What follows belongs to an exercise in optimizing a design on an open flow for small area; a production flow would make more cautious choices. At most, simulation tests tie the RTL to the original design; equivalence was not proved. Not every run is shown, and edits may drop behaviour that the tests do not exercise. The RTL of run 4 was laid out without a check of its function. No activity file was given, so power comes from the tool's default toggle rates.

==> design/flow/design.v <==
`timescale 1ns / 1ps
`default_nettype none
module Debounce(
    input wire btn, 
    input wire clk, 
    output reg led
    );
    reg [15:0] counter;  
    wire TC;  
    always @(posedge clk) begin
        if(~btn) begin
            counter <= 0;  
        end
        else begin
            counter <= counter + 1; 
        end
    end
    assign TC = (counter == 65534);  
    always @(posedge clk) begin
        if(~btn) begin
            led <= 0;  
        end
        else if (TC) begin
            led <= 1;  
        end
        else
            led <= led;  
    end
endmodule
`timescale 1ns / 1ps
module edge_generator(input wire clk, input wire rst, input wire signal, output reg out);  
    reg sig_p; 
    always @(posedge clk) begin
        if(rst == 1) begin
            out <= 0;
            sig_p <= 0;
        end else 
        begin
            if((sig_p != signal) && (signal)) begin
                out <= 1; 
            end 
            else out <= 0; 
            sig_p <= signal;
        end
    end
endmodule
`default_nettype none
`timescale 1ns / 1ps
module cla_adder(input wire [3:0] A, input wire [3:0] B, input wire CI, output wire CO, output wire [3:0] SUM);
    wire [3:0] propegated, generated;
    wire [3:0] carries;
    assign carries[0] = CI;
    assign propegated = A ^ B; 
    assign generated = A & B;
    assign carries[1] = generated[0] | (propegated[0] & carries[0]);
    assign carries[2] = generated[1] | (propegated[1] & carries[1]);
    assign carries[3] = generated[2] | (propegated[2] & carries[2]);
    assign CO = generated[3] | (propegated[3] & carries[3]);
    genvar i;
    generate 
        for (i = 0; i < 4; i = i + 1) begin
            FA a(.A(A[i]), .B(B[i]), .CI(carries[i]), .SUM(SUM[i]));
        end
    endgenerate
endmodule 
module FA(input wire A, input wire B, input wire CI, output wire CO, output wire SUM);
    assign CO = (A & B) | (CI & (A ^ B)); 
    assign SUM = A ^ B ^ CI; 
endmodule
`timescale 1ns / 1ps
`default_nettype none
module combo_mult(input wire [3:0] a, input wire [3:0] b, output wire [7:0] res);
    wire [7:0] m [3:0];
    genvar i; 
    generate 
        for(i = 0; i < 4; i = i + 1) begin
            assign m[i] = (a[i] != 0) ? ({{4'b0}, b} << i) : 8'b0;
        end
    endgenerate
    assign res = m[0] + m[1] + m[2] + m[3];
endmodule
`timescale 1ns / 1ps
`default_nettype none
module Calculator(
    input wire [3:0] a, 
    input wire [3:0] b,
    input wire [2:0] op,
    output reg [7:0] out
);
    parameter AND = 3'b000;
    parameter OR = 3'b001;
    parameter NOT = 3'b010;
    parameter XOR = 3'b011;
    parameter ADD = 3'b100;
    parameter SUB = 3'b101;
    parameter MULT = 3'b110;
    parameter DIV = 3'b111; 
    wire adder_co;
    wire [3:0] SUM;
    wire [7:0] PRODUCT;
    wire [3:0] B_adder;
    wire CI;
    assign B_adder = (op == ADD) ? b : 
                     (op == SUB) ? ~b :
                     0; 
    assign CI = (op == SUB) ? 1 : 0; 
    cla_adder ADDER(.A(a),.B(B_adder), .CI(CI), .CO(adder_co), .SUM(SUM));
    combo_mult MULTI(.a(a), .b(b), .res(PRODUCT));
    always @(*) begin
        case(op)
            AND: begin
                out <= {{4{1'b0}}, a&b};
            end
            OR: begin
                out <= {{4{1'b0}}, a|b};
            end
            NOT: begin
                out <= {{4{1'b1}}, ~a};
            end
            XOR: begin
                out <= {{4{1'b0}}, a ^ b};
            end
            ADD: begin
                out <= {{3{1'b0}}, adder_co, SUM};
            end
            SUB: begin
                if (a < b) begin
                    out <= {{4{1'b1}}, SUM};
                end
                else out <= {{4{1'b0}}, SUM};
            end
            MULT: begin
                out <= PRODUCT;
            end
            DIV: begin
                out <= (b == 4'd0) ? 8'hFF : a/b;
            end
        endcase
   end
endmodule 
`timescale 1ns / 1ps
module val_bcd(
    input wire clk,  
    input wire reset, 
    input wire en, 
    input wire [11:0] count, 
    output reg [15:0] BCD,
    output reg rdy
    );
    parameter IDLE = 0; 
    parameter SHIFT = 1;
    parameter ADD = 2;
    reg [11:0] count_p;  
    reg [3:0] shift_idx;  
    reg [1:0] state;  
    reg [15:0] BCD_temp;  
    always @(posedge clk or posedge reset) begin
        if(reset) begin
            BCD <= 0;
            rdy <= 0; 
            shift_idx <= 0; 
            count_p <= 0; 
            state <= IDLE;
        end
        else begin
            case(state)
                IDLE : begin  
                    if(en) begin  
                        BCD <= 0;  
                        count_p <= count;  
                        shift_idx <= 0;  
                        state <= SHIFT;  
                    end 
                    else state <= IDLE;  
                    rdy <= 0;  
                end
                SHIFT : begin  
                    BCD <= {BCD[14:0], count_p[11 - shift_idx]};  
                    shift_idx <= shift_idx + 1;  
                    state <= ADD;  
                    rdy <= 0;  
                end
                ADD : begin  
                    if(shift_idx == 12) begin
                        rdy <= 1;     
                        state <= IDLE;   
                    end
                    else begin  
                        BCD <= {(BCD[15:12] >= 5) ? BCD[15:12] + 4'd3 : BCD[15:12], 
                            (BCD[11:8] >= 5) ? BCD[11:8] + 4'd3 : BCD[11:8],
                            (BCD[7:4] >= 5) ? BCD[7:4] + 4'd3 : BCD[7:4],
                            (BCD[3:0] >= 5) ? BCD[3:0] + 4'd3 : BCD[3:0]}; 
                        state <= SHIFT;  
                        rdy <= 0;  
                    end
                end
            endcase             
        end
    end
endmodule
`timescale 1ns / 1ps
`default_nettype none
module bcd_seg(
    input wire [3:0] BCD, 
    output reg [7:0] s
);
    always @(*) begin
        case(BCD)
            0: s = 8'b0000_0011; 
            1: s = 8'b1001_1111;
            2: s = 8'b0010_0101;
            3: s = 8'b0000_1101;
            4: s = 8'b1001_1001;
            5: s = 8'b0100_1001;
            6: s = 8'b0100_0001;
            7: s = 8'b0001_1111;
            8: s = 8'b0000_0001;
            9: s = 8'b0000_1001;
            10: s = 8'b1111_1101; 
            default s = 8'b1111_1111;
        endcase
end
endmodule
`timescale 1ns / 1ps
`default_nettype none
module op_seg(
    input wire [2:0] OP, 
    output reg [31:0] s
);
    always @(*) begin
        case(OP)
            0: s = 32'b1111_1111_0001_0001_1101_0101_1000_0101;  
            1: s = 32'b1111_1111_1111_1111_0000_0011_1111_0101;  
            2: s = 32'b1111_1111_1101_0101_1100_0101_1110_0001;  
            3: s = 32'b1111_1111_1001_0001_0000_0011_1111_0101;  
            4: s = 32'b1111_1111_0001_0001_1000_0101_1000_0101;  
            5: s = 32'b1111_1111_0100_1001_1100_0111_1100_0001;  
            6: s = 32'b0011_0011_0001_1011_1110_0011_1110_0001;  
            7: s = 32'b1111_1111_1000_0101_1001_1111_1000_0011;  
            default s = 32'b1111_1111_1111_1111_1111_1111_1111_1111;
        endcase
    end
endmodule
`timescale 1ns / 1ps
`default_nettype none
module Multi_Driver(
    input wire clk, 
    input wire rst, 
    input wire [31:0] segValues,
    output reg [3:0] an,
    output reg [7:0] seg
    );
    parameter DELAY = 4095; 
    reg [11:0] count;  
    always @(posedge clk) begin
        if(count < (DELAY / 4)) begin
            an <= 4'b1110;
            seg <= segValues[7:0];
        end
        else if (count < (DELAY / 2)) begin
            an <= 4'b1101;
            seg <= segValues[15:8];
        end
        else if (count < ((3 * DELAY) / 4)) begin
            an <= 4'b1011;
            seg <= segValues[23:16];
        end
        else begin
            an <= 4'b0111;
            seg <= segValues[31:24];
        end
        if (rst) count <= 0;
        else count <= count + 1; 
    end
endmodule
`timescale 1ns / 1ps
`default_nettype none
module Calculator_top(
    input wire [3:0] a, 
    input wire [3:0] b,
    input wire clk, 
    input wire rst, 
    input wire enter, 
    input wire back,
    input wire up, 
    input wire down,
    output wire [3:0] an, 
    output wire [7:0] seg,
    output reg bin_ind
);
    reg [2:0] op; 
    wire [7:0] calculator_result;  
    reg [31:0] display_value;  
    reg convert_value_enable;  
    wire up_d; wire down_d; wire enter_d; wire back_d; wire rst_d;  
    Debounce dd(.btn(down), .clk(clk), .led(down_d));
    Debounce ud(.btn(up), .clk(clk), .led(up_d));
    Debounce ed(.btn(enter), .clk(clk), .led(enter_d));
    Debounce bd(.btn(back), .clk(clk), .led(back_d));
    Debounce rd(.btn(rst), .clk(clk), .led(rst_d)); 
    Calculator calc(.a(a), .b(b), .op(op), .out(calculator_result));
    wire [15:0] BCD_result; 
    reg [11:0] value_to_convert; 
    wire bcd_val_rdy; 
    val_bcd VAL(.clk(clk), .reset(rst_d), .en(convert_value_enable), .count(value_to_convert), .rdy(bcd_val_rdy), .BCD(BCD_result));
    wire [31:0] BCD_seg;
    reg [31:0] BCD_seg_buffer;
    bcd_seg A(.BCD(BCD_result[15:12]),.s(BCD_seg[31:24]));
    bcd_seg B(.BCD(BCD_result[11:8]),.s(BCD_seg[23:16]));
    bcd_seg C(.BCD(BCD_result[7:4]),.s(BCD_seg[15:8]));
    bcd_seg D(.BCD(BCD_result[3:0]),.s(BCD_seg[7:0]));
    wire [31:0] op_seg;
    op_seg OPS(.OP(op), .s(op_seg)); 
    parameter DISP_ZEROS = 32'b0000_0011_0000_0011_0000_0011_0000_0011;
    Multi_Driver md(.segValues(display_value), .clk(clk), .rst(rst_d), .an(an), .seg(seg));
    parameter IDLE = 0;  
    parameter VALUE_SET = 1;
    parameter CONV = 2;  
    parameter RES = 3;  
    parameter OP = 4;  
    reg [1:0] result_neg; 
    reg [2:0] cs;  
    reg [2:0] ns;  
    always @(posedge clk) begin
        if(op < 4) begin  
            value_to_convert <= (1000 * calculator_result[3]) + (100 * calculator_result[2]) + (10 * calculator_result[1]) + (calculator_result[0]);
        end 
        else if(op == 5) begin  
             if(calculator_result[7]) begin  
                 result_neg[0] <= 1; 
                 value_to_convert <= {{8{1'b0}}, ((~calculator_result) + 1) & 4'b1111};  
                 if((((~calculator_result) + 1) & 4'b1111) >= 10) result_neg[1] <= 1;
                 else result_neg[1] <= 0; 
             end
             else value_to_convert <= {{4{1'b0}}, calculator_result}; 
        end 
        else begin
            value_to_convert <= {{4{1'b0}}, calculator_result}; 
        end
        if(rst_d == 1) begin
            op <= 0; 
            convert_value_enable <= 0; 
            ns <= IDLE;
            result_neg <= 0;
            display_value <= DISP_ZEROS;
        end
        else begin
            case (cs)
                IDLE: begin
                    display_value <= DISP_ZEROS; 
                    op <= 0;
                    if(ENTER) begin
                        ns <= CONV;
                    end
                    else if (UP | DOWN) begin
                        ns <= OP;
                        op <= 0; 
                    end
                end
                CONV: begin
                    if(op >= 5) begin
                        bin_ind <= 0; 
                    end else begin
                        bin_ind <= 1; 
                    end
                    display_value <= op_seg; 
                    convert_value_enable <= 1; 
                    if(bcd_val_rdy) begin
                        ns <= RES;
                        convert_value_enable <= 0;
                        if(result_neg[0]) begin  
                            if(result_neg[1]) begin
                                BCD_seg_buffer <= {16'b1111_1111_1111_1101, BCD_seg[15:0]};  
                            end else begin
                                BCD_seg_buffer <= {24'b1111_1111_1111_1111_1111_1101, BCD_seg[7:0]};  
                            end
                            result_neg <= 2'b0; 
                        end else begin
                            BCD_seg_buffer <= BCD_seg;
                        end
                    end
                    else ns <= CONV; 
                end
                RES: begin
                    result_neg <= 2'b0;
                    display_value <= BCD_seg_buffer; 
                    if (BACK) begin
                        ns <= IDLE;
                    end
                    else if (ENTER) begin
                        ns <= CONV;
                    end
                    else if (UP | DOWN) begin
                        ns <= OP;
                        op <= 0;
                    end
                    else ns <= RES;
                end
                OP: begin
                    result_neg <= 2'b0;
                    display_value <= op_seg; 
                    if (ENTER) begin
                        ns <= CONV;
                    end
                    else if(BACK) begin
                        ns <= RES;
                    end else begin
                        ns <= OP; 
                    end
                    if(UP) begin
                        op <= op + 1;
                    end
                    else if(DOWN) begin
                        op <= op - 1;
                    end
                end
            endcase 
        end
    end
    wire DOWN; wire UP; wire BACK; wire ENTER;
    edge_generator de(.clk(clk), .rst(rst_d), .signal(down_d), .out(DOWN));
    edge_generator ue(.clk(clk), .rst(rst_d), .signal(back_d), .out(BACK));
    edge_generator be(.clk(clk), .rst(rst_d), .signal(up_d), .out(UP));
    edge_generator ee(.clk(clk), .rst(rst_d), .signal(enter_d), .out(ENTER));
    always @(negedge clk) begin
        if(rst_d) begin
            cs <= IDLE; 
        end
        else begin
            cs <= ns; 
        end
    end
endmodule
==> design/flow/run.sh <==
#!/bin/bash
# synth_recipe.tcl (not shown) runs the flow's synth.tcl, then flattens the netlist and writes it again
# the make line also repeats each setting of config.mk as NAME=value (left out here)
make -C /OpenROAD-flow-scripts/flow DESIGN_CONFIG=/design/flow/config.mk WORK_HOME=/design/flow/orfs CLKGATE_MAP_FILE= SYNTH_SCRIPT=/design/flow/synth_recipe.tcl finish
==> design/flow/config.mk <==
export PLATFORM = sky130hd
export DESIGN_NAME = Calculator_top
export DESIGN_NICKNAME = Calculator_top
export VERILOG_FILES = /design/flow/design.v
export SDC_FILE = /design/flow/constraint.sdc
export NUM_CORES = 4
export LEC_CHECK = 0
export CAP_MARGIN = 20
export CORE_MARGIN = 2
export CORE_UTILIZATION = 40
export SLEW_MARGIN = 20
==> design/flow/constraint.sdc <==
create_clock -name core_clock -period 12.0 [get_ports {clk}]
set_input_delay 2.4000 -clock core_clock [delete_from_list [all_inputs] [get_ports {clk}]]
set_output_delay 2.4000 -clock core_clock [all_outputs]
set_load 0.01 [all_outputs]
Figure 1. Metal layers overlaid (run 1).
Scale bar: 50 µm. Only two layers are drawn.
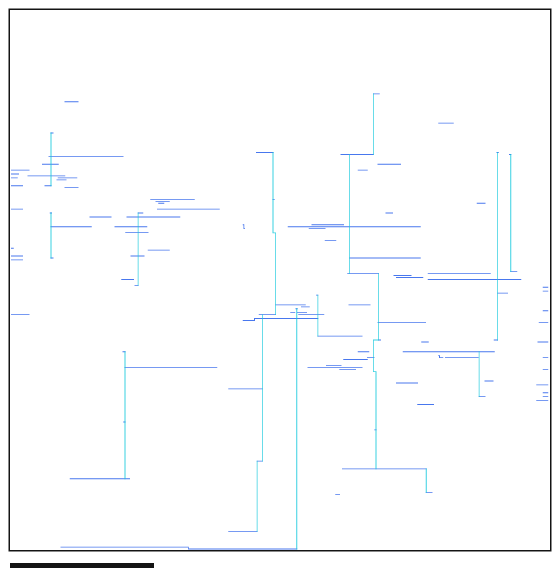
[met3] blue | wire length: 868 µm
[met4] cyan | wire length: 597 µm
Total Routing Usage GR: 0.165
final WL: 29200 µm

Figure 2. Logic cells by family (run 1).
Scale bar: 50 µm.
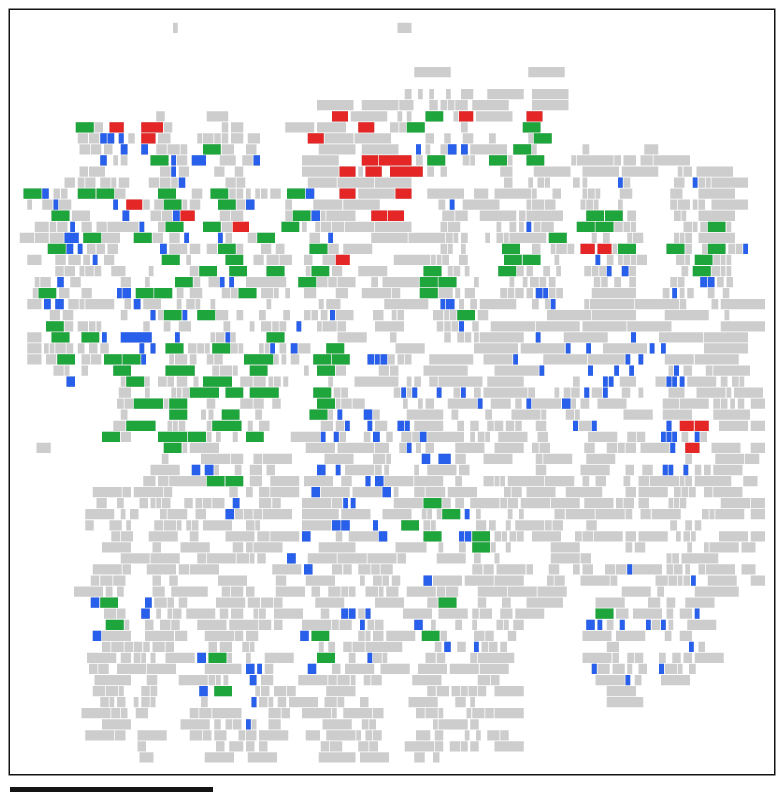
[multiplexers] red | cells: 26 | most used: mux2_2
[NOR gates] blue | cells: 182 | most used: nor2_1
[adder and majority cells] green | cells: 117 | most used: ha_1

Figure 3. The worst timing path (run 1).
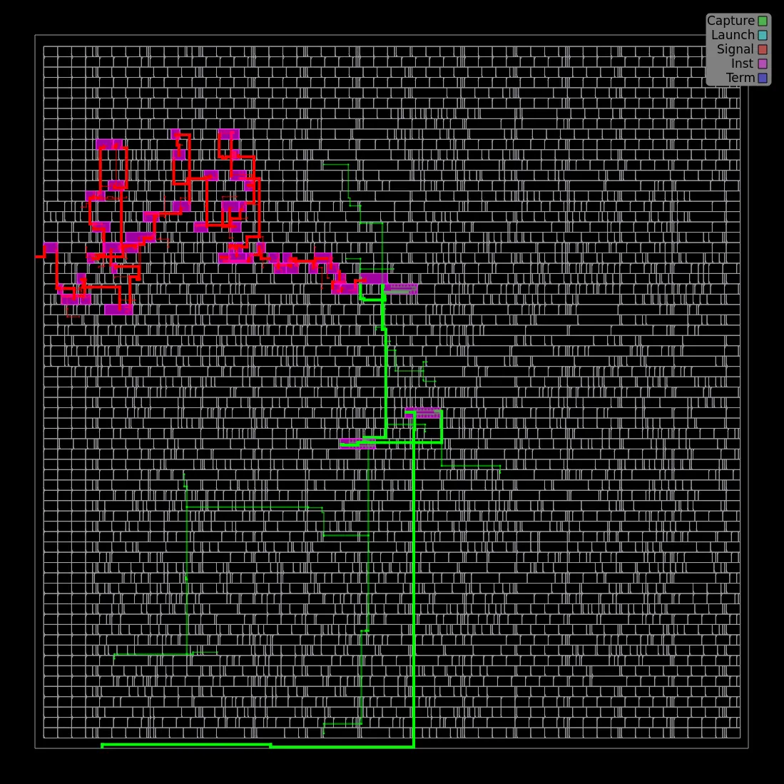
fin cells: 2032
TNS Setup: 0 ns
fin crit period: 11.29 ns
Layout Utilization: 0.461
setup ws final: 0.709 ns

Figure 4. Met4 routing (run 1).
Supply wires on this layer in grey.
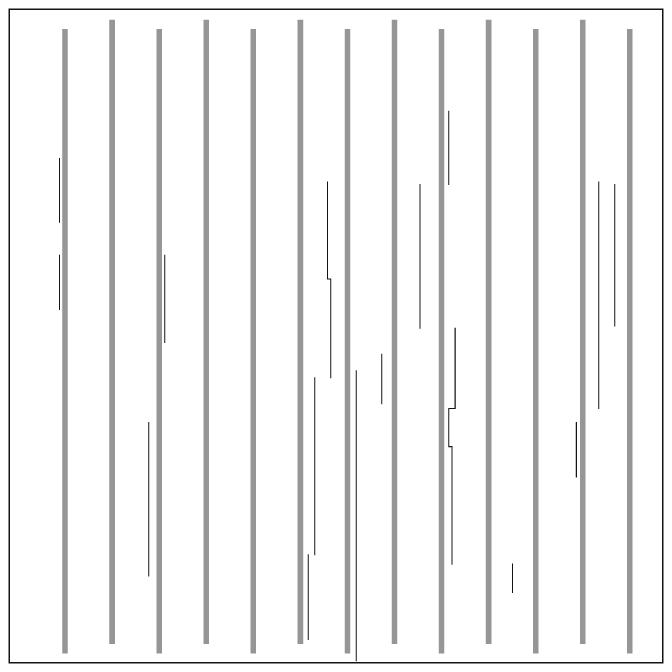
nets with wire on the layer: 8
share of all routed wire: 2.1%
main direction: vertical
wire length on this layer: 597 µm
via count: 10700

==> impl_metrics.toml, run 1 <==
[worst_setup_path]
slowest_delay_ns = 0.49
critPathCapture = "result_neg[1]"
crit_top_cell = "ha_1"

[timing]
drv_slew = 0

[logic_synthesis]
synth_area_um2 = 13500
synth_top_area_cell = "dfxtp_1"
synth_ff_type = "dfxtp_1"
synth_top_area_frac = 0.274
ys_ff_latch = 247

[global_routing]
grt_max_degree = 47
overflow = 0
met1_usage = 0.223
antenna_found_initial = 0
grt.met2_usage = 0.284

[final_layout]
inverters_excl_clock = 77
multi_input_area_um2 = 7680
numSequentialCells = 247
num-nets-final = 1696
n_clock_buffer = 38

[routing]
drtIter0Drc = 715
ant_nets = 0

[place]
gp_congestion = 0.879

[pwr]
power_density_nw_per_um2 = 138
comb_power_uw = 364
p_sw_uw = 562
pwr-share-clk = 0.398
power_leader = "sequential cells"

[clocking]
hold_buffers = 0
cts_buffers = 27
ctsResizeCount = 0

[run_status]
status = "complete, no violations"

[floorplan]
initial_utilization = 0.405

[run]
cap_viol_max_count = 0

[hold_path]
hold_path.class = "register to register"
==> run 1: layout by cell type, fill, tap and decap left out, drive strengths merged, types with 14 or more instances in the layout <==
master	count
buf	37
nor2	110
nand4	27
and2	58
o21ai	142
ha	108
edfxtp	29
nand2b	14
a211oi	23
nor2b	32
xnor2	55
or3	32
xor2	20
a21oi	73
inv	79
clkbuf	38
o21a	16
a22oi	19
dfxtp	185
clkdlybuf4s50	25
nand3	54
nand2	140
a21boi	22
dfrtp	33
nor3	35
mux2	14
==> run 1: layer usage <==
layer,wire length (µm),up-vias
met4,597,0
met3,867,43
met5,0,-
li1,-,5449
met1,14100,5055
met2,13600,169
==> run 1: per-stage QoR <==
step | hold slack, ns | std cells
2_1_floorplan | 0.367 | 1524
3_3_place_gp | 0.372 | 1980
3_5_place_dp | 0.373 | 1980
4_1_cts | 0.383 | 2030
5_1_grt | 0.389 | 2032
6_report | 0.380 | 2032
==> run 1: kinds of logic after synthesis <==
logic type,after synthesis,synth area share
compound gates,381,0.179
other cells,2,0.000555
flops,247,0.399
buf+inv,130,0.0364
simple gates,543,0.201
fa+ha+maj,117,0.113
xor+xnor,75,0.0485
mux,26,0.0226
==> run 2: a larger rewrite; changed files in full <==
==> design/flow/design.v <==
`timescale 1ns / 1ps
`default_nettype none
module Debounce #(
    parameter W = 16,
    parameter [W-1:0] TAPS = 16'b1101_0000_0000_1000
) (
    input  wire btn,
    input  wire clk,
    output wire led
);
    reg [W-1:0] s;
    wire low_ones = &s[W-2:0];
    wire fb = ~(^(s & TAPS)) | low_ones;
    always @(posedge clk) begin
        if (~btn) s <= {{(W-1){1'b1}}, 1'b0};
        else      s <= {s[W-2:0], fb};
    end
    assign led = low_ones & s[W-1];
endmodule
`timescale 1ns / 1ps
module edge_generator(input wire clk, input wire rst, input wire signal, output reg out);
    reg sig_p;
    always @(posedge clk) begin
        if (rst) begin
            out <= 1'b0;
            sig_p <= 1'b0;
        end else begin
            out <= signal & ~sig_p;
            sig_p <= signal;
        end
    end
endmodule
`timescale 1ns / 1ps
`default_nettype none
module Calculator(
    input  wire [3:0] a,
    input  wire [3:0] b,
    input  wire [2:0] op,
    output reg        bin,
    output reg  [7:0] v
);
    always @(*) begin
        bin = ~op[2];
        case (op)
            3'd0: v = {4'b0, a & b};
            3'd1: v = {4'b0, a | b};
            3'd2: v = {4'b0, ~a};
            3'd3: v = {4'b0, a ^ b};
            3'd4: v = {4'b0, a} + {4'b0, b};
            3'd5: v = (a < b) ? {4'b0, b - a} : {4'b0, a - b};
            3'd6: v = a * b;
            default: v = (b == 4'd0) ? 8'hFF : {4'b0, a / b};
        endcase
    end
endmodule
`timescale 1ns / 1ps
`default_nettype none
module val_bcd(
    input  wire [7:0] v,
    output wire [3:0] hun,
    output wire [3:0] ten,
    output wire [3:0] one
    );
    assign hun = v / 8'd100;
    assign ten = (v / 8'd10) % 8'd10;
    assign one = v % 8'd10;
endmodule
`timescale 1ns / 1ps
`default_nettype none
module bcd_seg(
    input wire [3:0] BCD,
    output reg [7:0] s
);
    always @(*) begin
        case(BCD)
            0: s = 8'b0000_0011;
            1: s = 8'b1001_1111;
            2: s = 8'b0010_0101;
            3: s = 8'b0000_1101;
            4: s = 8'b1001_1001;
            5: s = 8'b0100_1001;
            6: s = 8'b0100_0001;
            7: s = 8'b0001_1111;
            8: s = 8'b0000_0001;
            9: s = 8'b0000_1001;
            10: s = 8'b1111_1101;
            default s = 8'b1111_1111;
        endcase
    end
endmodule
`timescale 1ns / 1ps
`default_nettype none
module op_seg(
    input wire [2:0] OP,
    input wire [1:0] d,
    output wire [7:0] s
);
    reg [31:0] w;
    always @(*) begin
        case(OP)
            0: w = 32'b1111_1111_0001_0001_1101_0101_1000_0101;  
            1: w = 32'b1111_1111_1111_1111_0000_0011_1111_0101;  
            2: w = 32'b1111_1111_1101_0101_1100_0101_1110_0001;  
            3: w = 32'b1111_1111_1001_0001_0000_0011_1111_0101;  
            4: w = 32'b1111_1111_0001_0001_1000_0101_1000_0101;  
            5: w = 32'b1111_1111_0100_1001_1100_0111_1100_0001;  
            6: w = 32'b0011_0011_0001_1011_1110_0011_1110_0001;  
            default: w = 32'b1111_1111_1000_0101_1001_1111_1000_0011;  
        endcase
    end
    assign s = w[{d, 3'b000} +: 8];
endmodule
`timescale 1ns / 1ps
`default_nettype none
module Multi_Driver(
    input  wire clk,
    input  wire rst,
    output reg  [1:0] dsel
    );
    reg [11:0] count;
    always @(posedge clk) begin
        if (count < 12'd1023)      dsel <= 2'd0;
        else if (count < 12'd2047) dsel <= 2'd1;
        else if (count < 12'd3071) dsel <= 2'd2;
        else                       dsel <= 2'd3;
        if (rst) count <= 12'd0;
        else     count <= count + 12'd1;
    end
endmodule
`timescale 1ns / 1ps
`default_nettype none
module Calculator_top(
    input wire [3:0] a,
    input wire [3:0] b,
    input wire clk,
    input wire rst,
    input wire enter,
    input wire back,
    input wire up,
    input wire down,
    output wire [3:0] an,
    output wire [7:0] seg,
    output reg bin_ind
);
    wire up_d, down_d, enter_d, back_d, rst_d;
    Debounce dd(.btn(down),  .clk(clk), .led(down_d));
    Debounce ud(.btn(up),    .clk(clk), .led(up_d));
    Debounce ed(.btn(enter), .clk(clk), .led(enter_d));
    Debounce bd(.btn(back),  .clk(clk), .led(back_d));
    Debounce rd(.btn(rst),   .clk(clk), .led(rst_d));
    wire DOWN, UP, BACK, ENTER;
    edge_generator de(.clk(clk), .rst(rst_d), .signal(down_d),  .out(DOWN));
    edge_generator ue(.clk(clk), .rst(rst_d), .signal(back_d),  .out(BACK));
    edge_generator be(.clk(clk), .rst(rst_d), .signal(up_d),    .out(UP));
    edge_generator ee(.clk(clk), .rst(rst_d), .signal(enter_d), .out(ENTER));
    localparam [4:0] S_IDLE = 5'd0, S_RES = 5'd1, S_OP = 5'd2, S_CONV0 = 5'd5;
    reg [4:0] st;
    wire conv      = |st[4:2];
    wire conv_frst = ~st[4] & ~st[3] & st[2] & ~st[1];
    wire conv_last = &st;
    wire idle      = ~conv & ~st[1] & ~st[0];
    wire res       = ~conv & ~st[1] & st[0];
    reg [2:0] op;
    reg [1:0] result_neg;
    reg [3:0] a_l, b_l;           
    reg [10:0] r;                 
    localparam [3:0] D_ZERO = 4'd8, D_RES = 4'd9;
    reg [3:0] dcode, dcode2;
    wire       c_bin;
    wire [7:0] c_val;
    Calculator calc(.a(a_l), .b(b_l), .op(op), .bin(c_bin), .v(c_val));
    always @(posedge clk) begin
        if (op == 3'd5 && a < b) begin
            result_neg[0] <= 1'b1;
            result_neg[1] <= (b - a) >= 4'd10;
        end
        if (rst_d) begin
            op <= 3'd0;
            st <= S_IDLE;
            result_neg <= 2'b0;
            dcode <= D_ZERO;
        end else if (conv) begin
            bin_ind <= ~(op >= 3'd5);
            dcode <= {1'b0, op};
            if (conv_frst) begin
                a_l <= a;
                b_l <= b;
            end
            if (conv_last) begin
                st <= S_RES;
                r <= {result_neg[0], result_neg[1], c_bin, c_val};
                if (result_neg[0]) result_neg <= 2'b0;
            end else begin
                st <= st + 5'd1;
            end
        end else if (idle) begin
            dcode <= D_ZERO;
            op <= 3'd0;
            if (ENTER) st <= S_CONV0;
            else if (UP | DOWN) st <= S_OP;
        end else if (res) begin
            result_neg <= 2'b0;
            dcode <= D_RES;
            if (BACK) st <= S_IDLE;
            else if (ENTER) st <= S_CONV0;
            else if (UP | DOWN) begin
                st <= S_OP;
                op <= 3'd0;
            end
        end else begin
            result_neg <= 2'b0;
            dcode <= {1'b0, op};
            if (ENTER) st <= S_CONV0;
            else if (BACK) st <= S_RES;
            if (UP) op <= op + 3'd1;
            else if (DOWN) op <= op - 3'd1;
        end
        dcode2 <= dcode;
    end
    wire [1:0] dsel;
    Multi_Driver md(.clk(clk), .rst(rst_d), .dsel(dsel));
    assign an = ~(4'b0001 << dsel);
    wire [3:0] hun, ten, one;
    val_bcd conv_bcd(.v(r[7:0]), .hun(hun), .ten(ten), .one(one));
    wire rbin = r[8];
    wire [3:0] d_ten = rbin ? {3'b0, r[1]} : ten;
    wire [3:0] d_one = rbin ? {3'b0, r[0]} : one;
    reg [3:0] dig;
    always @(*) begin
        if (r[10]) begin
            case (dsel)
                2'd0: dig = d_one;
                2'd1: dig = r[9] ? d_ten : 4'd10;
                2'd2: dig = r[9] ? 4'd10 : 4'd15;
                default: dig = 4'd15;
            endcase
        end else begin
            case (dsel)
                2'd0: dig = d_one;
                2'd1: dig = d_ten;
                2'd2: dig = rbin ? {3'b0, r[2]} : hun;
                default: dig = rbin ? {3'b0, r[3]} : 4'd0;
            endcase
        end
    end
    wire [7:0] res_seg, name_seg;
    bcd_seg bs(.BCD(dig), .s(res_seg));
    op_seg os(.OP(dcode2[2:0]), .d(dsel), .s(name_seg));
    assign seg = ~dcode2[3] ? name_seg :
                 dcode2[0]  ? res_seg  : 8'b0000_0011;
endmodule
Figure 5. Metal layers overlaid (run 2).
Scale bar: 50 µm. Only two layers are drawn.
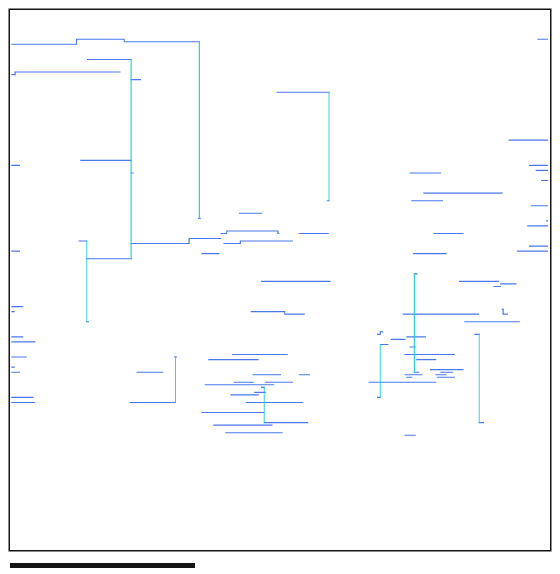
[met3] blue | wire length: 699 µm
[met4] cyan | wire length: 239 µm
routed len/inst: 13.5 µm
via count: 6127
final WL: 15700 µm
Total Routing Usage GR: 0.152

Figure 6. Logic cells by family (run 2).
Scale bar: 50 µm.
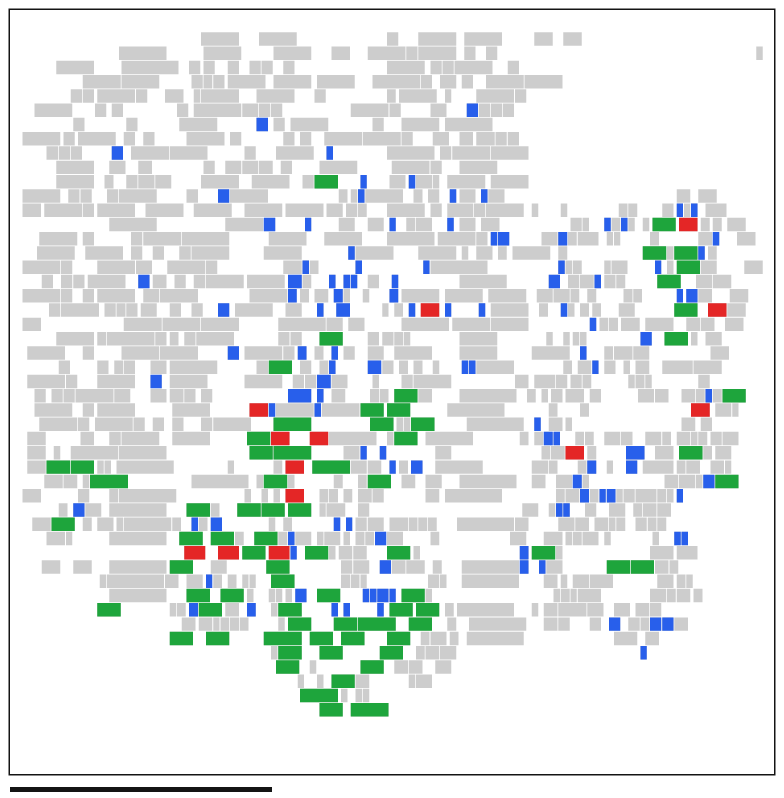
[adder and majority cells] green | cells: 74 | most used: ha_1
[multiplexers] red | cells: 13 | most used: mux2i_1
[NOR gates] blue | cells: 114 | most used: nor2_1
fin cells: 1162
multi-input combinational area share: 0.511

==> impl_metrics.toml, run 2 <==
[global_routing]
antenna_found_initial = 0
overflow = 0
met1_usage = 0.213
grt.met2_usage = 0.236
grt_max_degree = 22

[logic_synthesis]
ys_ff_latch = 140
synth-xor-area-share = 0.0481
yosys.area_share.simple = 0.203
synth_area_um2 = 8020
synth_fa_ha_area_frac = 0.123
synthMuxAreaShare = 0.0167
synth_top_family_by_area = "simple AND/OR/NAND/NOR gates"
synth_compound_area_frac = 0.179
synth_ff_type = "dfxtp_1"
yosys-top-cells-area = "dfxtp_1 (30%), ha_1 (10%), edfxtp_1 (7.5%)"

[floorplan]
initial_utilization = 0.409

[routing]
met2_length_um = 6910
ant_nets = 0
met3_length_um = 698
drtIter0Drc = 298
met1_length_um = 7890
highest_layer = "met4"

[clocking]
ctsResizeCount = 0
hold_buffers = 0
cts_max_level = 4

[run]
cap_viol_max_count = 0

[worst_setup_path]
critPathCapture = "seg[4]"
startpoint_type = "register"
crit_top_cell = "ha_1"

[timing]
rsz0062_at_grt = "no"
hold_ws_ns = 0.318
period_needed_ns = 8.74
drv_slew = 0

[run_status]
status = "complete, no violations"

[final_layout]
final_cell_mix = "dfxtp_1 (120), nand2b_1 (82), nor2_1 (69)"
layout_commonest_cell = "dfxtp_1"

[pwr]
ir_drop_uv = 116
power_density_nw_per_um2 = 147

[place]
gp_congestion = 0.840
dp_cells = 1132

[hold_path]
hold_path.class = "register to register"
Figure 7. The worst timing path (run 2).
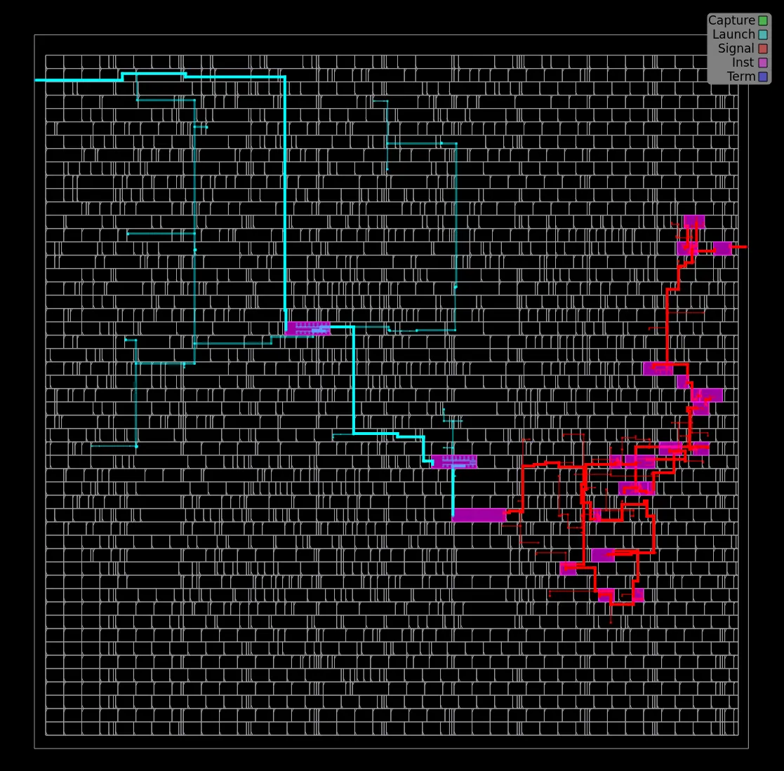
Layout Utilization: 0.458
setup ws final: 3.26 ns

## run 2: cell count changes after synthesis, sizes merged, moves of 25 or more
cell / previous run / this run
o21ai: 142 / 39
nand2: 140 / 38
nand2b: 14 / 82
dfxtp: 185 / 120
and2: 58 / 5
ha: 108 / 66
nor2: 110 / 70
dfrtp: 33 / 0
nand3: 54 / 23
or3: 32 / 2
clkbuf: 45 / 20
## run 2: power by group
| group | internal [µW] | total [µW] | leakage [µW] | switching [µW] |
|---|---|---|---|---|
| clock network | 313 | 497 | 0.000283 | 183 |
| registers | 509 | 552 | 0.00116 | 43.1 |
| logic | 125 | 267 | 0.00218 | 141 |
| total | 948 | 1320 | 0.00362 | 368 |
## run 2: area by class of cell
| class | count | area [µm²] | area share |
|---|---|---|---|
| clock inverter | 8 | 80.1 | 0.00893 |
| inverter | 56 | 210 | 0.0235 |
| timing repair buffer | 27 | 265 | 0.0296 |
| sequential | 140 | 3000 | 0.335 |
| clock buffer | 22 | 497 | 0.0554 |
| multi-input combinational | 644 | 4580 | 0.511 |
| tap | 265 | 332 | 0.0370 |
--- run 3 (diff from run 2) ---
--- a/design/flow/config.mk
+++ b/design/flow/config.mk
@@ -5,6 +5,7 @@
 export SDC_FILE = /design/flow/constraint.sdc
 export NUM_CORES = 4
 export LEC_CHECK = 0
+export ABC_AREA = 1
 export CAP_MARGIN = 20
 export CORE_MARGIN = 2
 export CORE_UTILIZATION = 40
Figure 8. Where the registers sit (run 3).
Scale bar: 50 µm. Other sequential cells in the stronger grey, the rest of the logic in the fainter grey.
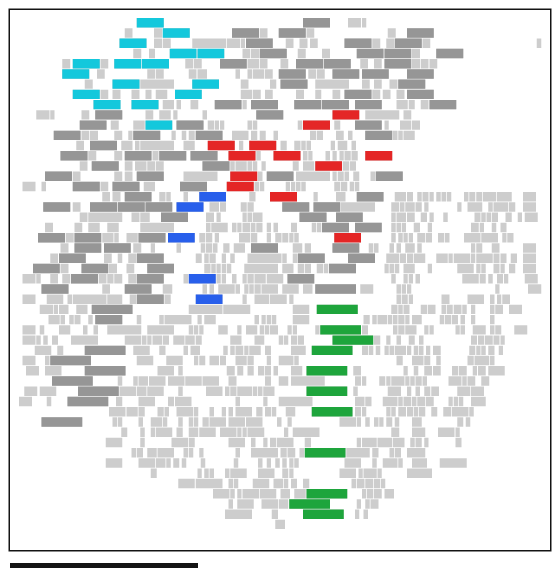
[dd.s] cyan | placed flops: 16 | where: upper left
[r] green | placed flops: 11
[md.count] red | placed flops: 12 | where: top centre
[st] blue | placed flops: 5
not coloured: 96
sequential fraction of total cell area: 0.339
Layout Utilization: 0.459

Figure 9. Logic cells by family (run 3).
Scale bar: 50 µm.
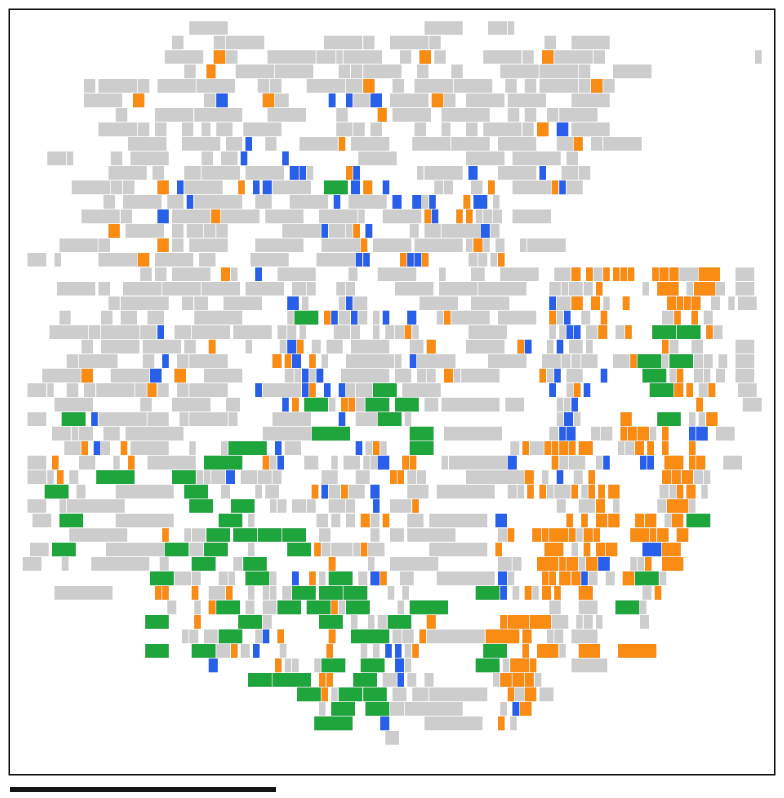
[NOR gates] blue | cells: 103 | most used: nor2_1
[adder and majority cells] green | cells: 74 | most used: ha_1
[NAND gates] orange | cells: 221 | most used: nand2_1

==> impl_metrics.toml, run 3 <==
[clocking]
hold_buffers = 0
cts_max_level = 4
clkLatencyLatePin_ns = 0.42
cts_buffers = 17
ctsResizeCount = 0

[run_status]
status = "complete, no violations"

[final_layout]
multi_input_area_um2 = 4200
regArea_um2 = 3000
antenna_cells = 0
final_cell_mix = "inv_1 (127), nand2_1 (127), dfxtp_1 (120)"

[pwr]
ir_drop_uv = 145
power_density_nw_per_um2 = 149

[routing]
drtIter0Drc = 277
drt_wl_total_um = 14400
ant_nets = 0
post_drt_wl_per_cell_um = 11.5
num_vias = 5926

[worst_setup_path]
cp.arrival_ns = 4.91
path_class = "register to primary output"
crit_required_ns = 9.60
critPathCapture = "seg[1]"
ff2ff_path_depth = 21
startpoint_type = "register"
critical_path.top_delay_family = "simple AND/OR/NAND/NOR gates"
cp_num_buf_inv = 7
crit_top_cell = "nand2_1"

[logic_synthesis]
synth_top_area_frac = 0.309
synth_ff_type = "dfxtp_1"
synth_fa_ha_area_frac = 0.127
ys_ff_latch = 140
synth_compound_area_frac = 0.115
synth_top_area_cell = "dfxtp_1"
yosys-top-cells-area = "dfxtp_1 (31%), ha_1 (11%), edfxtp_1 (7.7%)"
synth_area_um2 = 7780
synthMuxAreaShare = 0.00306
yosys.area_share.simple = 0.265
synth-xor-area-share = 0.0293
synth_top_family_by_area = "simple AND/OR/NAND/NOR gates"

[global_routing]
grtUsageTotal = 0.151
overflow = 0
grt_max_degree = 23
antenna_found_initial = 0

[timing]
skew_ns = 0.00873
drv_slew = 0
rsz0062_at_grt = "no"

[place]
gp_congestion = 0.875
placed_cell_area_um2 = 8300

[floorplan]
die_width_um = 143
initial_utilization = 0.404

[run]
cap_viol_max_count = 0

[hold_path]
hold_path.class = "register to register"
Figure 10. The worst timing path (run 3).
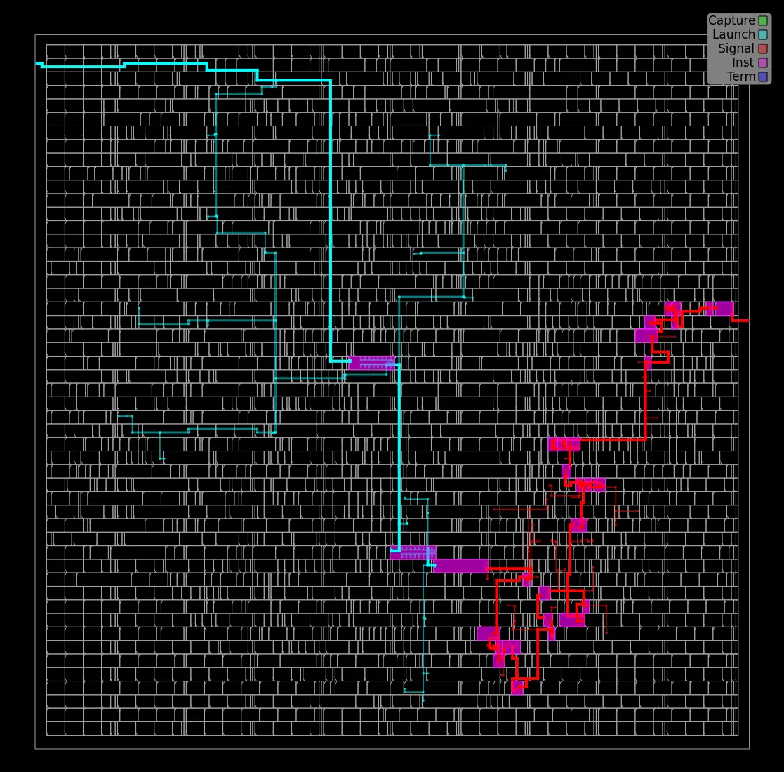
setup ws final: 4.69 ns
fin crit period: 7.31 ns

[run 3: power by group]
part	switching [µW]	internal, µW
sequential	31.4	515
clock	211	271
combinational	170	123
total	412	909
[run 3: through the flow]
step / hold WS [ns] / setup slack [ns] / std cells
global route: 0.334 / 4.12 / 1252
detailed placement: 0.314 / 5.13 / 1220
global placement: 0.311 / 5.23 / 1220
CTS: 0.325 / 4.66 / 1252
floorplan: 0.310 / 6.00 / 944
finish: 0.323 / 4.69 / 1252
[run 3: final cells by class]
type | count | area share
flip-flops and latches | 140 | 0.339
clock buffers | 17 | 0.0481
clock inverters | 15 | 0.0147
inverters | 136 | 0.0577
repair buffers | 25 | 0.0283
multi-input cells | 654 | 0.475
well taps | 265 | 0.0375
[run 3: metal layers]
metal  track usage  vias up  part of all wire
met5             0        -                 0
met4        0.0506        0             0.015
met3        0.0293       18             0.031
met2         0.241       89              0.44
met1         0.205     2650              0.51
li1              -     3169                 -
[run 3: cell families (layout without fill, tap and decap cells)]
family,count (synthesis),count (layout)
and+or+nand+nor,404,404
buffers and inverters,150,193
AOI/OAI and AO/OA,147,147
DFF,140,140
adders and majority gates,74,74
xor gates and xnor gates,26,26
muxes,2,2
other,1,1
## Run 4: files that changed since run 3, shown whole
removed: design/flow/run.sh
==> design/flow/design.v <==
`timescale 1ns / 1ps
`default_nettype none
module Debounce #(
    parameter W = 16,
    parameter [W-1:0] TAPS = 16'b1101_0000_0000_1000
) (
    input  wire btn,
    input  wire clk,
    output wire led
);
    localparam [W-1:0] POL = {(W/2){2'b10}};
    reg  [W-1:0] q;
    wire [W-1:0] s = q ^ POL;
    wire low_ones = &s[W-2:0];
    wire fb = ~(^(s & TAPS)) | low_ones;
    wire [W-1:0] s_next = btn ? {s[W-2:0], fb} : {{(W-1){1'b1}}, 1'b0};
    always @(posedge clk) q <= s_next ^ POL;
    assign led = low_ones & s[W-1];
endmodule
`timescale 1ns / 1ps
module edge_generator(input wire clk, input wire rst, input wire signal, output reg out);
    reg sig_p;
    always @(posedge clk) begin
        if (rst) begin
            out <= 1'b0;
            sig_p <= 1'b0;
        end else begin
            out <= signal & ~sig_p;
            sig_p <= signal;
        end
    end
endmodule
`timescale 1ns / 1ps
`default_nettype none
module Calculator(
    input  wire       clk,
    input  wire       load,
    input  wire       step,
    input  wire [3:0] a,
    input  wire [3:0] b,
    input  wire [2:0] op,
    output wire       bin,
    output reg  [7:0] v
);
    reg [3:0] x, y, h;
    wire [4:0] m_sum = {1'b0, h} + (x[0] ? {1'b0, y} : 5'd0);
    wire [4:0] d_t   = {h, x[3]};
    wire       d_ge  = d_t >= {1'b0, y};
    wire [4:0] d_r   = d_t - {1'b0, y};
    always @(posedge clk) begin
        if (load) begin
            x <= a;
            y <= b;
            h <= 4'd0;
        end else if (step & op[2] & op[1]) begin
            if (~op[0]) begin
                h <= m_sum[4:1];
                x <= {m_sum[0], x[3:1]};
            end else begin
                h <= d_ge ? d_r[3:0] : d_t[3:0];
                x <= {x[2:0], d_ge};
            end
        end
    end
    assign bin = ~op[2];
    always @(*) begin
        case (op)
            3'd0: v = {4'b0, x & y};
            3'd1: v = {4'b0, x | y};
            3'd2: v = {4'b0, ~x};
            3'd3: v = {4'b0, x ^ y};
            3'd4: v = {4'b0, x} + {4'b0, y};
            3'd5: v = (x < y) ? {4'b0, y - x} : {4'b0, x - y};
            3'd6: v = {h, x};
            default: v = (y == 4'd0) ? 8'hFF : {4'b0, x};
        endcase
    end
endmodule
module add3(input wire [3:0] i, output reg [3:0] o);
  always @(*) case (i)
    4'd5: o = 4'd8; 4'd6: o = 4'd9; 4'd7: o = 4'd10; 4'd8: o = 4'd11; 4'd9: o = 4'd12;
    default: o = i;
  endcase
endmodule
module val_bcd(input wire [7:0] v, output wire [1:0] hun, output wire [3:0] ten, output wire [3:0] one);
  wire [3:0] c1,c2,c3,c4,c5,c6,c7;
  add3 m1(.i({1'b0,v[7:5]}), .o(c1));
  add3 m2(.i({c1[2:0],v[4]}), .o(c2));
  add3 m3(.i({c2[2:0],v[3]}), .o(c3));
  add3 m4(.i({c3[2:0],v[2]}), .o(c4));
  add3 m5(.i({c4[2:0],v[1]}), .o(c5));
  add3 m6(.i({1'b0,c1[3],c2[3],c3[3]}), .o(c6));
  add3 m7(.i({c6[2:0],c4[3]}), .o(c7));
  assign one = {c5[2:0], v[0]};
  assign ten = {c7[2:0], c5[3]};
  assign hun = {c6[3], c7[3]};
endmodule
`timescale 1ns / 1ps
`default_nettype none
module bcd_seg(
    input wire [3:0] BCD,
    output reg [7:0] s
);
    always @(*) begin
        case(BCD)
            0: s = 8'b0000_0011;
            1: s = 8'b1001_1111;
            2: s = 8'b0010_0101;
            3: s = 8'b0000_1101;
            4: s = 8'b1001_1001;
            5: s = 8'b0100_1001;
            6: s = 8'b0100_0001;
            7: s = 8'b0001_1111;
            8: s = 8'b0000_0001;
            9: s = 8'b0000_1001;
            10: s = 8'b1111_1101;
            default s = 8'b1111_1111;
        endcase
    end
endmodule
`timescale 1ns / 1ps
`default_nettype none
module op_seg(
    input wire [2:0] OP,
    input wire [1:0] d,
    output wire [7:0] s
);
    reg [31:0] w;
    always @(*) begin
        case(OP)
            0: w = 32'b1111_1111_0001_0001_1101_0101_1000_0101;  
            1: w = 32'b1111_1111_1111_1111_0000_0011_1111_0101;  
            2: w = 32'b1111_1111_1101_0101_1100_0101_1110_0001;  
            3: w = 32'b1111_1111_1001_0001_0000_0011_1111_0101;  
            4: w = 32'b1111_1111_0001_0001_1000_0101_1000_0101;  
            5: w = 32'b1111_1111_0100_1001_1100_0111_1100_0001;  
            6: w = 32'b0011_0011_0001_1011_1110_0011_1110_0001;  
            default: w = 32'b1111_1111_1000_0101_1001_1111_1000_0011;  
        endcase
    end
    assign s = w[{d, 3'b000} +: 8];
endmodule
`timescale 1ns / 1ps
`default_nettype none
module Multi_Driver(
    input  wire clk,
    input  wire rst,
    output reg  [1:0] dsel
    );
    reg [11:0] count;
    always @(posedge clk) begin
        if (count < 12'd1023)      dsel <= 2'd0;
        else if (count < 12'd2047) dsel <= 2'd1;
        else if (count < 12'd3071) dsel <= 2'd2;
        else                       dsel <= 2'd3;
        if (rst) count <= 12'd0;
        else     count <= count + 12'd1;
    end
endmodule
`timescale 1ns / 1ps
`default_nettype none
module Calculator_top(
    input wire [3:0] a,
    input wire [3:0] b,
    input wire clk,
    input wire rst,
    input wire enter,
    input wire back,
    input wire up,
    input wire down,
    output wire [3:0] an,
    output wire [7:0] seg,
    output reg bin_ind
);
    wire up_d, down_d, enter_d, back_d, rst_d;
    Debounce dd(.btn(down),  .clk(clk), .led(down_d));
    Debounce ud(.btn(up),    .clk(clk), .led(up_d));
    Debounce ed(.btn(enter), .clk(clk), .led(enter_d));
    Debounce bd(.btn(back),  .clk(clk), .led(back_d));
    Debounce rd(.btn(rst),   .clk(clk), .led(rst_d));
    wire DOWN, UP, BACK, ENTER;
    edge_generator de(.clk(clk), .rst(rst_d), .signal(down_d),  .out(DOWN));
    edge_generator ue(.clk(clk), .rst(rst_d), .signal(back_d),  .out(BACK));
    edge_generator be(.clk(clk), .rst(rst_d), .signal(up_d),    .out(UP));
    edge_generator ee(.clk(clk), .rst(rst_d), .signal(enter_d), .out(ENTER));
    localparam [4:0] S_IDLE = 5'd0, S_RES = 5'd1, S_OP = 5'd2, S_CONV0 = 5'd5;
    reg [4:0] st;
    wire conv      = |st[4:2];
    wire conv_frst = ~st[4] & ~st[3] & st[2] & ~st[1];
    wire conv_last = &st;
    wire idle      = ~conv & ~st[1] & ~st[0];
    wire res       = ~conv & ~st[1] & st[0];
    reg [2:0] op;
    reg [1:0] result_neg;
    reg [10:0] r;                 
    localparam [3:0] D_ZERO = 4'd8, D_RES = 4'd9;
    reg [3:0] dcode, dcode2;
    wire       c_bin;
    wire [7:0] c_val;
    wire calc_step = ~st[4] & st[3] & ~st[2];    
    Calculator calc(.clk(clk), .load(conv_frst), .step(calc_step),
                    .a(a), .b(b), .op(op), .bin(c_bin), .v(c_val));
    always @(posedge clk) begin
        if (op == 3'd5 && a < b) begin
            result_neg[0] <= 1'b1;
            result_neg[1] <= (b - a) >= 4'd10;
        end
        if (rst_d) begin
            op <= 3'd0;
            st <= S_IDLE;
            result_neg <= 2'b0;
            dcode <= D_ZERO;
        end else if (conv) begin
            bin_ind <= ~(op >= 3'd5);
            dcode <= {1'b0, op};
            if (conv_last) begin
                st <= S_RES;
                r <= {result_neg[0], result_neg[1], c_bin, c_val};
                if (result_neg[0]) result_neg <= 2'b0;
            end else begin
                st <= st + 5'd1;
            end
        end else if (idle) begin
            dcode <= D_ZERO;
            op <= 3'd0;
            if (ENTER) st <= S_CONV0;
            else if (UP | DOWN) st <= S_OP;
        end else if (res) begin
            result_neg <= 2'b0;
            dcode <= D_RES;
            if (BACK) st <= S_IDLE;
            else if (ENTER) st <= S_CONV0;
            else if (UP | DOWN) begin
                st <= S_OP;
                op <= 3'd0;
            end
        end else begin
            result_neg <= 2'b0;
            dcode <= {1'b0, op};
            if (ENTER) st <= S_CONV0;
            else if (BACK) st <= S_RES;
            if (UP) op <= op + 3'd1;
            else if (DOWN) op <= op - 3'd1;
        end
        dcode2 <= dcode;
    end
    wire [1:0] dsel;
    Multi_Driver md(.clk(clk), .rst(rst_d), .dsel(dsel));
    assign an = ~(4'b0001 << dsel);
    wire [1:0] hun; wire [3:0] ten, one;
    val_bcd conv_bcd(.v(r[7:0]), .hun(hun), .ten(ten), .one(one));
    wire rbin = r[8];
    wire [3:0] d_ten = rbin ? {3'b0, r[1]} : ten;
    wire [3:0] d_one = rbin ? {3'b0, r[0]} : one;
    reg [3:0] dig;
    always @(*) begin
        if (r[10]) begin
            case (dsel)
                2'd0: dig = d_one;
                2'd1: dig = r[9] ? d_ten : 4'd10;
                2'd2: dig = r[9] ? 4'd10 : 4'd15;
                default: dig = 4'd15;
            endcase
        end else begin
            case (dsel)
                2'd0: dig = d_one;
                2'd1: dig = d_ten;
                2'd2: dig = rbin ? {3'b0, r[2]} : {2'b0, hun};
                default: dig = rbin ? {3'b0, r[3]} : 4'd0;
            endcase
        end
    end
    wire [7:0] res_seg, name_seg;
    bcd_seg bs(.BCD(dig), .s(res_seg));
    op_seg os(.OP(dcode2[2:0]), .d(dsel), .s(name_seg));
    assign seg = ~dcode2[3] ? name_seg :
                 dcode2[0]  ? res_seg  : 8'b0000_0011;
endmodule
==> design/flow/flow/run.sh <==
#!/bin/bash
# Standard layout, except that:
#  - the combinational logic of the standard synthesis is re-mapped for area
#    by yosys/abc (flip-flops kept as they are) before floorplanning;
#  - ports are buffered with buf_1, and CTS uses small clock buffers and no
#    dummy loads (settings in flow/cts_args).
set -u
HERE=$(pwd)
F=$HERE/flow
RES=$HERE/orfs/results/$FLOW_PLATFORM/Calculator_top/base
LIB=$FLOW_HOME/platforms/$FLOW_PLATFORM/lib/sky130_fd_sc_hd__tt_025C_1v80.lib
YOSYS=$(command -v yosys || echo /OpenROAD-flow-scripts/tools/install/yosys/bin/yosys)

bash standard.sh synth > std_synth.log 2>&1 || { echo "standard synth failed"; exit 1; }
cp $RES/1_2_yosys.v $HERE/std_1_2_yosys.v

# combinational cell models for the re-mapping
$YOSYS -q -p "read_liberty -ignore_miss_func $LIB; write_verilog -noattr $HERE/cells_all.v" > cells.log 2>&1
python3 $F/combcells.py $HERE/cells_all.v $HERE/combcells.v > combcells.log 2>&1

cat > $HERE/resyn.ys <<EOS
read_liberty -lib $LIB
read_verilog -defer $HERE/std_1_2_yosys.v
hierarchy -top $FLOW_TOP
techmap -map $HERE/combcells.v
techmap
opt -purge
abc -liberty $LIB -dont_use *probe* -dont_use *lpflow* -script $F/area.abc
opt_clean -purge
hilomap -singleton -hicell sky130_fd_sc_hd__conb_1 HI -locell sky130_fd_sc_hd__conb_1 LO
insbuf -buf sky130_fd_sc_hd__buf_4 A X
check -assert -mapped
tee -o $HERE/resyn_stat.txt stat -liberty $LIB
write_verilog -noattr -nohex -nodec $HERE/resyn_1_2_yosys.v
EOS
if $YOSYS -s $HERE/resyn.ys > resyn.log 2>&1 && python3 $F/sameregs.py $HERE/std_1_2_yosys.v $HERE/resyn_1_2_yosys.v > sameregs.log 2>&1; then
  cp $HERE/resyn_1_2_yosys.v $RES/1_2_yosys.v
  rm -f $RES/1_synth.odb $RES/1_synth.sdc
  echo "using the re-mapped netlist"
else
  echo "re-mapping failed; keeping the standard netlist"
fi
bash standard.sh "BUFFER_PORTS_ARGS=-buffer_cell sky130_fd_sc_hd__buf_1" \
  "CTS_ARGS=$(cat $F/cts_args)" finish > std_finish.log 2>&1 || { echo "standard finish failed"; exit 1; }
test -f out/final.def
==> design/flow/flow/area.abc <==
strash; &get -n; &deepsyn -T 60; &put; strash; &get -n; &dch -f; &nf -a -R 1000; &put
==> design/flow/flow/combcells.py <==
import re, sys
s = open(sys.argv[1]).read()
keep = [b for b, n in re.findall(r'(module (\S+)\(.*?endmodule\n)', s, re.S)
        if 'always' not in b and 'reg ' not in b]
open(sys.argv[2], 'w').write('\n'.join(keep))
print(len(keep), "combinational cell models")
==> design/flow/flow/cts_args <==
-sink_clustering_enable -repair_clock_nets -dont_use_dummy_load -buf_list sky130_fd_sc_hd__clkbuf_8 -sink_clustering_size 30 -sink_clustering_max_diameter 100
==> design/flow/flow/sameregs.py <==
# Checks that two netlists have the same sequential cell instances (name and type).
import re, sys
def regs(p):
    s = open(p).read()
    return sorted(re.findall(r'\b(sky130_fd_sc_hd__(?:e?df\w+|sdf\w+|dl\w+))\s+(\\?\S+)\s*\(', s))
a, b = regs(sys.argv[1]), regs(sys.argv[2])
print(len(a), len(b))
sys.exit(0 if a == b and len(a) > 0 else 1)
==> design/flow/standard.sh <==
#!/bin/bash
# synth_recipe.tcl (not shown) runs the flow's synth.tcl, then flattens the netlist and writes it again
# the make line also repeats each setting of config.mk as NAME=value (left out here)
make -C /OpenROAD-flow-scripts/flow DESIGN_CONFIG=/design/flow/config.mk WORK_HOME=/design/flow/orfs CLKGATE_MAP_FILE= SYNTH_SCRIPT=/design/flow/synth_recipe.tcl "${@:-finish}"
Figure 11. Where the registers sit (run 4).
Scale bar: 50 µm. Other sequential cells in the stronger grey, the rest of the logic in the fainter grey.
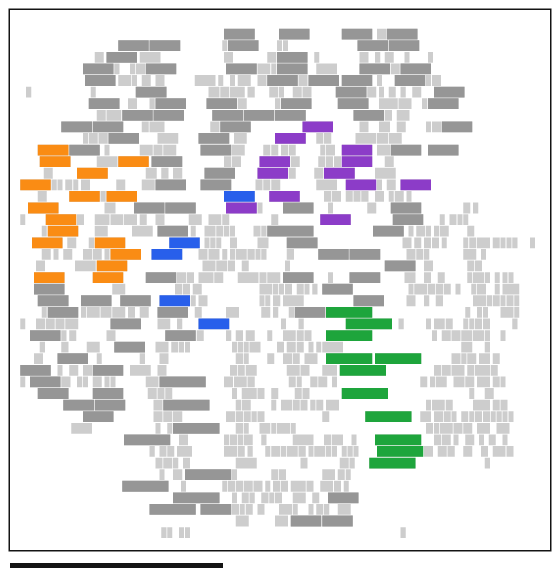
[st] blue | placed flops: 5
[bd.q] orange | placed flops: 16
[md.count] purple | placed flops: 12
[r] green | placed flops: 11

Figure 12. Metal layers overlaid (run 4).
Scale bar: 50 µm. Only two layers are drawn.
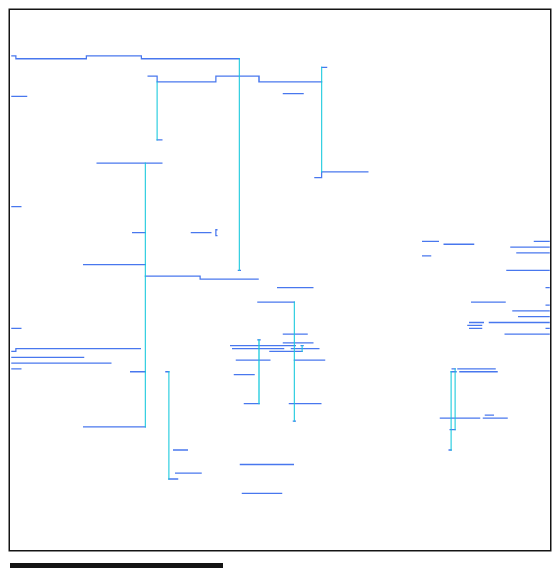
[met4] cyan | wire length: 252 µm
[met3] blue | wire length: 559 µm
Total Routing Usage GR: 0.158
final WL: 12000 µm

==> impl_metrics.toml, run 4 <==
[pwr]
power_density_nw_per_um2 = 187
ir_drop_uv = 83.1

[final_layout]
numSequentialCells = 144
fin_util = 0.445
inverters_excl_clock = 13
largestClassByArea = "sequential cells"
clock_cell_area_share = 0.0359
regArea_um2 = 3080
n_clock_buffer = 17

[global_routing]
antenna_found_initial = 0
grt.met2_usage = 0.249
met3_usage = 0.0456
grt_max_degree = 24
overflow = 0

[routing]
met2_length_um = 5460
num_vias = 4802
highest_layer = "met4"

[place]
placed_cell_area_um2 = 6280

[worst_setup_path]
startpoint_type = "register"
cp.arrival_ns = 4.03
ff2ff_path_depth = 13
path_class = "register to primary output"
crit_required_ns = 9.60

[floorplan]
tap_cells = 184

[timing]
hold_ws_ns = 0.312
drv_slew = 0

[run_status]
status = "complete, no violations"

[run]
cap_viol_max_count = 0

[clocking]
hold_buffers = 0
Figure 13. Top view of the die (run 4).
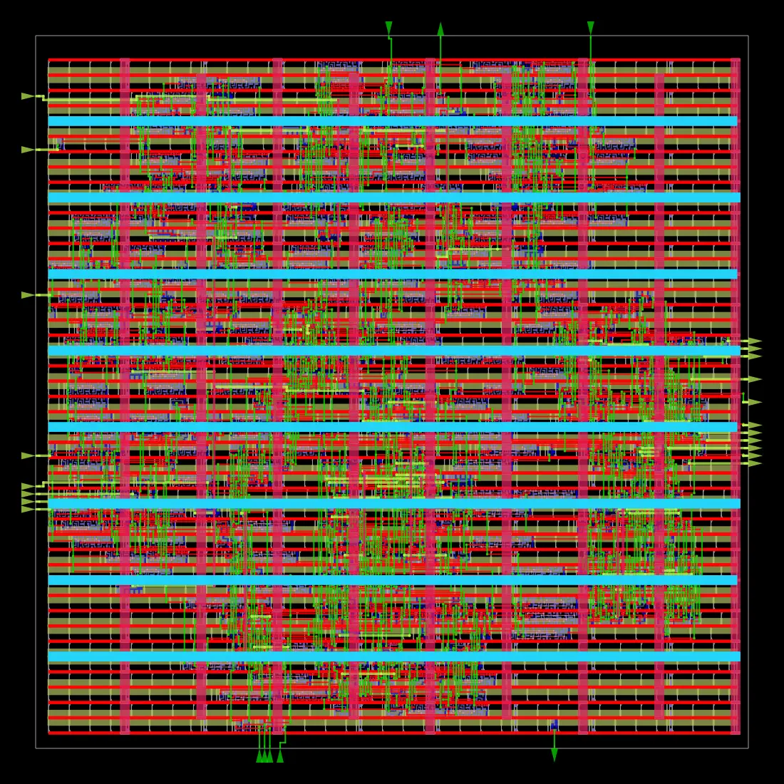
# IOs: 27
post-layout instance area: 6510 µm²

## run 4: worst max path at each step
stage | start | endpoint | slack (ns) | depth (start not counted)
floorplan | r[7] | seg[1] | 6.41 | 12
global placement | r[7] | seg[1] | 6.25 | 15
detailed placement | r[7] | seg[1] | 6.10 | 15
CTS | r[7] | seg[1] | 5.58 | 15
global route | r[7] | seg[1] | 5.15 | 15
finish | r[7] | seg[1] | 5.57 | 15
## run 4: worst max-delay path, stage by stage, from the launching register on
cell and delay [ns]:
edfxtp_1 0.52, nor2b_1 0.25, a21oi_1 0.27, a221oi_1 0.13, a311oi_1 0.43, o21ai_0 0.21, a2111oi_0 0.43, a21oi_1 0.13
nand2_1 0.13, nor2_1 0.07, xnor2_1 0.15, nand4_1 0.15, nand2_1 0.13, mux2_1 0.32, a21oi_1 0.11, buf_1 0.16
## run 4: power by group
group | switching (µW) | internal [µW] | total (µW)
Sequential | 75.9 | 549 | 625
Clock | 147 | 124 | 272
Combinational | 193 | 131 | 324
Total | 416 | 805 | 1220
## run 4: through the flow
stage / worst slack [ns] / total power [µW]
floorplan: 6.41 / 879
global placement: 6.25 / 948
detailed placement: 6.10 / 954
CTS: 5.58 / 1230
global route: 5.15 / 1310
finish: 5.57 / 1220
--- run 5 (diff from run 4) ---
--- a/design/flow/design.v
+++ b/design/flow/design.v
@@ -147,14 +147,21 @@
     input  wire rst,
     output reg  [1:0] dsel
     );
-    reg [11:0] count;
-    always @(posedge clk) begin
-        if (count < 12'd1023)      dsel <= 2'd0;
-        else if (count < 12'd2047) dsel <= 2'd1;
-        else if (count < 12'd3071) dsel <= 2'd2;
-        else                       dsel <= 2'd3;
-        if (rst) count <= 12'd0;
-        else     count <= count + 12'd1;
+    reg [9:0] lo;
+    reg [1:0] hi;
+    wire low_zero = ~|lo[8:0];
+    wire lo_last  = lo[9] & low_zero;     
+    wire m_zero   = ~lo[9] & low_zero & ~hi[1] & ~hi[0];
+    wire fb       = lo[9] ^ lo[6] ^ low_zero;
+    always @(posedge clk) begin
+        dsel <= m_zero ? 2'd3 : hi;
+        if (rst) begin
+            lo <= 10'd1;                  
+            hi <= 2'd0;
+        end else begin
+            lo <= {lo[8:0], fb};
+            hi <= hi + {1'b0, lo_last};
+        end
     end
 endmodule
 `timescale 1ns / 1ps
Figure 14. Where the registers sit (run 5).
Scale bar: 50 µm. Other sequential cells in the stronger grey, the rest of the logic in the fainter grey.
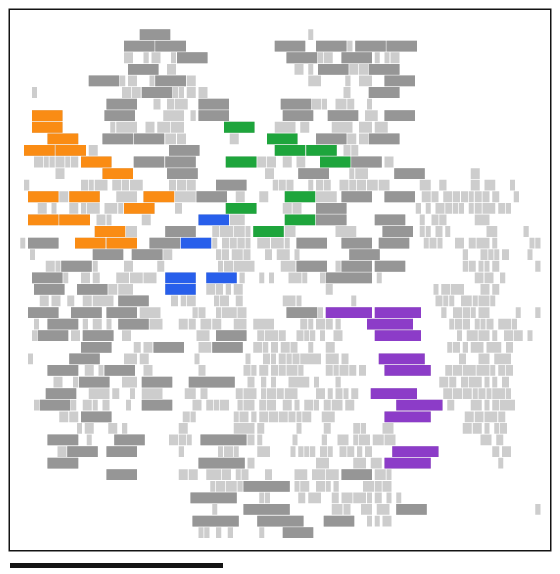
[r] purple | placed flops: 11
[md.lo] green | placed flops: 10 | where: top centre
[st] blue | placed flops: 5
[bd.q] orange | placed flops: 16
Layout Utilization: 0.445
sequential fraction of total cell area: 0.473
area taken by flip-flops and latches: 3080 µm²

Figure 15. Top view of the die (run 5).
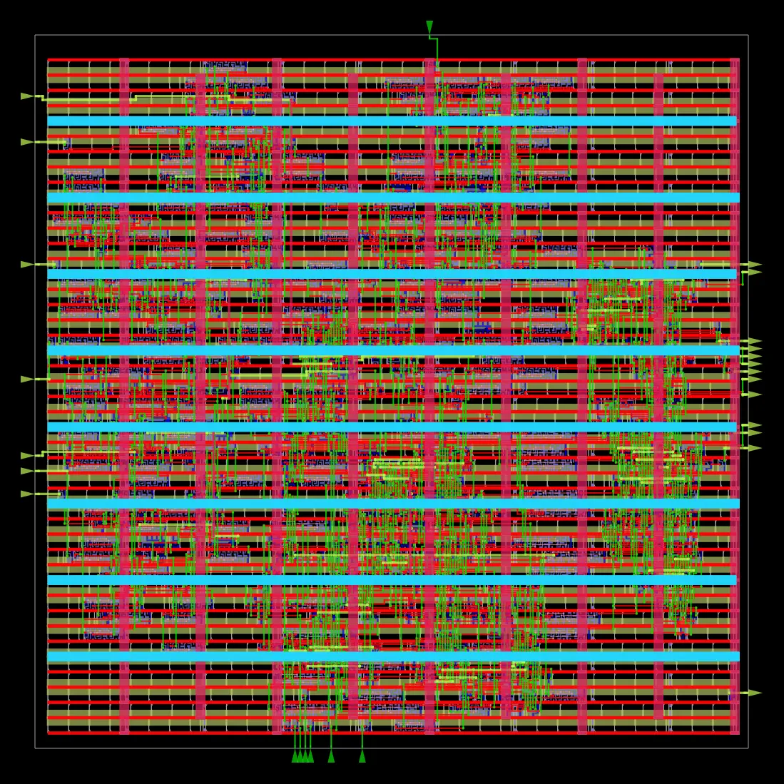
final WL: 11800 µm
fin cells: 887
Die X: 127 µm

==> impl_metrics.toml, run 5 <==
[routing]
met2_length_um = 5400
met1_length_um = 5770
viasPerCell = 5.40
num_vias = 4788
highest_layer = "met4"

[worst_setup_path]
slowest_delay_ns = 0.44
path_class = "register to primary output"
cp.arrival_ns = 4.75
cpMaxStageDelayCell = "edfxtp_1"
worst_setup_path_end_kind = "primary output"
ff2ff_path_depth = 11
crit_chain = "nand2b_1 -> o21ai_0 -> nor4_1 -> a221o_1 -> o21ai_0 -> xor2_1 -> mux2_1 -> nor3b_1 -> a211o_1 -> o21a_1 -> o21ai_0 -> a21o_1 -> o21a_1 -> a31oi_1 -> nor2_1 -> a41oi_1 -> o211ai_1 -> buf_1"
crit_path_start = "r[2]"
crit_top_cell = "o21ai_0"
startpoint_type = "register"
critPathCapture = "seg[4]"
cp_num_buf_inv = 1
critical_path.top_delay_family = "compound AO/OA/AOI/OAI gates"

[logic_synthesis]
postSynthAreaPerCell_um2 = 8.98
yosysWarnings = 8

[pwr]
ir_drop_uv = 68.2
p_sw_uw = 436
pwr-share-clk = 0.214
p_seq_frac = 0.498
p_sw_frac = 0.348
pwr-share-comb = 0.288
power.total_uw = 1250
power_density_nw_per_um2 = 193
p_int_uw = 818

[timing]
hold_ws_ns = 0.326
drv_slew = 0
setup_slack_ns = 4.85

[floorplan]
top_level_ports = 27

[clocking]
hold_buffers = 0
cts_sinks = 144

[run]
cap_viol_max_count = 0

[global_routing]
antenna_found_initial = 0
grt_pass1_wl_um = 20700
grt_max_degree = 30

[place]
placed_cell_area_um2 = 6280
gp_congestion = 0.850
place_ws_ns = 5.38

[final_layout]
layout_commonest_cell = "dfxtp_1"
finalInstanceArea_um2 = 6510

[run_status]
status = "complete, no violations"
Figure 16. Metal layers overlaid (run 5).
Scale bar: 50 µm. Only two layers are drawn.
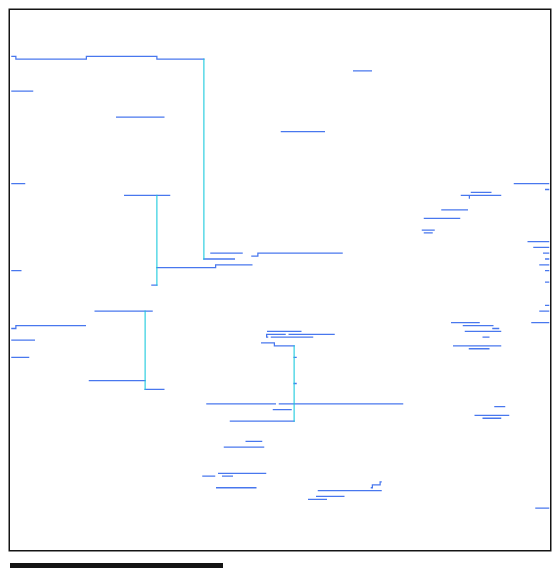
[met3] blue | wire length: 504 µm
[met4] cyan | wire length: 104 µm

-- run 5: changes by cell type in the layout (fill, tap and decap cells not counted), moves of 6 or more --
cell and change:
a21o_1 +6, a21oi_1 -6, nand2_1 -7, nor2b_1 +8
nor3_1 -7, o21ai_0 -9
-- run 5: power by group through the flow --
stage	combinational (µW)	clock (µW)	sequential (µW)
final	361	269	625
after global routing	411	297	635
after CTS	359	279	623
after detailed placement	356	0	633
after global placement	353	0	633
after floorplan	311	0	609
-- run 5: routing by layer --
metal / track usage / up-vias
met5: 0 / -
met4: 0.0588 / 0
met3: 0.0358 / 12
met2: 0.243 / 119
met1: 0.205 / 2231
li1: - / 2426
-- run 5: worst min-delay path by stage --
stage	endpoint	slack (ns)	depth (start not counted)
after floorplan	dcode2[0]	0.31	0
after global placement	dcode2[3]	0.31	0
after detailed placement	dcode2[3]	0.31	0
after CTS	dcode2[3]	0.33	0
after global routing	dcode2[3]	0.33	0
final	dcode2[3]	0.33	0
-- run 5: final cells by class --
cell class,count,area [µm²],area share
clock buffers,17,234,0.0359
inverters,16,60.1,0.00922
multi-input cells,500,2800,0.430
flip-flops and latches,144,3080,0.473
well taps,184,230,0.0354
repair buffers,26,101,0.0156
--- run 6 (diff from run 5) ---
==> design/flow/flow/cts_args (replaced) <==
-sink_clustering_enable -repair_clock_nets -dont_use_dummy_load -buf_list {sky130_fd_sc_hd__clkbuf_4 sky130_fd_sc_hd__clkbuf_8} -root_buf sky130_fd_sc_hd__clkbuf_8
Figure 17. Met4 routing (run 6).
Supply wires on this layer in grey.
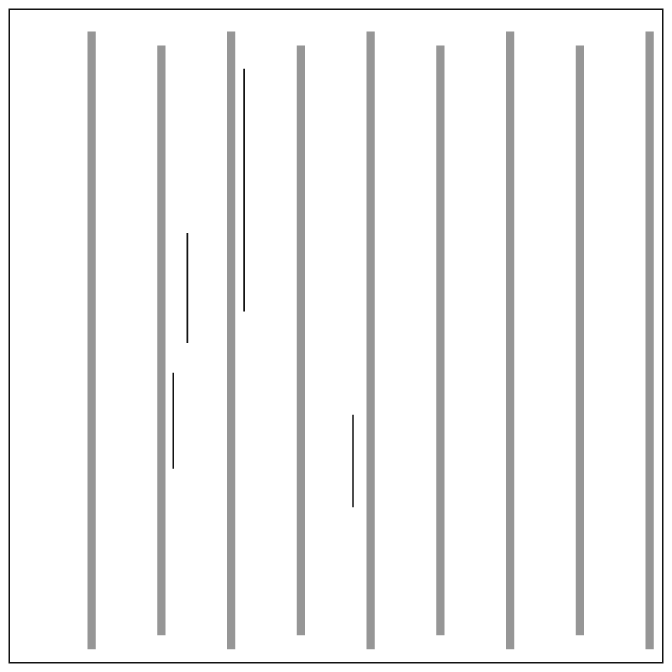
main direction: vertical
longest straight run: 46.9 µm
share of all routed wire: 0.88%
wire length on this layer: 104 µm

Figure 18. Logic cells by family (run 6).
Scale bar: 50 µm.
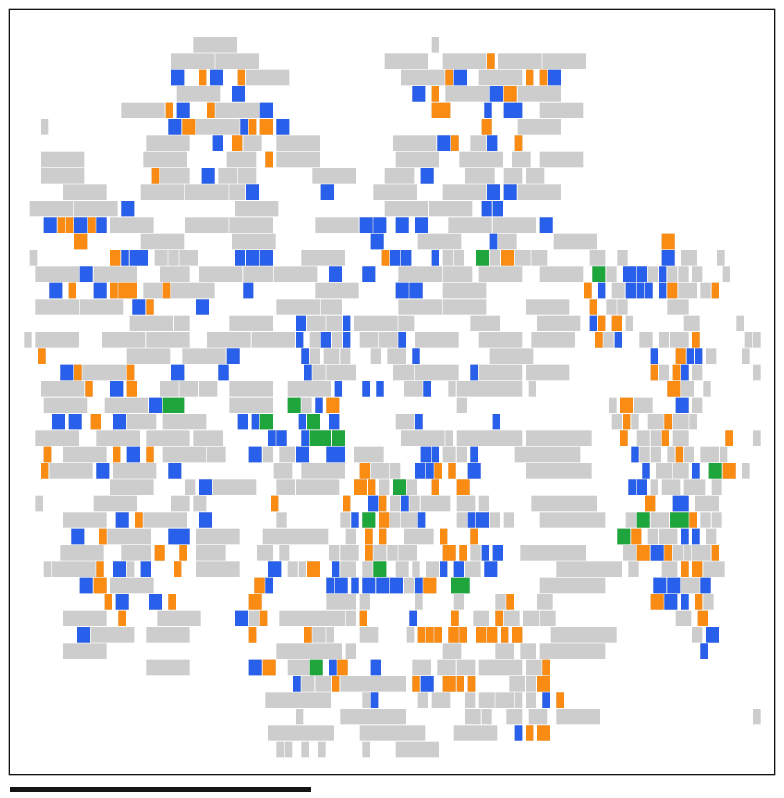
[AND and OR gates] green | cells: 17 | most used: and3_1
[NAND gates] orange | cells: 135 | most used: nand2_1 | where: spread over the die
[NOR gates] blue | cells: 173 | most used: nor2b_1

==> impl_metrics.toml, run 6 <==
[run_status]
status = "complete, no violations"

[worst_setup_path]
crit_chain = "nand2b_1 -> o21ai_0 -> nor4_1 -> a221o_1 -> o21ai_0 -> xor2_1 -> mux2_1 -> nor3b_1 -> a211o_1 -> o21a_1 -> o21ai_0 -> a21o_1 -> o21a_1 -> a31oi_1 -> nor2_1 -> a41oi_1 -> o211ai_1 -> buf_1"
crit_top_cell = "o21ai_0"
crit_fanout = 4
crit_required_ns = 9.60
slowest_delay_ns = 0.44
cp.arrival_ns = 4.75
worst_setup_path_end_kind = "primary output"
cp_num_buf_inv = 1
critical_path.top_delay_family = "compound AO/OA/AOI/OAI gates"
path_class = "register to primary output"

[final_layout]
multi_input_area_um2 = 2800
n_all_buffers = 26
inverters_excl_clock = 16
regArea_um2 = 3080
buf_share = 0.0156
multi_input_cells = 500
seq_area_frac = 0.473
largestClassByArea = "sequential cells"
numSequentialCells = 144
n_clock_buffer = 17
clock_cell_area_share = 0.0359

[global_routing]
met3_usage = 0.0358
grt_max_degree = 30
grt.met2_usage = 0.243
antenna_found_initial = 0
top_usage_layer = "met2"
met1_usage = 0.205
grt_pass1_wl_um = 20700

[run]
cap_viol_max_count = 0

[routing]
viasPerCell = 5.40
num_vias = 4788
drt_wl_total_um = 11800

[place]
place_ws_ns = 5.38
dp_cells = 870
gp_congestion = 0.850
dp_hpwl_um = 8490

[floorplan]
die_width_um = 127
top_level_ports = 27
tap_cells = 184

[logic_synthesis]
postSynthAreaPerCell_um2 = 8.98

[pwr]
power.total_uw = 1250
ir_drop_uv = 68.2
power_density_nw_per_um2 = 193

[clocking]
cts_sinks = 144
hold_buffers = 0

[timing]
drv_slew = 0
hold_ws_ns = 0.326
Figure 19. The worst timing path (run 6).
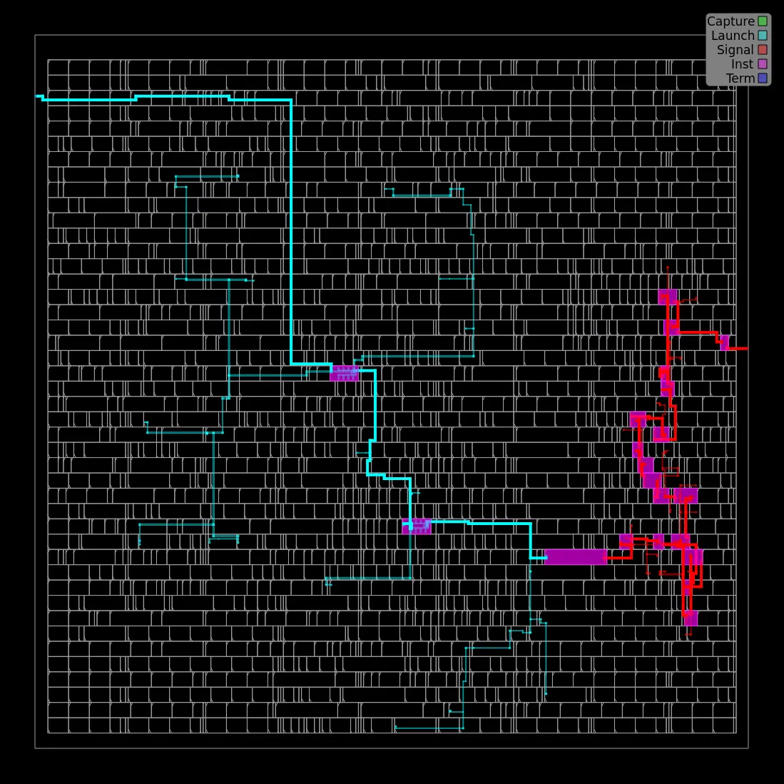
setup ws final: 4.85 ns
fin crit period: 7.15 ns

-- run 6: metal layers --
layer,wire (µm),share of wire,vias up
met3,504,0.043,12
li1,-,-,2426
met5,0,0,-
met1,5770,0.49,2231
met4,104,0.0088,0
met2,5400,0.46,119
-- run 6: worst register-to-register path, stage by stage (launching register included) --
cell and delay [ns]:
edfxtp_1 0.55, nor2b_1 0.24, nor2_1 0.11, o21ai_0 0.08
a31oi_1 0.29, o21ai_0 0.14, o21ai_0 0.11, nand2_1 0.09
and3_1 0.21, a2111oi_0 0.40, a21o_1 0.13, o21ai_0 0.09
-- run 6: through the flow --
step | utilization | area [µm²]
after floorplan | - | 6030
after global placement | 0.429 | 6280
after detailed placement | 0.429 | 6280
after CTS | 0.445 | 6510
after global routing | 0.445 | 6510
final | 0.445 | 6510
-- run 6: worst paths after layout --
path	from	end	slack, ns	depth (start not counted)
worst max-delay path	r[2]	seg[4]	4.85	18
worst min-delay path	dcode[3]	dcode2[3]	0.33	0
worst max register to register	calc.y[2]	r[1]	9.28	11
worst min register to register	dcode[3]	dcode2[3]	0.33	0
-- run 6: where the power goes --
part	internal (µW)	switching, µW
Clock	125	145
Combinational	149	212
Sequential	545	79.9
Total	818	436
--- run 7 (diff from run 6) ---
--- a/design/flow/design.v
+++ b/design/flow/design.v
@@ -40,21 +40,30 @@
     input  wire [3:0] b,
     input  wire [2:0] op,
     output wire       bin,
-    output reg  [7:0] v
+    output wire [7:0] v
 );
     reg [3:0] x, y, h;
-    wire [4:0] m_sum = {1'b0, h} + (x[0] ? {1'b0, y} : 5'd0);
+    wire lt = a < b;
+    wire is_sub = (op == 3'd5);
+    wire       cin   = is_sub & x[0];
+    wire [4:0] m_sum = {1'b0, h} + (x[0] ? {1'b0, y} : 5'd0) + {4'b0, cin};
     wire [4:0] d_t   = {h, x[3]};
     wire       d_ge  = d_t >= {1'b0, y};
     wire [4:0] d_r   = d_t - {1'b0, y};
     always @(posedge clk) begin
         if (load) begin
-            x <= a;
-            y <= b;
-            h <= 4'd0;
-        end else if (step & op[2] & op[1]) begin
-            if (~op[0]) begin
-                h <= m_sum[4:1];
+            case (op)
+                3'd0: begin x <= a & b;   h <= 4'd0; y <= b; end
+                3'd1: begin x <= a | b;   h <= 4'd0; y <= b; end
+                3'd2: begin x <= ~a;      h <= 4'd0; y <= b; end
+                3'd3: begin x <= a ^ b;   h <= 4'd0; y <= b; end
+                3'd4: begin x <= 4'd1;    h <= a;    y <= b; end
+                3'd5: begin x <= 4'd1;    h <= lt ? b : a;  y <= ~(lt ? a : b); end
+                default: begin x <= a;    h <= 4'd0; y <= b; end
+            endcase
+        end else if (step & op[2]) begin
+            if (op != 3'd7) begin
+                h <= {m_sum[4] & ~is_sub, m_sum[3:1]};
                 x <= {m_sum[0], x[3:1]};
             end else begin
                 h <= d_ge ? d_r[3:0] : d_t[3:0];
@@ -63,18 +72,7 @@
         end
     end
     assign bin = ~op[2];
-    always @(*) begin
-        case (op)
-            3'd0: v = {4'b0, x & y};
-            3'd1: v = {4'b0, x | y};
-            3'd2: v = {4'b0, ~x};
-            3'd3: v = {4'b0, x ^ y};
-            3'd4: v = {4'b0, x} + {4'b0, y};
-            3'd5: v = (x < y) ? {4'b0, y - x} : {4'b0, x - y};
-            3'd6: v = {h, x};
-            default: v = (y == 4'd0) ? 8'hFF : {4'b0, x};
-        endcase
-    end
+    assign v = {(op == 3'd7) ? {4{y == 4'd0}} : h, x};
 endmodule
 module add3(input wire [3:0] i, output reg [3:0] o);
   always @(*) case (i)
==> design/flow/flow/cts_args (replaced) <==
-sink_clustering_enable -repair_clock_nets -dont_use_dummy_load -buf_list sky130_fd_sc_hd__clkbuf_8 -sink_clustering_size 50 -sink_clustering_max_diameter 300 -sink_clustering_levels 1
Figure 20. Met4 routing (run 7).
Supply wires on this layer in grey.
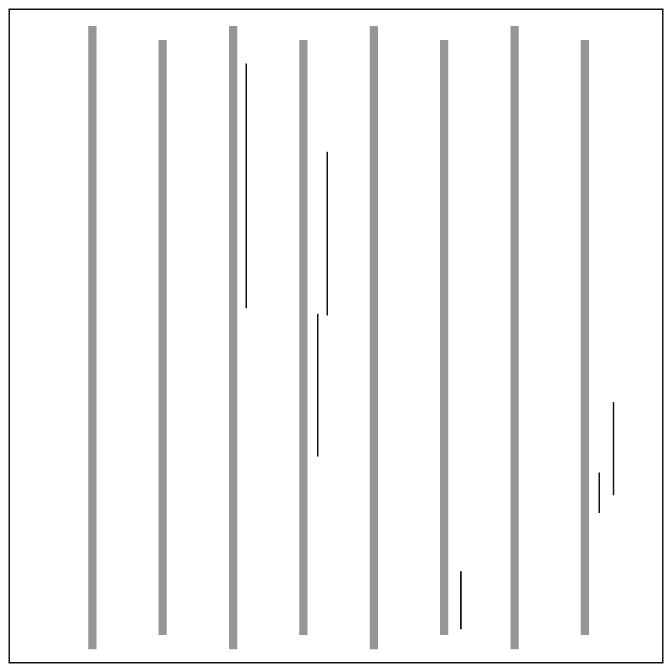
main direction: vertical
longest straight run: 46.9 µm

Figure 21. Metal layers overlaid (run 7).
Scale bar: 50 µm. Only two layers are drawn.
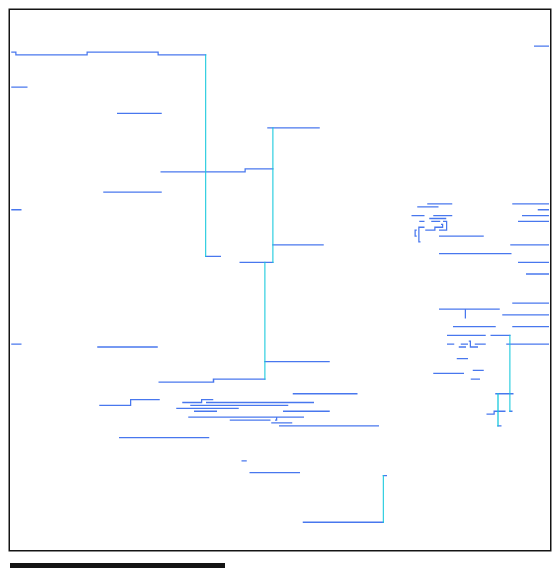
[met4] cyan | wire length: 141 µm
[met3] blue | wire length: 647 µm
Total Routing Usage GR: 0.150
via count: 4620
routed len/inst: 13.4 µm
final WL: 11500 µm

==> impl_metrics.toml, run 7 <==
[clocking]
hold_buffers = 0

[floorplan]
die_width_um = 126
initial_utilization = 0.409
tap_cells = 184
top_level_ports = 27
rows = 44

[routing]
ant_nets = 0
viasPerCell = 5.39

[final_layout]
numSequentialCells = 144
largestClassByArea = "sequential cells"
multi_input_cells = 466
seq_area_frac = 0.487
inverters_excl_clock = 19
n_clock_buffer = 17
multi_input_area_um2 = 2650
buf_share = 0.0170
n_all_buffers = 27

[worst_setup_path]
crit_chain = "nor2b_1 -> o21ai_0 -> o22ai_1 -> nor4_1 -> a221oi_1 -> a31oi_1 -> a41oi_1 -> a311o_1 -> a221o_1 -> nand3_1 -> a21oi_1 -> mux2i_1 -> clkinv_1 -> a21oi_1 -> o22ai_1 -> buf_1"
path_class = "register to primary output"
critical_path.top_delay_family = "compound AO/OA/AOI/OAI gates"
cp_num_buf_inv = 2
r2r_end = "calc.h[2]"
slowest_delay_ns = 0.50
crit_fanout = 9
critPathCapture = "seg[5]"
worst-path-stages = 16
r2r_start = "op[0]"
worst_setup_path_end_kind = "primary output"
rrSetupSlack_ns = 9.38
ff2ff_path_depth = 6
cp.arrival_ns = 4.39

[pwr]
power.total_uw = 1110
pwr-share-clk = 0.243
power_density_nw_per_um2 = 173
p_sw_uw = 352
p_int_uw = 760
p_sw_frac = 0.316
ir_drop_uv = 66.7
p_seq_frac = 0.524

[hold_path]
hold_path_depth = 0
hold_path.class = "register to register"

[run_status]
status = "complete, no violations"

[timing]
drv_slew = 0
setup_slack_ns = 5.21
period_needed_ns = 6.79
setup_violations = 0

[global_routing]
antenna_found_initial = 0
overflow = 0
grt_max_degree = 30

[logic_synthesis]
yosysWarnings = 8
postSynthAreaPerCell_um2 = 9.25

[place]
place_ws_ns = 5.72
gp_congestion = 0.926

[run]
cap_viol_max_count = 0
Figure 22. Logic cells by family (run 7).
Scale bar: 50 µm.
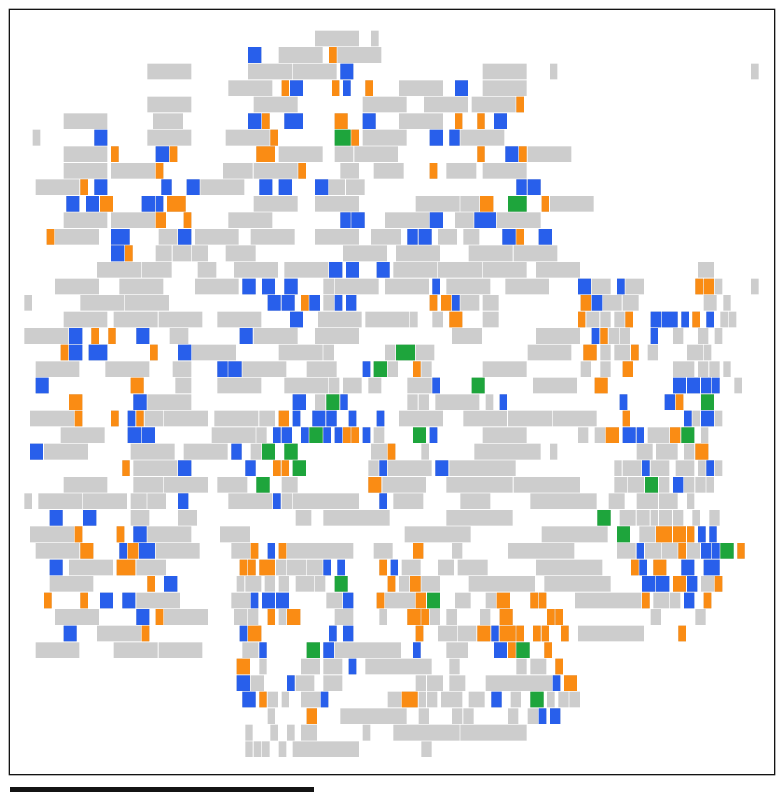
[AND and OR gates] green | cells: 23
[NOR gates] blue | cells: 160 | most used: nor2b_1
[NAND gates] orange | cells: 126 | most used: nand2_1 | where: spread over the die
commonest non-fill, non-tap cell in the layout: dfxtp_1
multi-input combinational area share: 0.412
fin cells: 857

-- run 7: stage by stage --
stage          instances  cell area [µm²]   util  hold slack [ns]
2_1_floorplan        641             5930      -            0.310
3_3_place_gp         840             6180  0.427            0.312
3_5_place_dp         840             6180  0.427            0.312
4_1_cts              857             6410  0.443            0.323
5_1_grt              857             6410  0.443            0.331
6_report             857             6410  0.443            0.323
-- run 7: routing by layer --
layer	part of all wire	wire length, µm	vias to the layer above	track usage
li1	-	-	2339	-
met5	0	0	-	0
met1	0.48	5550	2142	0.198
met3	0.056	646	15	0.0463
met4	0.012	141	0	0.0477
met2	0.45	5140	124	0.237
-- run 7: worst min path at each step --
stage                         from         to
final                     dcode[2]  dcode2[2]
after global routing      dcode[2]  dcode2[2]
after CTS                 dcode[2]  dcode2[2]
after detailed placement  dcode[3]  dcode2[3]
after global placement    dcode[2]  dcode2[2]
after floorplan           dcode[0]  dcode2[0]
-- run 7: power groups by stage --
stage | Clock [µW] | Combinational (µW) | Sequential [µW]
2_1_floorplan | 0 | 225 | 578
3_3_place_gp | 0 | 252 | 591
3_5_place_dp | 0 | 257 | 593
4_1_cts | 280 | 258 | 582
5_1_grt | 298 | 297 | 590
6_report | 270 | 259 | 583
--- run 8 (diff from run 7) ---
==> design/flow/flow/cts_args (replaced) <==
-sink_clustering_enable -repair_clock_nets -dont_use_dummy_load -buf_list sky130_fd_sc_hd__clkbuf_16
Figure 23. Metal layers overlaid (run 8).
Scale bar: 50 µm. Only two layers are drawn.
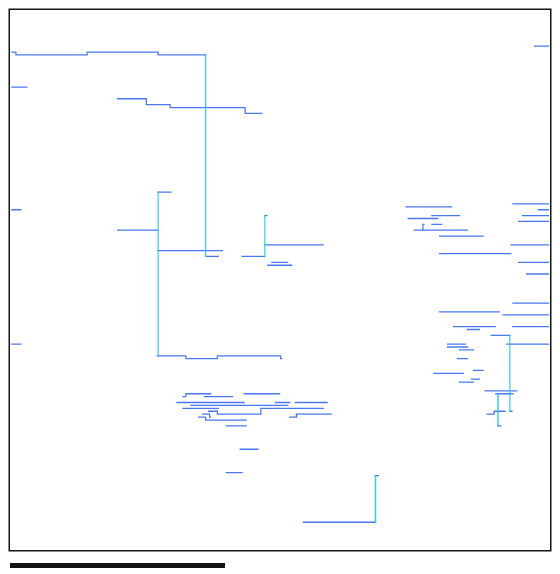
[met4] cyan | wire length: 131 µm
[met3] blue | wire length: 570 µm

Figure 24. Logic cells by family (run 8).
Scale bar: 50 µm.
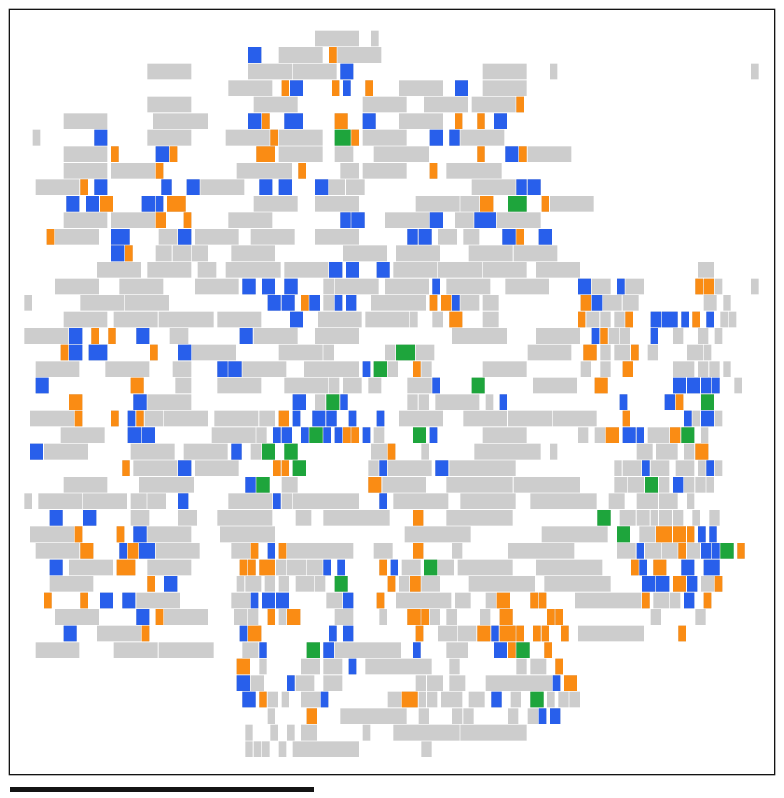
[NAND gates] orange | cells: 126 | most used: nand2_1 | where: spread over the die
[AND and OR gates] green | cells: 23
[NOR gates] blue | cells: 160 | most used: nor2b_1

==> impl_metrics.toml, run 8 <==
[final_layout]
finalInstanceArea_um2 = 6600
finalNonFillerCells = 857
layout_commonest_cell = "dfxtp_1"

[pwr]
pg_clk_uw = 407
power_leader = "sequential cells"
pwr-share-clk = 0.326
seq_cell_power_uw = 584
ir_drop_uv = 90.0
p_sw_frac = 0.295

[worst_setup_path]
worst_setup_path_end_kind = "primary output"
crit_fanout = 9

[global_routing]
met3_usage = 0.0425
overflow = 0
grt.met2_usage = 0.238
top_usage_layer = "met2"
antenna_found_initial = 0
grtUsageTotal = 0.152

[floorplan]
initial_utilization = 0.409
rows = 44
top_level_ports = 27

[run]
cap_viol_max_count = 0

[timing]
setup_violations = 0
period_needed_ns = 6.79
drv_slew = 0

[place]
gp_congestion = 0.926

[routing]
post_drt_wl_per_cell_um = 13.4
highest_layer = "met4"
met3_length_um = 569

[run_status]
status = "complete, no violations"
Figure 25. Where the registers sit (run 8).
Scale bar: 50 µm. Other sequential cells in the stronger grey, the rest of the logic in the fainter grey.
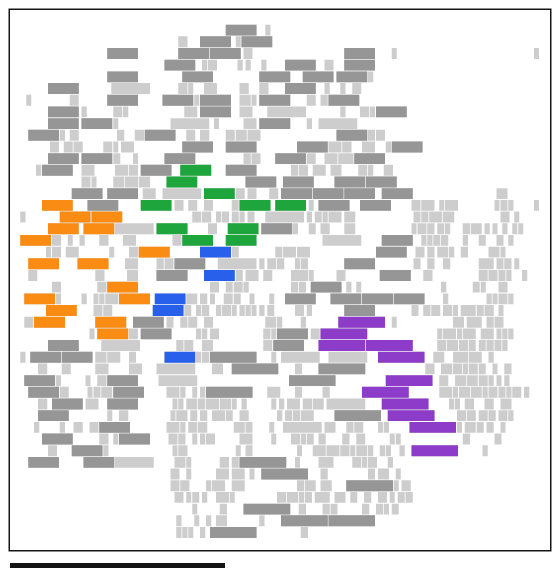
[md.lo] green | placed flops: 10
[bd.q] orange | placed flops: 16 | where: middle left
[r] purple | placed flops: 11
[st] blue | placed flops: 5
not coloured: 102
area taken by flip-flops and latches: 3120 µm²
sequential fraction of total cell area: 0.473

## run 8: final timing paths
path,startpoint,end,slack [ns],depth (start not counted)
setup reg to reg,op[0],calc.h[1],9.40,6
setup / recovery,r[6],seg[5],5.21,16
hold reg to reg,dcode[3],dcode2[3],0.32,0
hold / removal,dcode[3],dcode2[3],0.32,0
## run 8: stage by stage
step / worst slack (ns) / total power (µW)
finish: 5.21 / 1250
global route: 4.83 / 1330
CTS: 5.28 / 1260
detailed placement: 5.72 / 850
global placement: 5.91 / 844
floorplan: 6.18 / 803
## run 8: final cells by class
cell class / count / area share
Timing Repair Buffer: 27 / 0.0165
Clock buffer: 17 / 0.0644
Sequential cell: 144 / 0.473
Inverter: 19 / 0.0108
Multi-Input combinational cell: 466 / 0.401
Tap cell: 184 / 0.0349
## run 8: worst max-delay path, cell delays in order (launching register included)
cell	delay, ns
edfxtp_1	0.50
nor2b_1	0.21
o21ai_0	0.41
o22ai_1	0.17
nor4_1	0.43
a221oi_1	0.19
a31oi_1	0.33
a41oi_1	0.20
a311o_1	0.32
a221o_1	0.28
nand3_1	0.13
a21oi_1	0.08
mux2i_1	0.19
clkinv_1	0.11
a21oi_1	0.20
o22ai_1	0.11
buf_1	0.14
--- run 9 (diff from run 8) ---
==> design/flow/flow/cts_args (replaced) <==
-repair_clock_nets -dont_use_dummy_load -buf_list sky130_fd_sc_hd__clkbuf_8 -sink_clustering_size 40
Figure 26. The worst timing path (run 9).
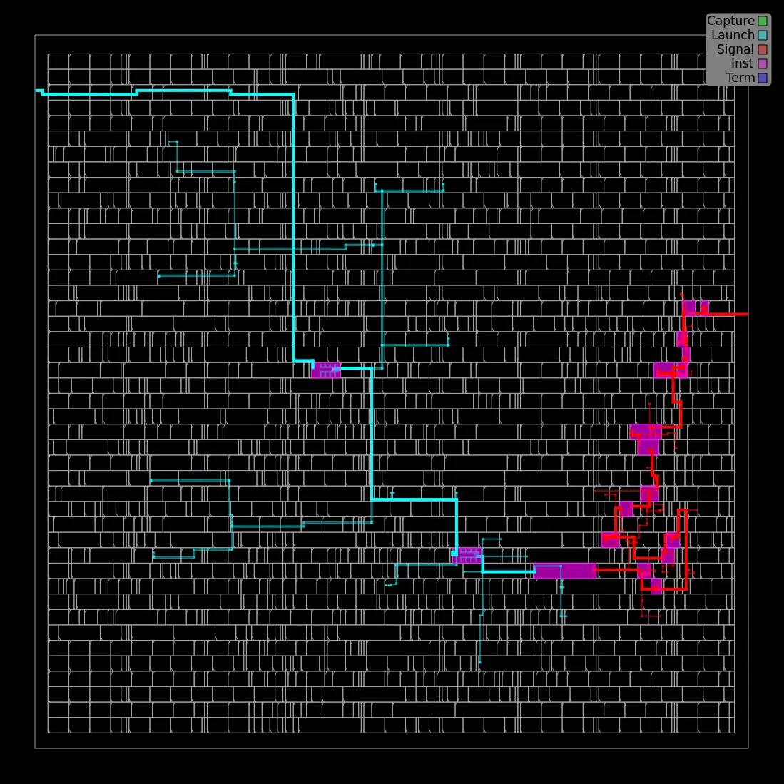
Layout Utilization: 0.443
setup ws final: 5.21 ns

Figure 27. Top view of the die (run 9).
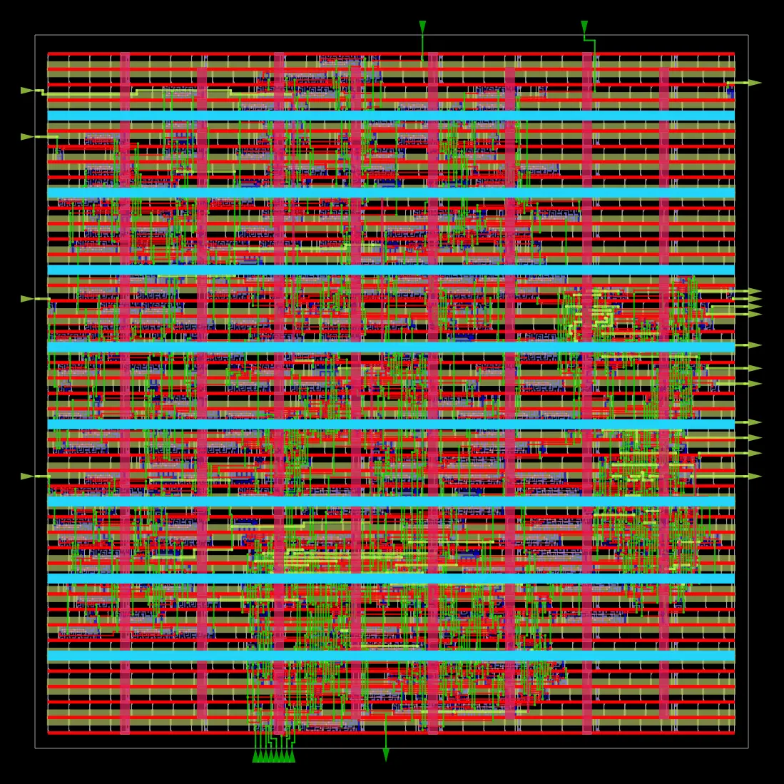
post-layout instance area: 6410 µm²
Die Span Y: 126 µm
Rows: 44
Die X: 126 µm

==> impl_metrics.toml, run 9 <==
[place]
place_ws_ns = 5.72
gp_congestion = 0.926
placed_cell_area_um2 = 6180

[worst_setup_path]
worst-path-stages = 16
slowest_delay_ns = 0.50
cp_num_buf_inv = 2
cpMaxStageDelayCell = "edfxtp_1"
cp.arrival_ns = 4.39
worst_setup_path_end_kind = "primary output"
ff2ff_path_depth = 6
crit_chain = "nor2b_1 -> o21ai_0 -> o22ai_1 -> nor4_1 -> a221oi_1 -> a31oi_1 -> a41oi_1 -> a311o_1 -> a221o_1 -> nand3_1 -> a21oi_1 -> mux2i_1 -> clkinv_1 -> a21oi_1 -> o22ai_1 -> buf_1"
crit_fanout = 9
path_class = "register to primary output"
critical_path.top_delay_family = "compound AO/OA/AOI/OAI gates"

[routing]
post_drt_wl_per_cell_um = 13.4
firstDrtPassIters = 5
drtIter0Drc = 351

[global_routing]
overflow = 0
antenna_found_initial = 0
grtUsageTotal = 0.150

[run]
cap_viol_max_count = 0

[floorplan]
top_level_ports = 27
initial_utilization = 0.409

[timing]
rsz0062_at_grt = "no"
setup_violations = 0
hold_viol = 0
slew_headroom = 0.429

[clocking]
path_clk_slew_ns = 0.08

[pwr]
ir_drop_uv = 66.7
pwr-share-clk = 0.243
power.total_uw = 1110

[run_status]
status = "complete, no violations"

[final_layout]
finalNonFillerCells = 857
layout_commonest_cell = "dfxtp_1"

[hold_path]
hold_path_depth = 0

[logic_synthesis]
Figure 28. Where the registers sit (run 9).
Scale bar: 50 µm. Other sequential cells in the stronger grey, the rest of the logic in the fainter grey.
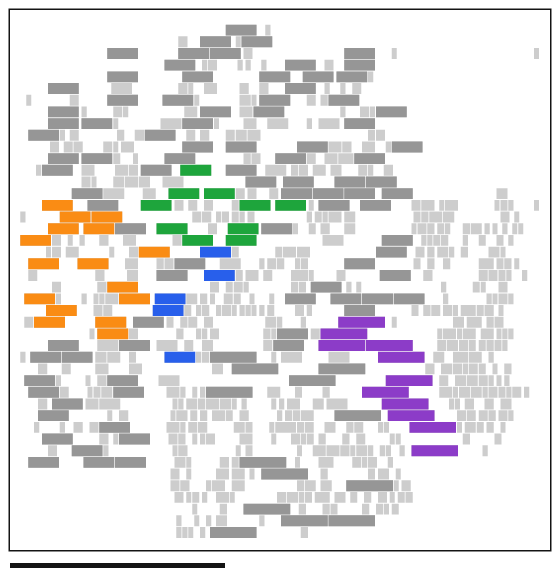
[r] purple | placed flops: 11
[bd.q] orange | placed flops: 16 | where: middle left
[md.lo] green | placed flops: 10
[st] blue | placed flops: 5
not coloured: 102

==> run 9: power groups by stage <==
stage | clock, µW | sequential, µW | combinational (µW)
global route | 298 | 590 | 297
floorplan | 0 | 578 | 225
detailed placement | 0 | 593 | 257
finish | 270 | 583 | 259
CTS | 280 | 582 | 258
global placement | 0 | 591 | 252
==> run 9: per-layer routing <==
metal | wire [µm] | track usage
met3 | 646 | 0.0463
met5 | 0 | 0
met4 | 141 | 0.0477
met1 | 5550 | 0.198
met2 | 5140 | 0.237
==> run 9: final cells by class <==
type / instances / area, µm² / area share
Clock buffer: 17 / 234 / 0.0365
Sequential cell: 144 / 3120 / 0.487
Tap cell: 184 / 230 / 0.0359
Inverter: 19 / 71.3 / 0.0111
Multi-Input combinational cell: 466 / 2650 / 0.412
Timing Repair Buffer: 27 / 109 / 0.0170
==> run 9: worst paths after layout <==
check,startpoint,endpoint,slack [ns]
max reg2reg,op[0],calc.h[2],9.38
min reg2reg,dcode[2],dcode2[2],0.32
min,dcode[2],dcode2[2],0.32
max,r[6],seg[5],5.21
--- run 10 (diff from run 9) ---
==> design/flow/flow/cts_args (replaced) <==
-sink_clustering_enable -repair_clock_nets -dont_use_dummy_load -buf_list sky130_fd_sc_hd__clkbuf_8 -sink_clustering_size 40 -sink_clustering_max_diameter 400 -clustering_unbalance_ratio 0.9
Figure 29. Where the registers sit (run 10).
Scale bar: 50 µm. Other sequential cells in the stronger grey, the rest of the logic in the fainter grey.
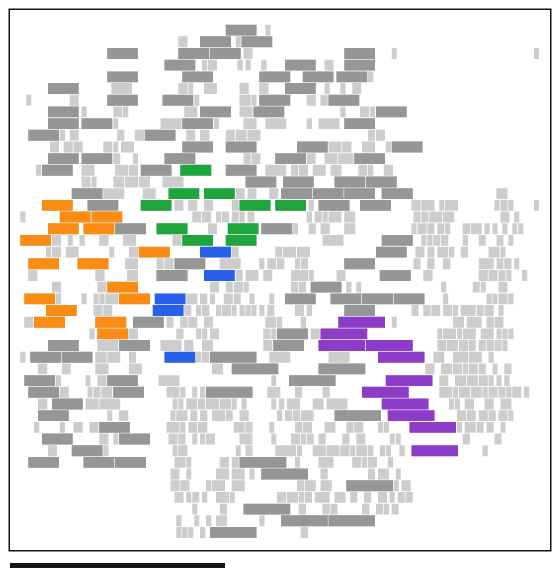
[bd.q] orange | placed flops: 16 | where: middle left
[st] blue | placed flops: 5
[md.lo] green | placed flops: 10
[r] purple | placed flops: 11
not coloured: 102
sequential fraction of total cell area: 0.487
Seq power: 583 µW

Figure 30. Top view of the die (run 10).
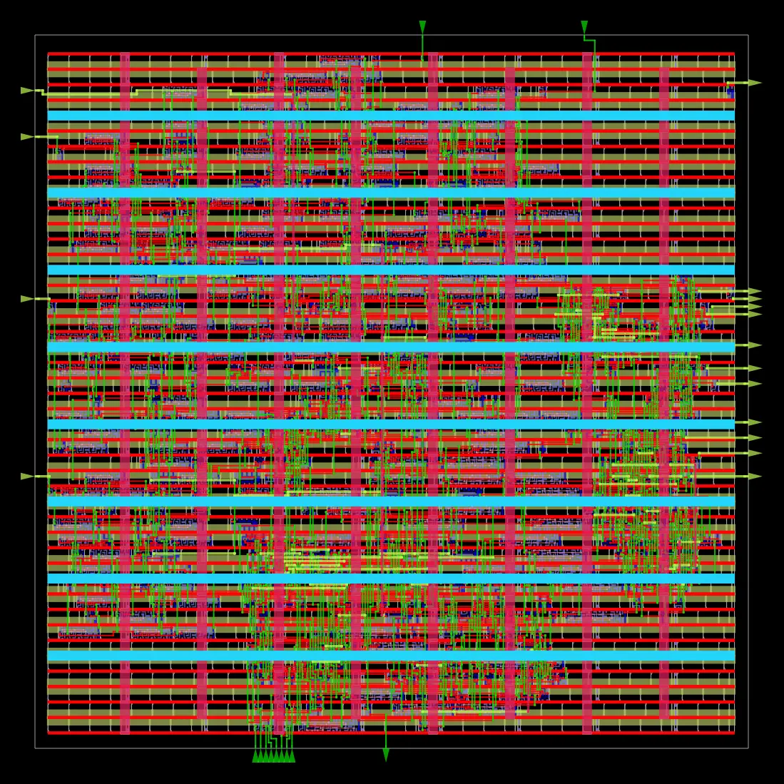
final WL: 11500 µm
die area: 15800 µm²

==> impl_metrics.toml, run 10 <==
[final_layout]
finalInstanceArea_um2 = 6410

[worst_setup_path]
cpMaxStageDelayCell = "edfxtp_1"
ff2ff_path_depth = 6
cp_num_buf_inv = 2
worst_setup_path_end_kind = "primary output"
cp.arrival_ns = 4.40
crit_chain = "nor2b_1 -> o21ai_0 -> o22ai_1 -> nor4_1 -> a221oi_1 -> a31oi_1 -> a41oi_1 -> a311o_1 -> a221o_1 -> nand3_1 -> a21oi_1 -> mux2i_1 -> clkinv_1 -> a21oi_1 -> o22ai_1 -> buf_1"
critical_path.top_delay_family = "compound AO/OA/AOI/OAI gates"

[timing]
slew_headroom = 0.428
setup_violations = 0
hold_viol = 0

[global_routing]
top_usage_layer = "met2"
grt.met2_usage = 0.239

[place]
gp_congestion = 0.926
placed_cell_area_um2 = 6180

[clocking]
path_clk_slew_ns = 0.08

[run_status]
status = "complete, no violations"

[routing]
met1_length_um = 5530
drtIter0Drc = 325

[pwr]
comb_power_uw = 259
pg_clk_uw = 268
pwr-share-clk = 0.241
power_leader = "sequential cells"

[floorplan]
initial_utilization = 0.409

[hold_path]
hold_path_depth = 0
Figure 31. The worst timing path (run 10).
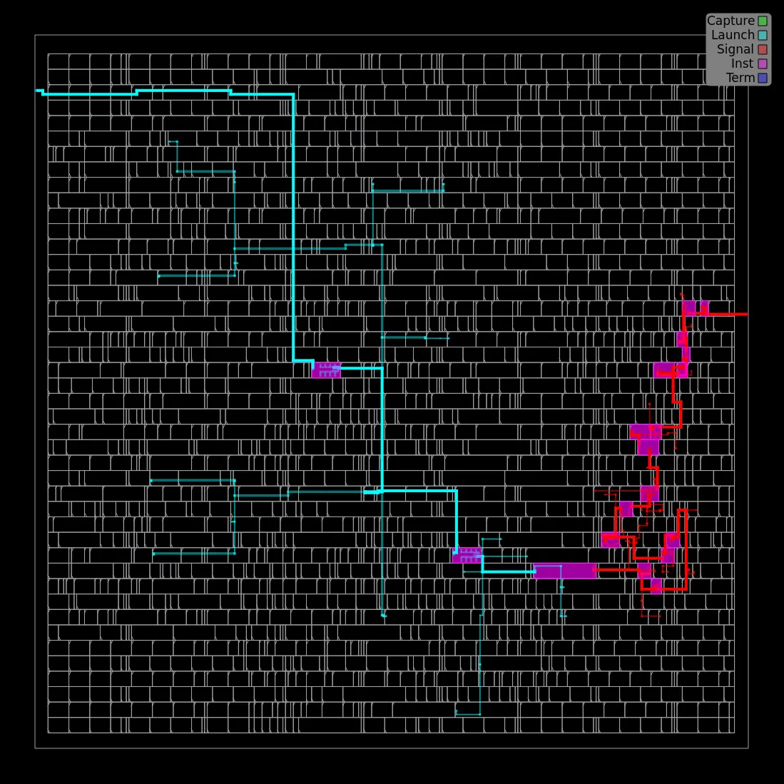
setup ws final: 5.20 ns
fin crit period: 6.80 ns

run 10: worst reg2reg max path, stage by stage, from the launching register on:
cell and delay (ns):
dfxtp_1 0.61, nand2_1 0.22, nor2_1 0.45, and2_0 0.43
nor3_1 0.15, a221oi_1 0.41, a211oi_1 0.08
run 10: path summary, 6_finish.rpt:
| kind | startpoint | slack (ns) | end |
|---|---|---|---|
| worst max-delay path | r[6] | 5.20 | seg[5] |
| worst min-delay path | dcode[3] | 0.33 | dcode2[3] |
| worst max register to register | op[0] | 9.36 | calc.h[1] |
| worst min register to register | dcode[3] | 0.33 | dcode2[3] |
run 10: metrics by stage:
step / total power (µW) / utilization / cells
3_5_place_dp: 850 / 0.427 / 840
4_1_cts: 1120 / 0.443 / 857
6_report: 1110 / 0.443 / 857
5_1_grt: 1190 / 0.443 / 857
2_1_floorplan: 803 / - / 641
3_3_place_gp: 844 / 0.427 / 840
run 10: area by class of cell:
cell class	count	area, µm²	area share
flip-flops and latches	144	3120	0.487
multi-input cells	466	2650	0.412
clock buffers	17	234	0.0365
well taps	184	230	0.0359
repair buffers	27	109	0.0170
inverters	19	71.3	0.0111
--- run 11 (diff from run 10) ---
==> design/flow/flow/cts_args (replaced) <==
-sink_clustering_enable -repair_clock_nets -dont_use_dummy_load -buf_list sky130_fd_sc_hd__clkbuf_8 -sink_buffer_max_cap_derate 2.0
==> impl_metrics.toml, run 11 <==
[floorplan]
die_width_um = 126
rows = 44
initial_utilization = 0.408
die_h_um = 126
top_level_ports = 27

[run_status]
tool.error = "[ERROR CTS-0109] sink_buffer_max_cap_derate needs to be between 0 and 1.0."
lastStage = "clock tree synthesis"
status = "stopped before the end"

[logic_synthesis]
syn_inst = 647
synth_area_um2 = 5940
yosysWarnings = 8
postSynthAreaPerCell_um2 = 9.17

[place]
gp_congestion = 0.868
placed_cell_area_um2 = 6190
dp_hpwl_um = 7990
port_buffers = 25
run 11: metrics by stage:
step	cells	worst slack [ns]	power, µW	hold WS (ns)
2_1_floorplan	647	5.88	879	0.310
3_3_place_gp	846	5.62	933	0.313
3_5_place_dp	846	5.41	941	0.321
run 11: power by group through the flow:
stage | Clock (µW) | Combinational (µW) | Sequential [µW]
after detailed placement | 0 | 317 | 624
after floorplan | 0 | 275 | 603
after global placement | 0 | 311 | 622
run 11: worst max-delay path by stage:
stage / startpoint / end / slack, ns / cells past startpoint
3_3_place_gp: r[4] / seg[3] / 5.62 / 22
2_1_floorplan: r[4] / seg[3] / 5.88 / 21
3_5_place_dp: r[4] / seg[3] / 5.41 / 21
--- run 12 (diff from run 11) ---
==> design/flow/flow/cts_args (replaced) <==
-sink_clustering_enable -repair_clock_nets -dont_use_dummy_load -buf_list sky130_fd_sc_hd__clkbuf_8 -sink_buffer_max_cap_derate 0.5
==> impl_metrics.toml, run 12 <==
[run_status]
status = "complete, no violations"

[routing]
drtIter0Drc = 351
num_vias = 4620
viasPerCell = 5.39
post_drt_wl_per_cell_um = 13.4
firstDrtPassIters = 5

[final_layout]
finalInstanceArea_um2 = 6410
antenna_cells = 0
finalNonFillerCells = 857
multi_input_area_um2 = 2650
num-nets-final = 689
final_cell_mix = "dfxtp_1 (120), nand2_1 (84), nor2b_1 (60)"
synthToLayoutAreaGrowth_pct = 8.19

[global_routing]
grtUsageTotal = 0.150
first_global_vias = 4435
antenna_found_initial = 0

[floorplan]
rows = 44
die_h_um = 126
core_um2 = 14500
top_level_ports = 27
initial_utilization = 0.409
die_width_um = 126

[place]
place_ws_ns = 5.72
gp_congestion = 0.926
dp_hpwl_um = 8220
placed_cell_area_um2 = 6180
port_buffers = 25
dp_cells = 840

[clocking]
cts_tree = "done"
path_clk_slew_ns = 0.08
ctsResizeCount = 0

[logic_synthesis]
postSynthAreaPerCell_um2 = 9.25
yosysWarnings = 8
synth_area_um2 = 5930
syn_inst = 641

[pwr]
power.total_uw = 1110
ir_drop_uv = 66.7
power_density_nw_per_um2 = 173

[hold_path]
hold_path.class = "register to register"

[timing]
timing.fmax_mhz = 147
hold_ws_ns = 0.323
skew_ns = 0.0219
tightest_slew_ns = 0.855
drv_slew = 0
rsz0062_at_grt = "no"
hold_viol = 0

[worst_setup_path]
crit_fanout = 9
worst_setup_path_end_kind = "primary output"
crit_chain = "nor2b_1 -> o21ai_0 -> o22ai_1 -> nor4_1 -> a221oi_1 -> a31oi_1 -> a41oi_1 -> a311o_1 -> a221o_1 -> nand3_1 -> a21oi_1 -> mux2i_1 -> clkinv_1 -> a21oi_1 -> o22ai_1 -> buf_1"
==> run 12: where the power goes <==
group	leakage, µW	switching, µW	internal (µW)	total, µW
Combinational	0.000966	159	100	259
Clock	0.000122	145	125	270
Sequential	0.00119	47.9	535	583
Total	0.00228	352	760	1110
==> run 12: layout make-up <==
cell class / count / area share
flip-flops and latches: 144 / 0.487
well taps: 184 / 0.0359
repair buffers: 27 / 0.0170
multi-input cells: 466 / 0.412
clock buffers: 17 / 0.0365
inverters: 19 / 0.0111
==> run 12: final timing paths <==
kind / from / to / slack [ns] / cells past startpoint
min reg2reg: dcode[2] / dcode2[2] / 0.32 / 0
max reg2reg: op[0] / calc.h[2] / 9.38 / 6
max: r[6] / seg[5] / 5.21 / 16
min: dcode[2] / dcode2[2] / 0.32 / 0
==> run 12: worst reg2reg max path, delay by kind of cell (launching register included) <==
kind            cells  cell delay (ns)
compound gates      1             0.41
flops               1             0.61
simple gates        5             1.34
==> run 12: layer usage <==
layer	vias up	track usage	routed length, µm
li1	2339	-	-
met1	2142	0.198	5550
met2	124	0.237	5140
met3	15	0.0463	646
met4	0	0.0477	141
met5	-	0	0

==> screenshots <==
Top view of the die.
(a)
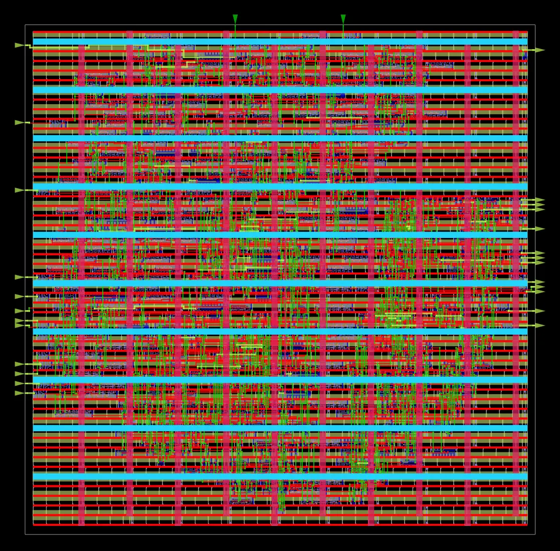
(b)
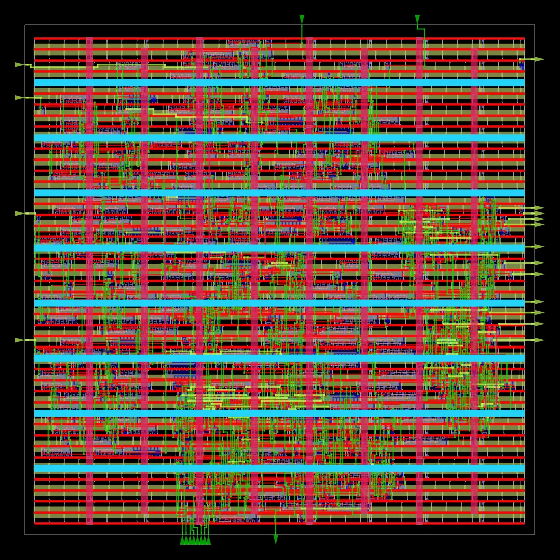
(c)
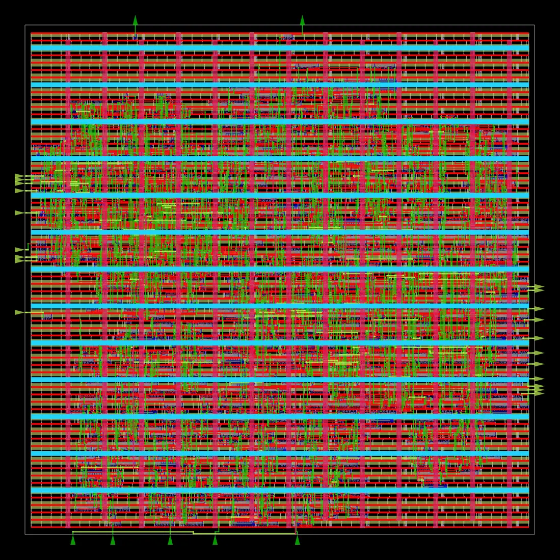
For run 8, see (b).
For run 1, see (c).
For run 3, see (a).
- most cells: (c)
- smallest die: (b)


==> notes/layouts.md <==
Pictures saved along the way, in no particular order.

Met4 routing.
Supply wires on this layer in grey.
picture 1
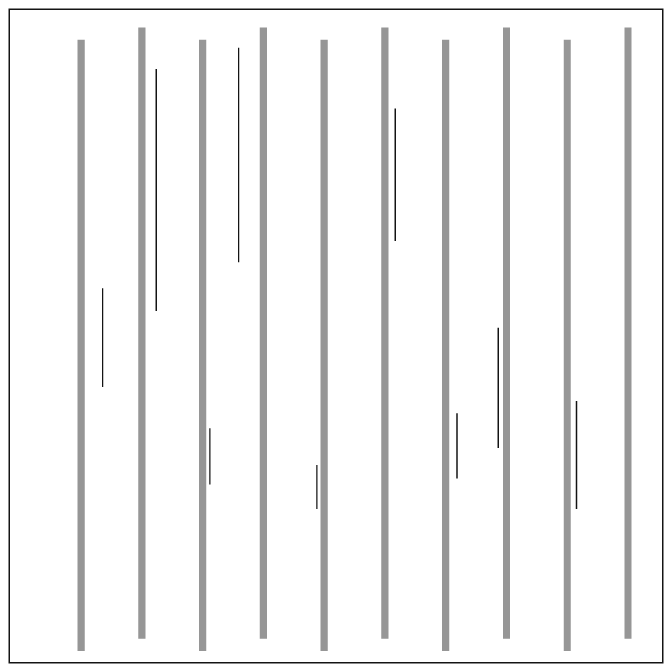
picture 2
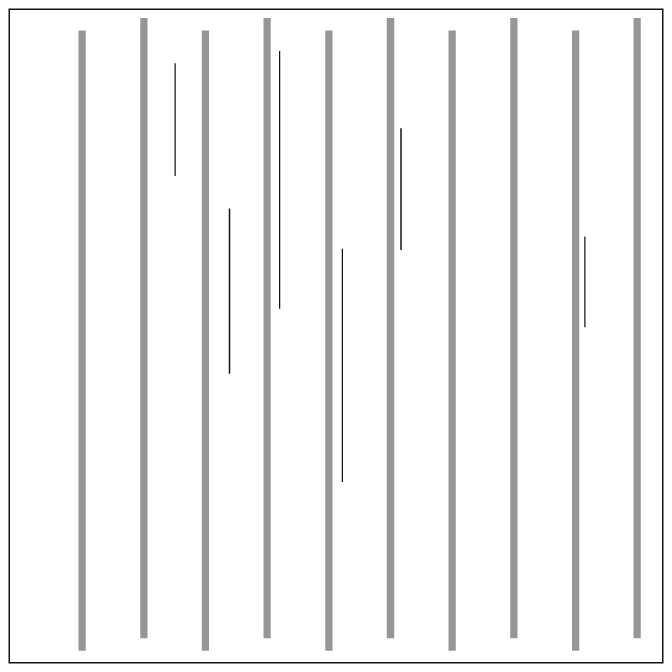
picture 2 -> run 3
picture 1 -> run 2

Key to picture 2:
wire length on this layer: 214 µm
main direction: vertical
share of all routed wire: 1.5%
nets with wire on the layer: 3

-- port drivers added, routing unchanged --
How much do the figures lean on ideal ports? The routed layouts below were timed once more, with nothing changed but the port constraints. Step 1 sets driving cells, clkbuf_16 on the clock port and buf_2 on the other inputs (assumed; they add their load-dependent delay and slew). Step 2 adds t to the input delays and takes it off the output delays; t is the mean of the earliest and latest rising clock arrival at the registers after step 1. Input paths then give back, and output paths get back, about the clock's delay inside the block. Three values: no drivers, after step 1, after step 2; two values: the first two.
run	t (ns)	setup WS [ns]	hold WS [ns]	clock arrival spread, ns	cell pins on the clock port's net
run 2	0.442	3.263 / 3.225 / 3.667	0.318 / 0.318 / 0.318	0.010 / 0.010	1
run 3	0.455	4.692 / 4.650 / 5.105	0.323 / 0.323 / 0.323	0.009 / 0.010	1
run 4	0.468	5.573 / 5.539 / 6.007	0.312 / 0.312 / 0.312	0.031 / 0.032	1
run 5	0.458	4.852 / 4.819 / 5.276	0.326 / 0.326 / 0.326	0.035 / 0.035	1
run 6	0.458	4.852 / 4.819 / 5.276	0.326 / 0.326 / 0.326	0.035 / 0.035	1
run 7	0.448	5.206 / 5.173 / 5.621	0.323 / 0.323 / 0.323	0.022 / 0.022	1
run 8	0.436	5.209 / 5.172 / 5.608	0.324 / 0.324 / 0.324	0.013 / 0.013	1
run 9	0.448	5.206 / 5.173 / 5.621	0.323 / 0.323 / 0.323	0.022 / 0.022	1
run 10	0.441	5.201 / 5.168 / 5.609	0.331 / 0.331 / 0.331	0.035 / 0.035	1
run 12	0.448	5.206 / 5.173 / 5.621	0.323 / 0.323 / 0.323	0.022 / 0.022	1
After both steps every run listed still meets setup and hold.
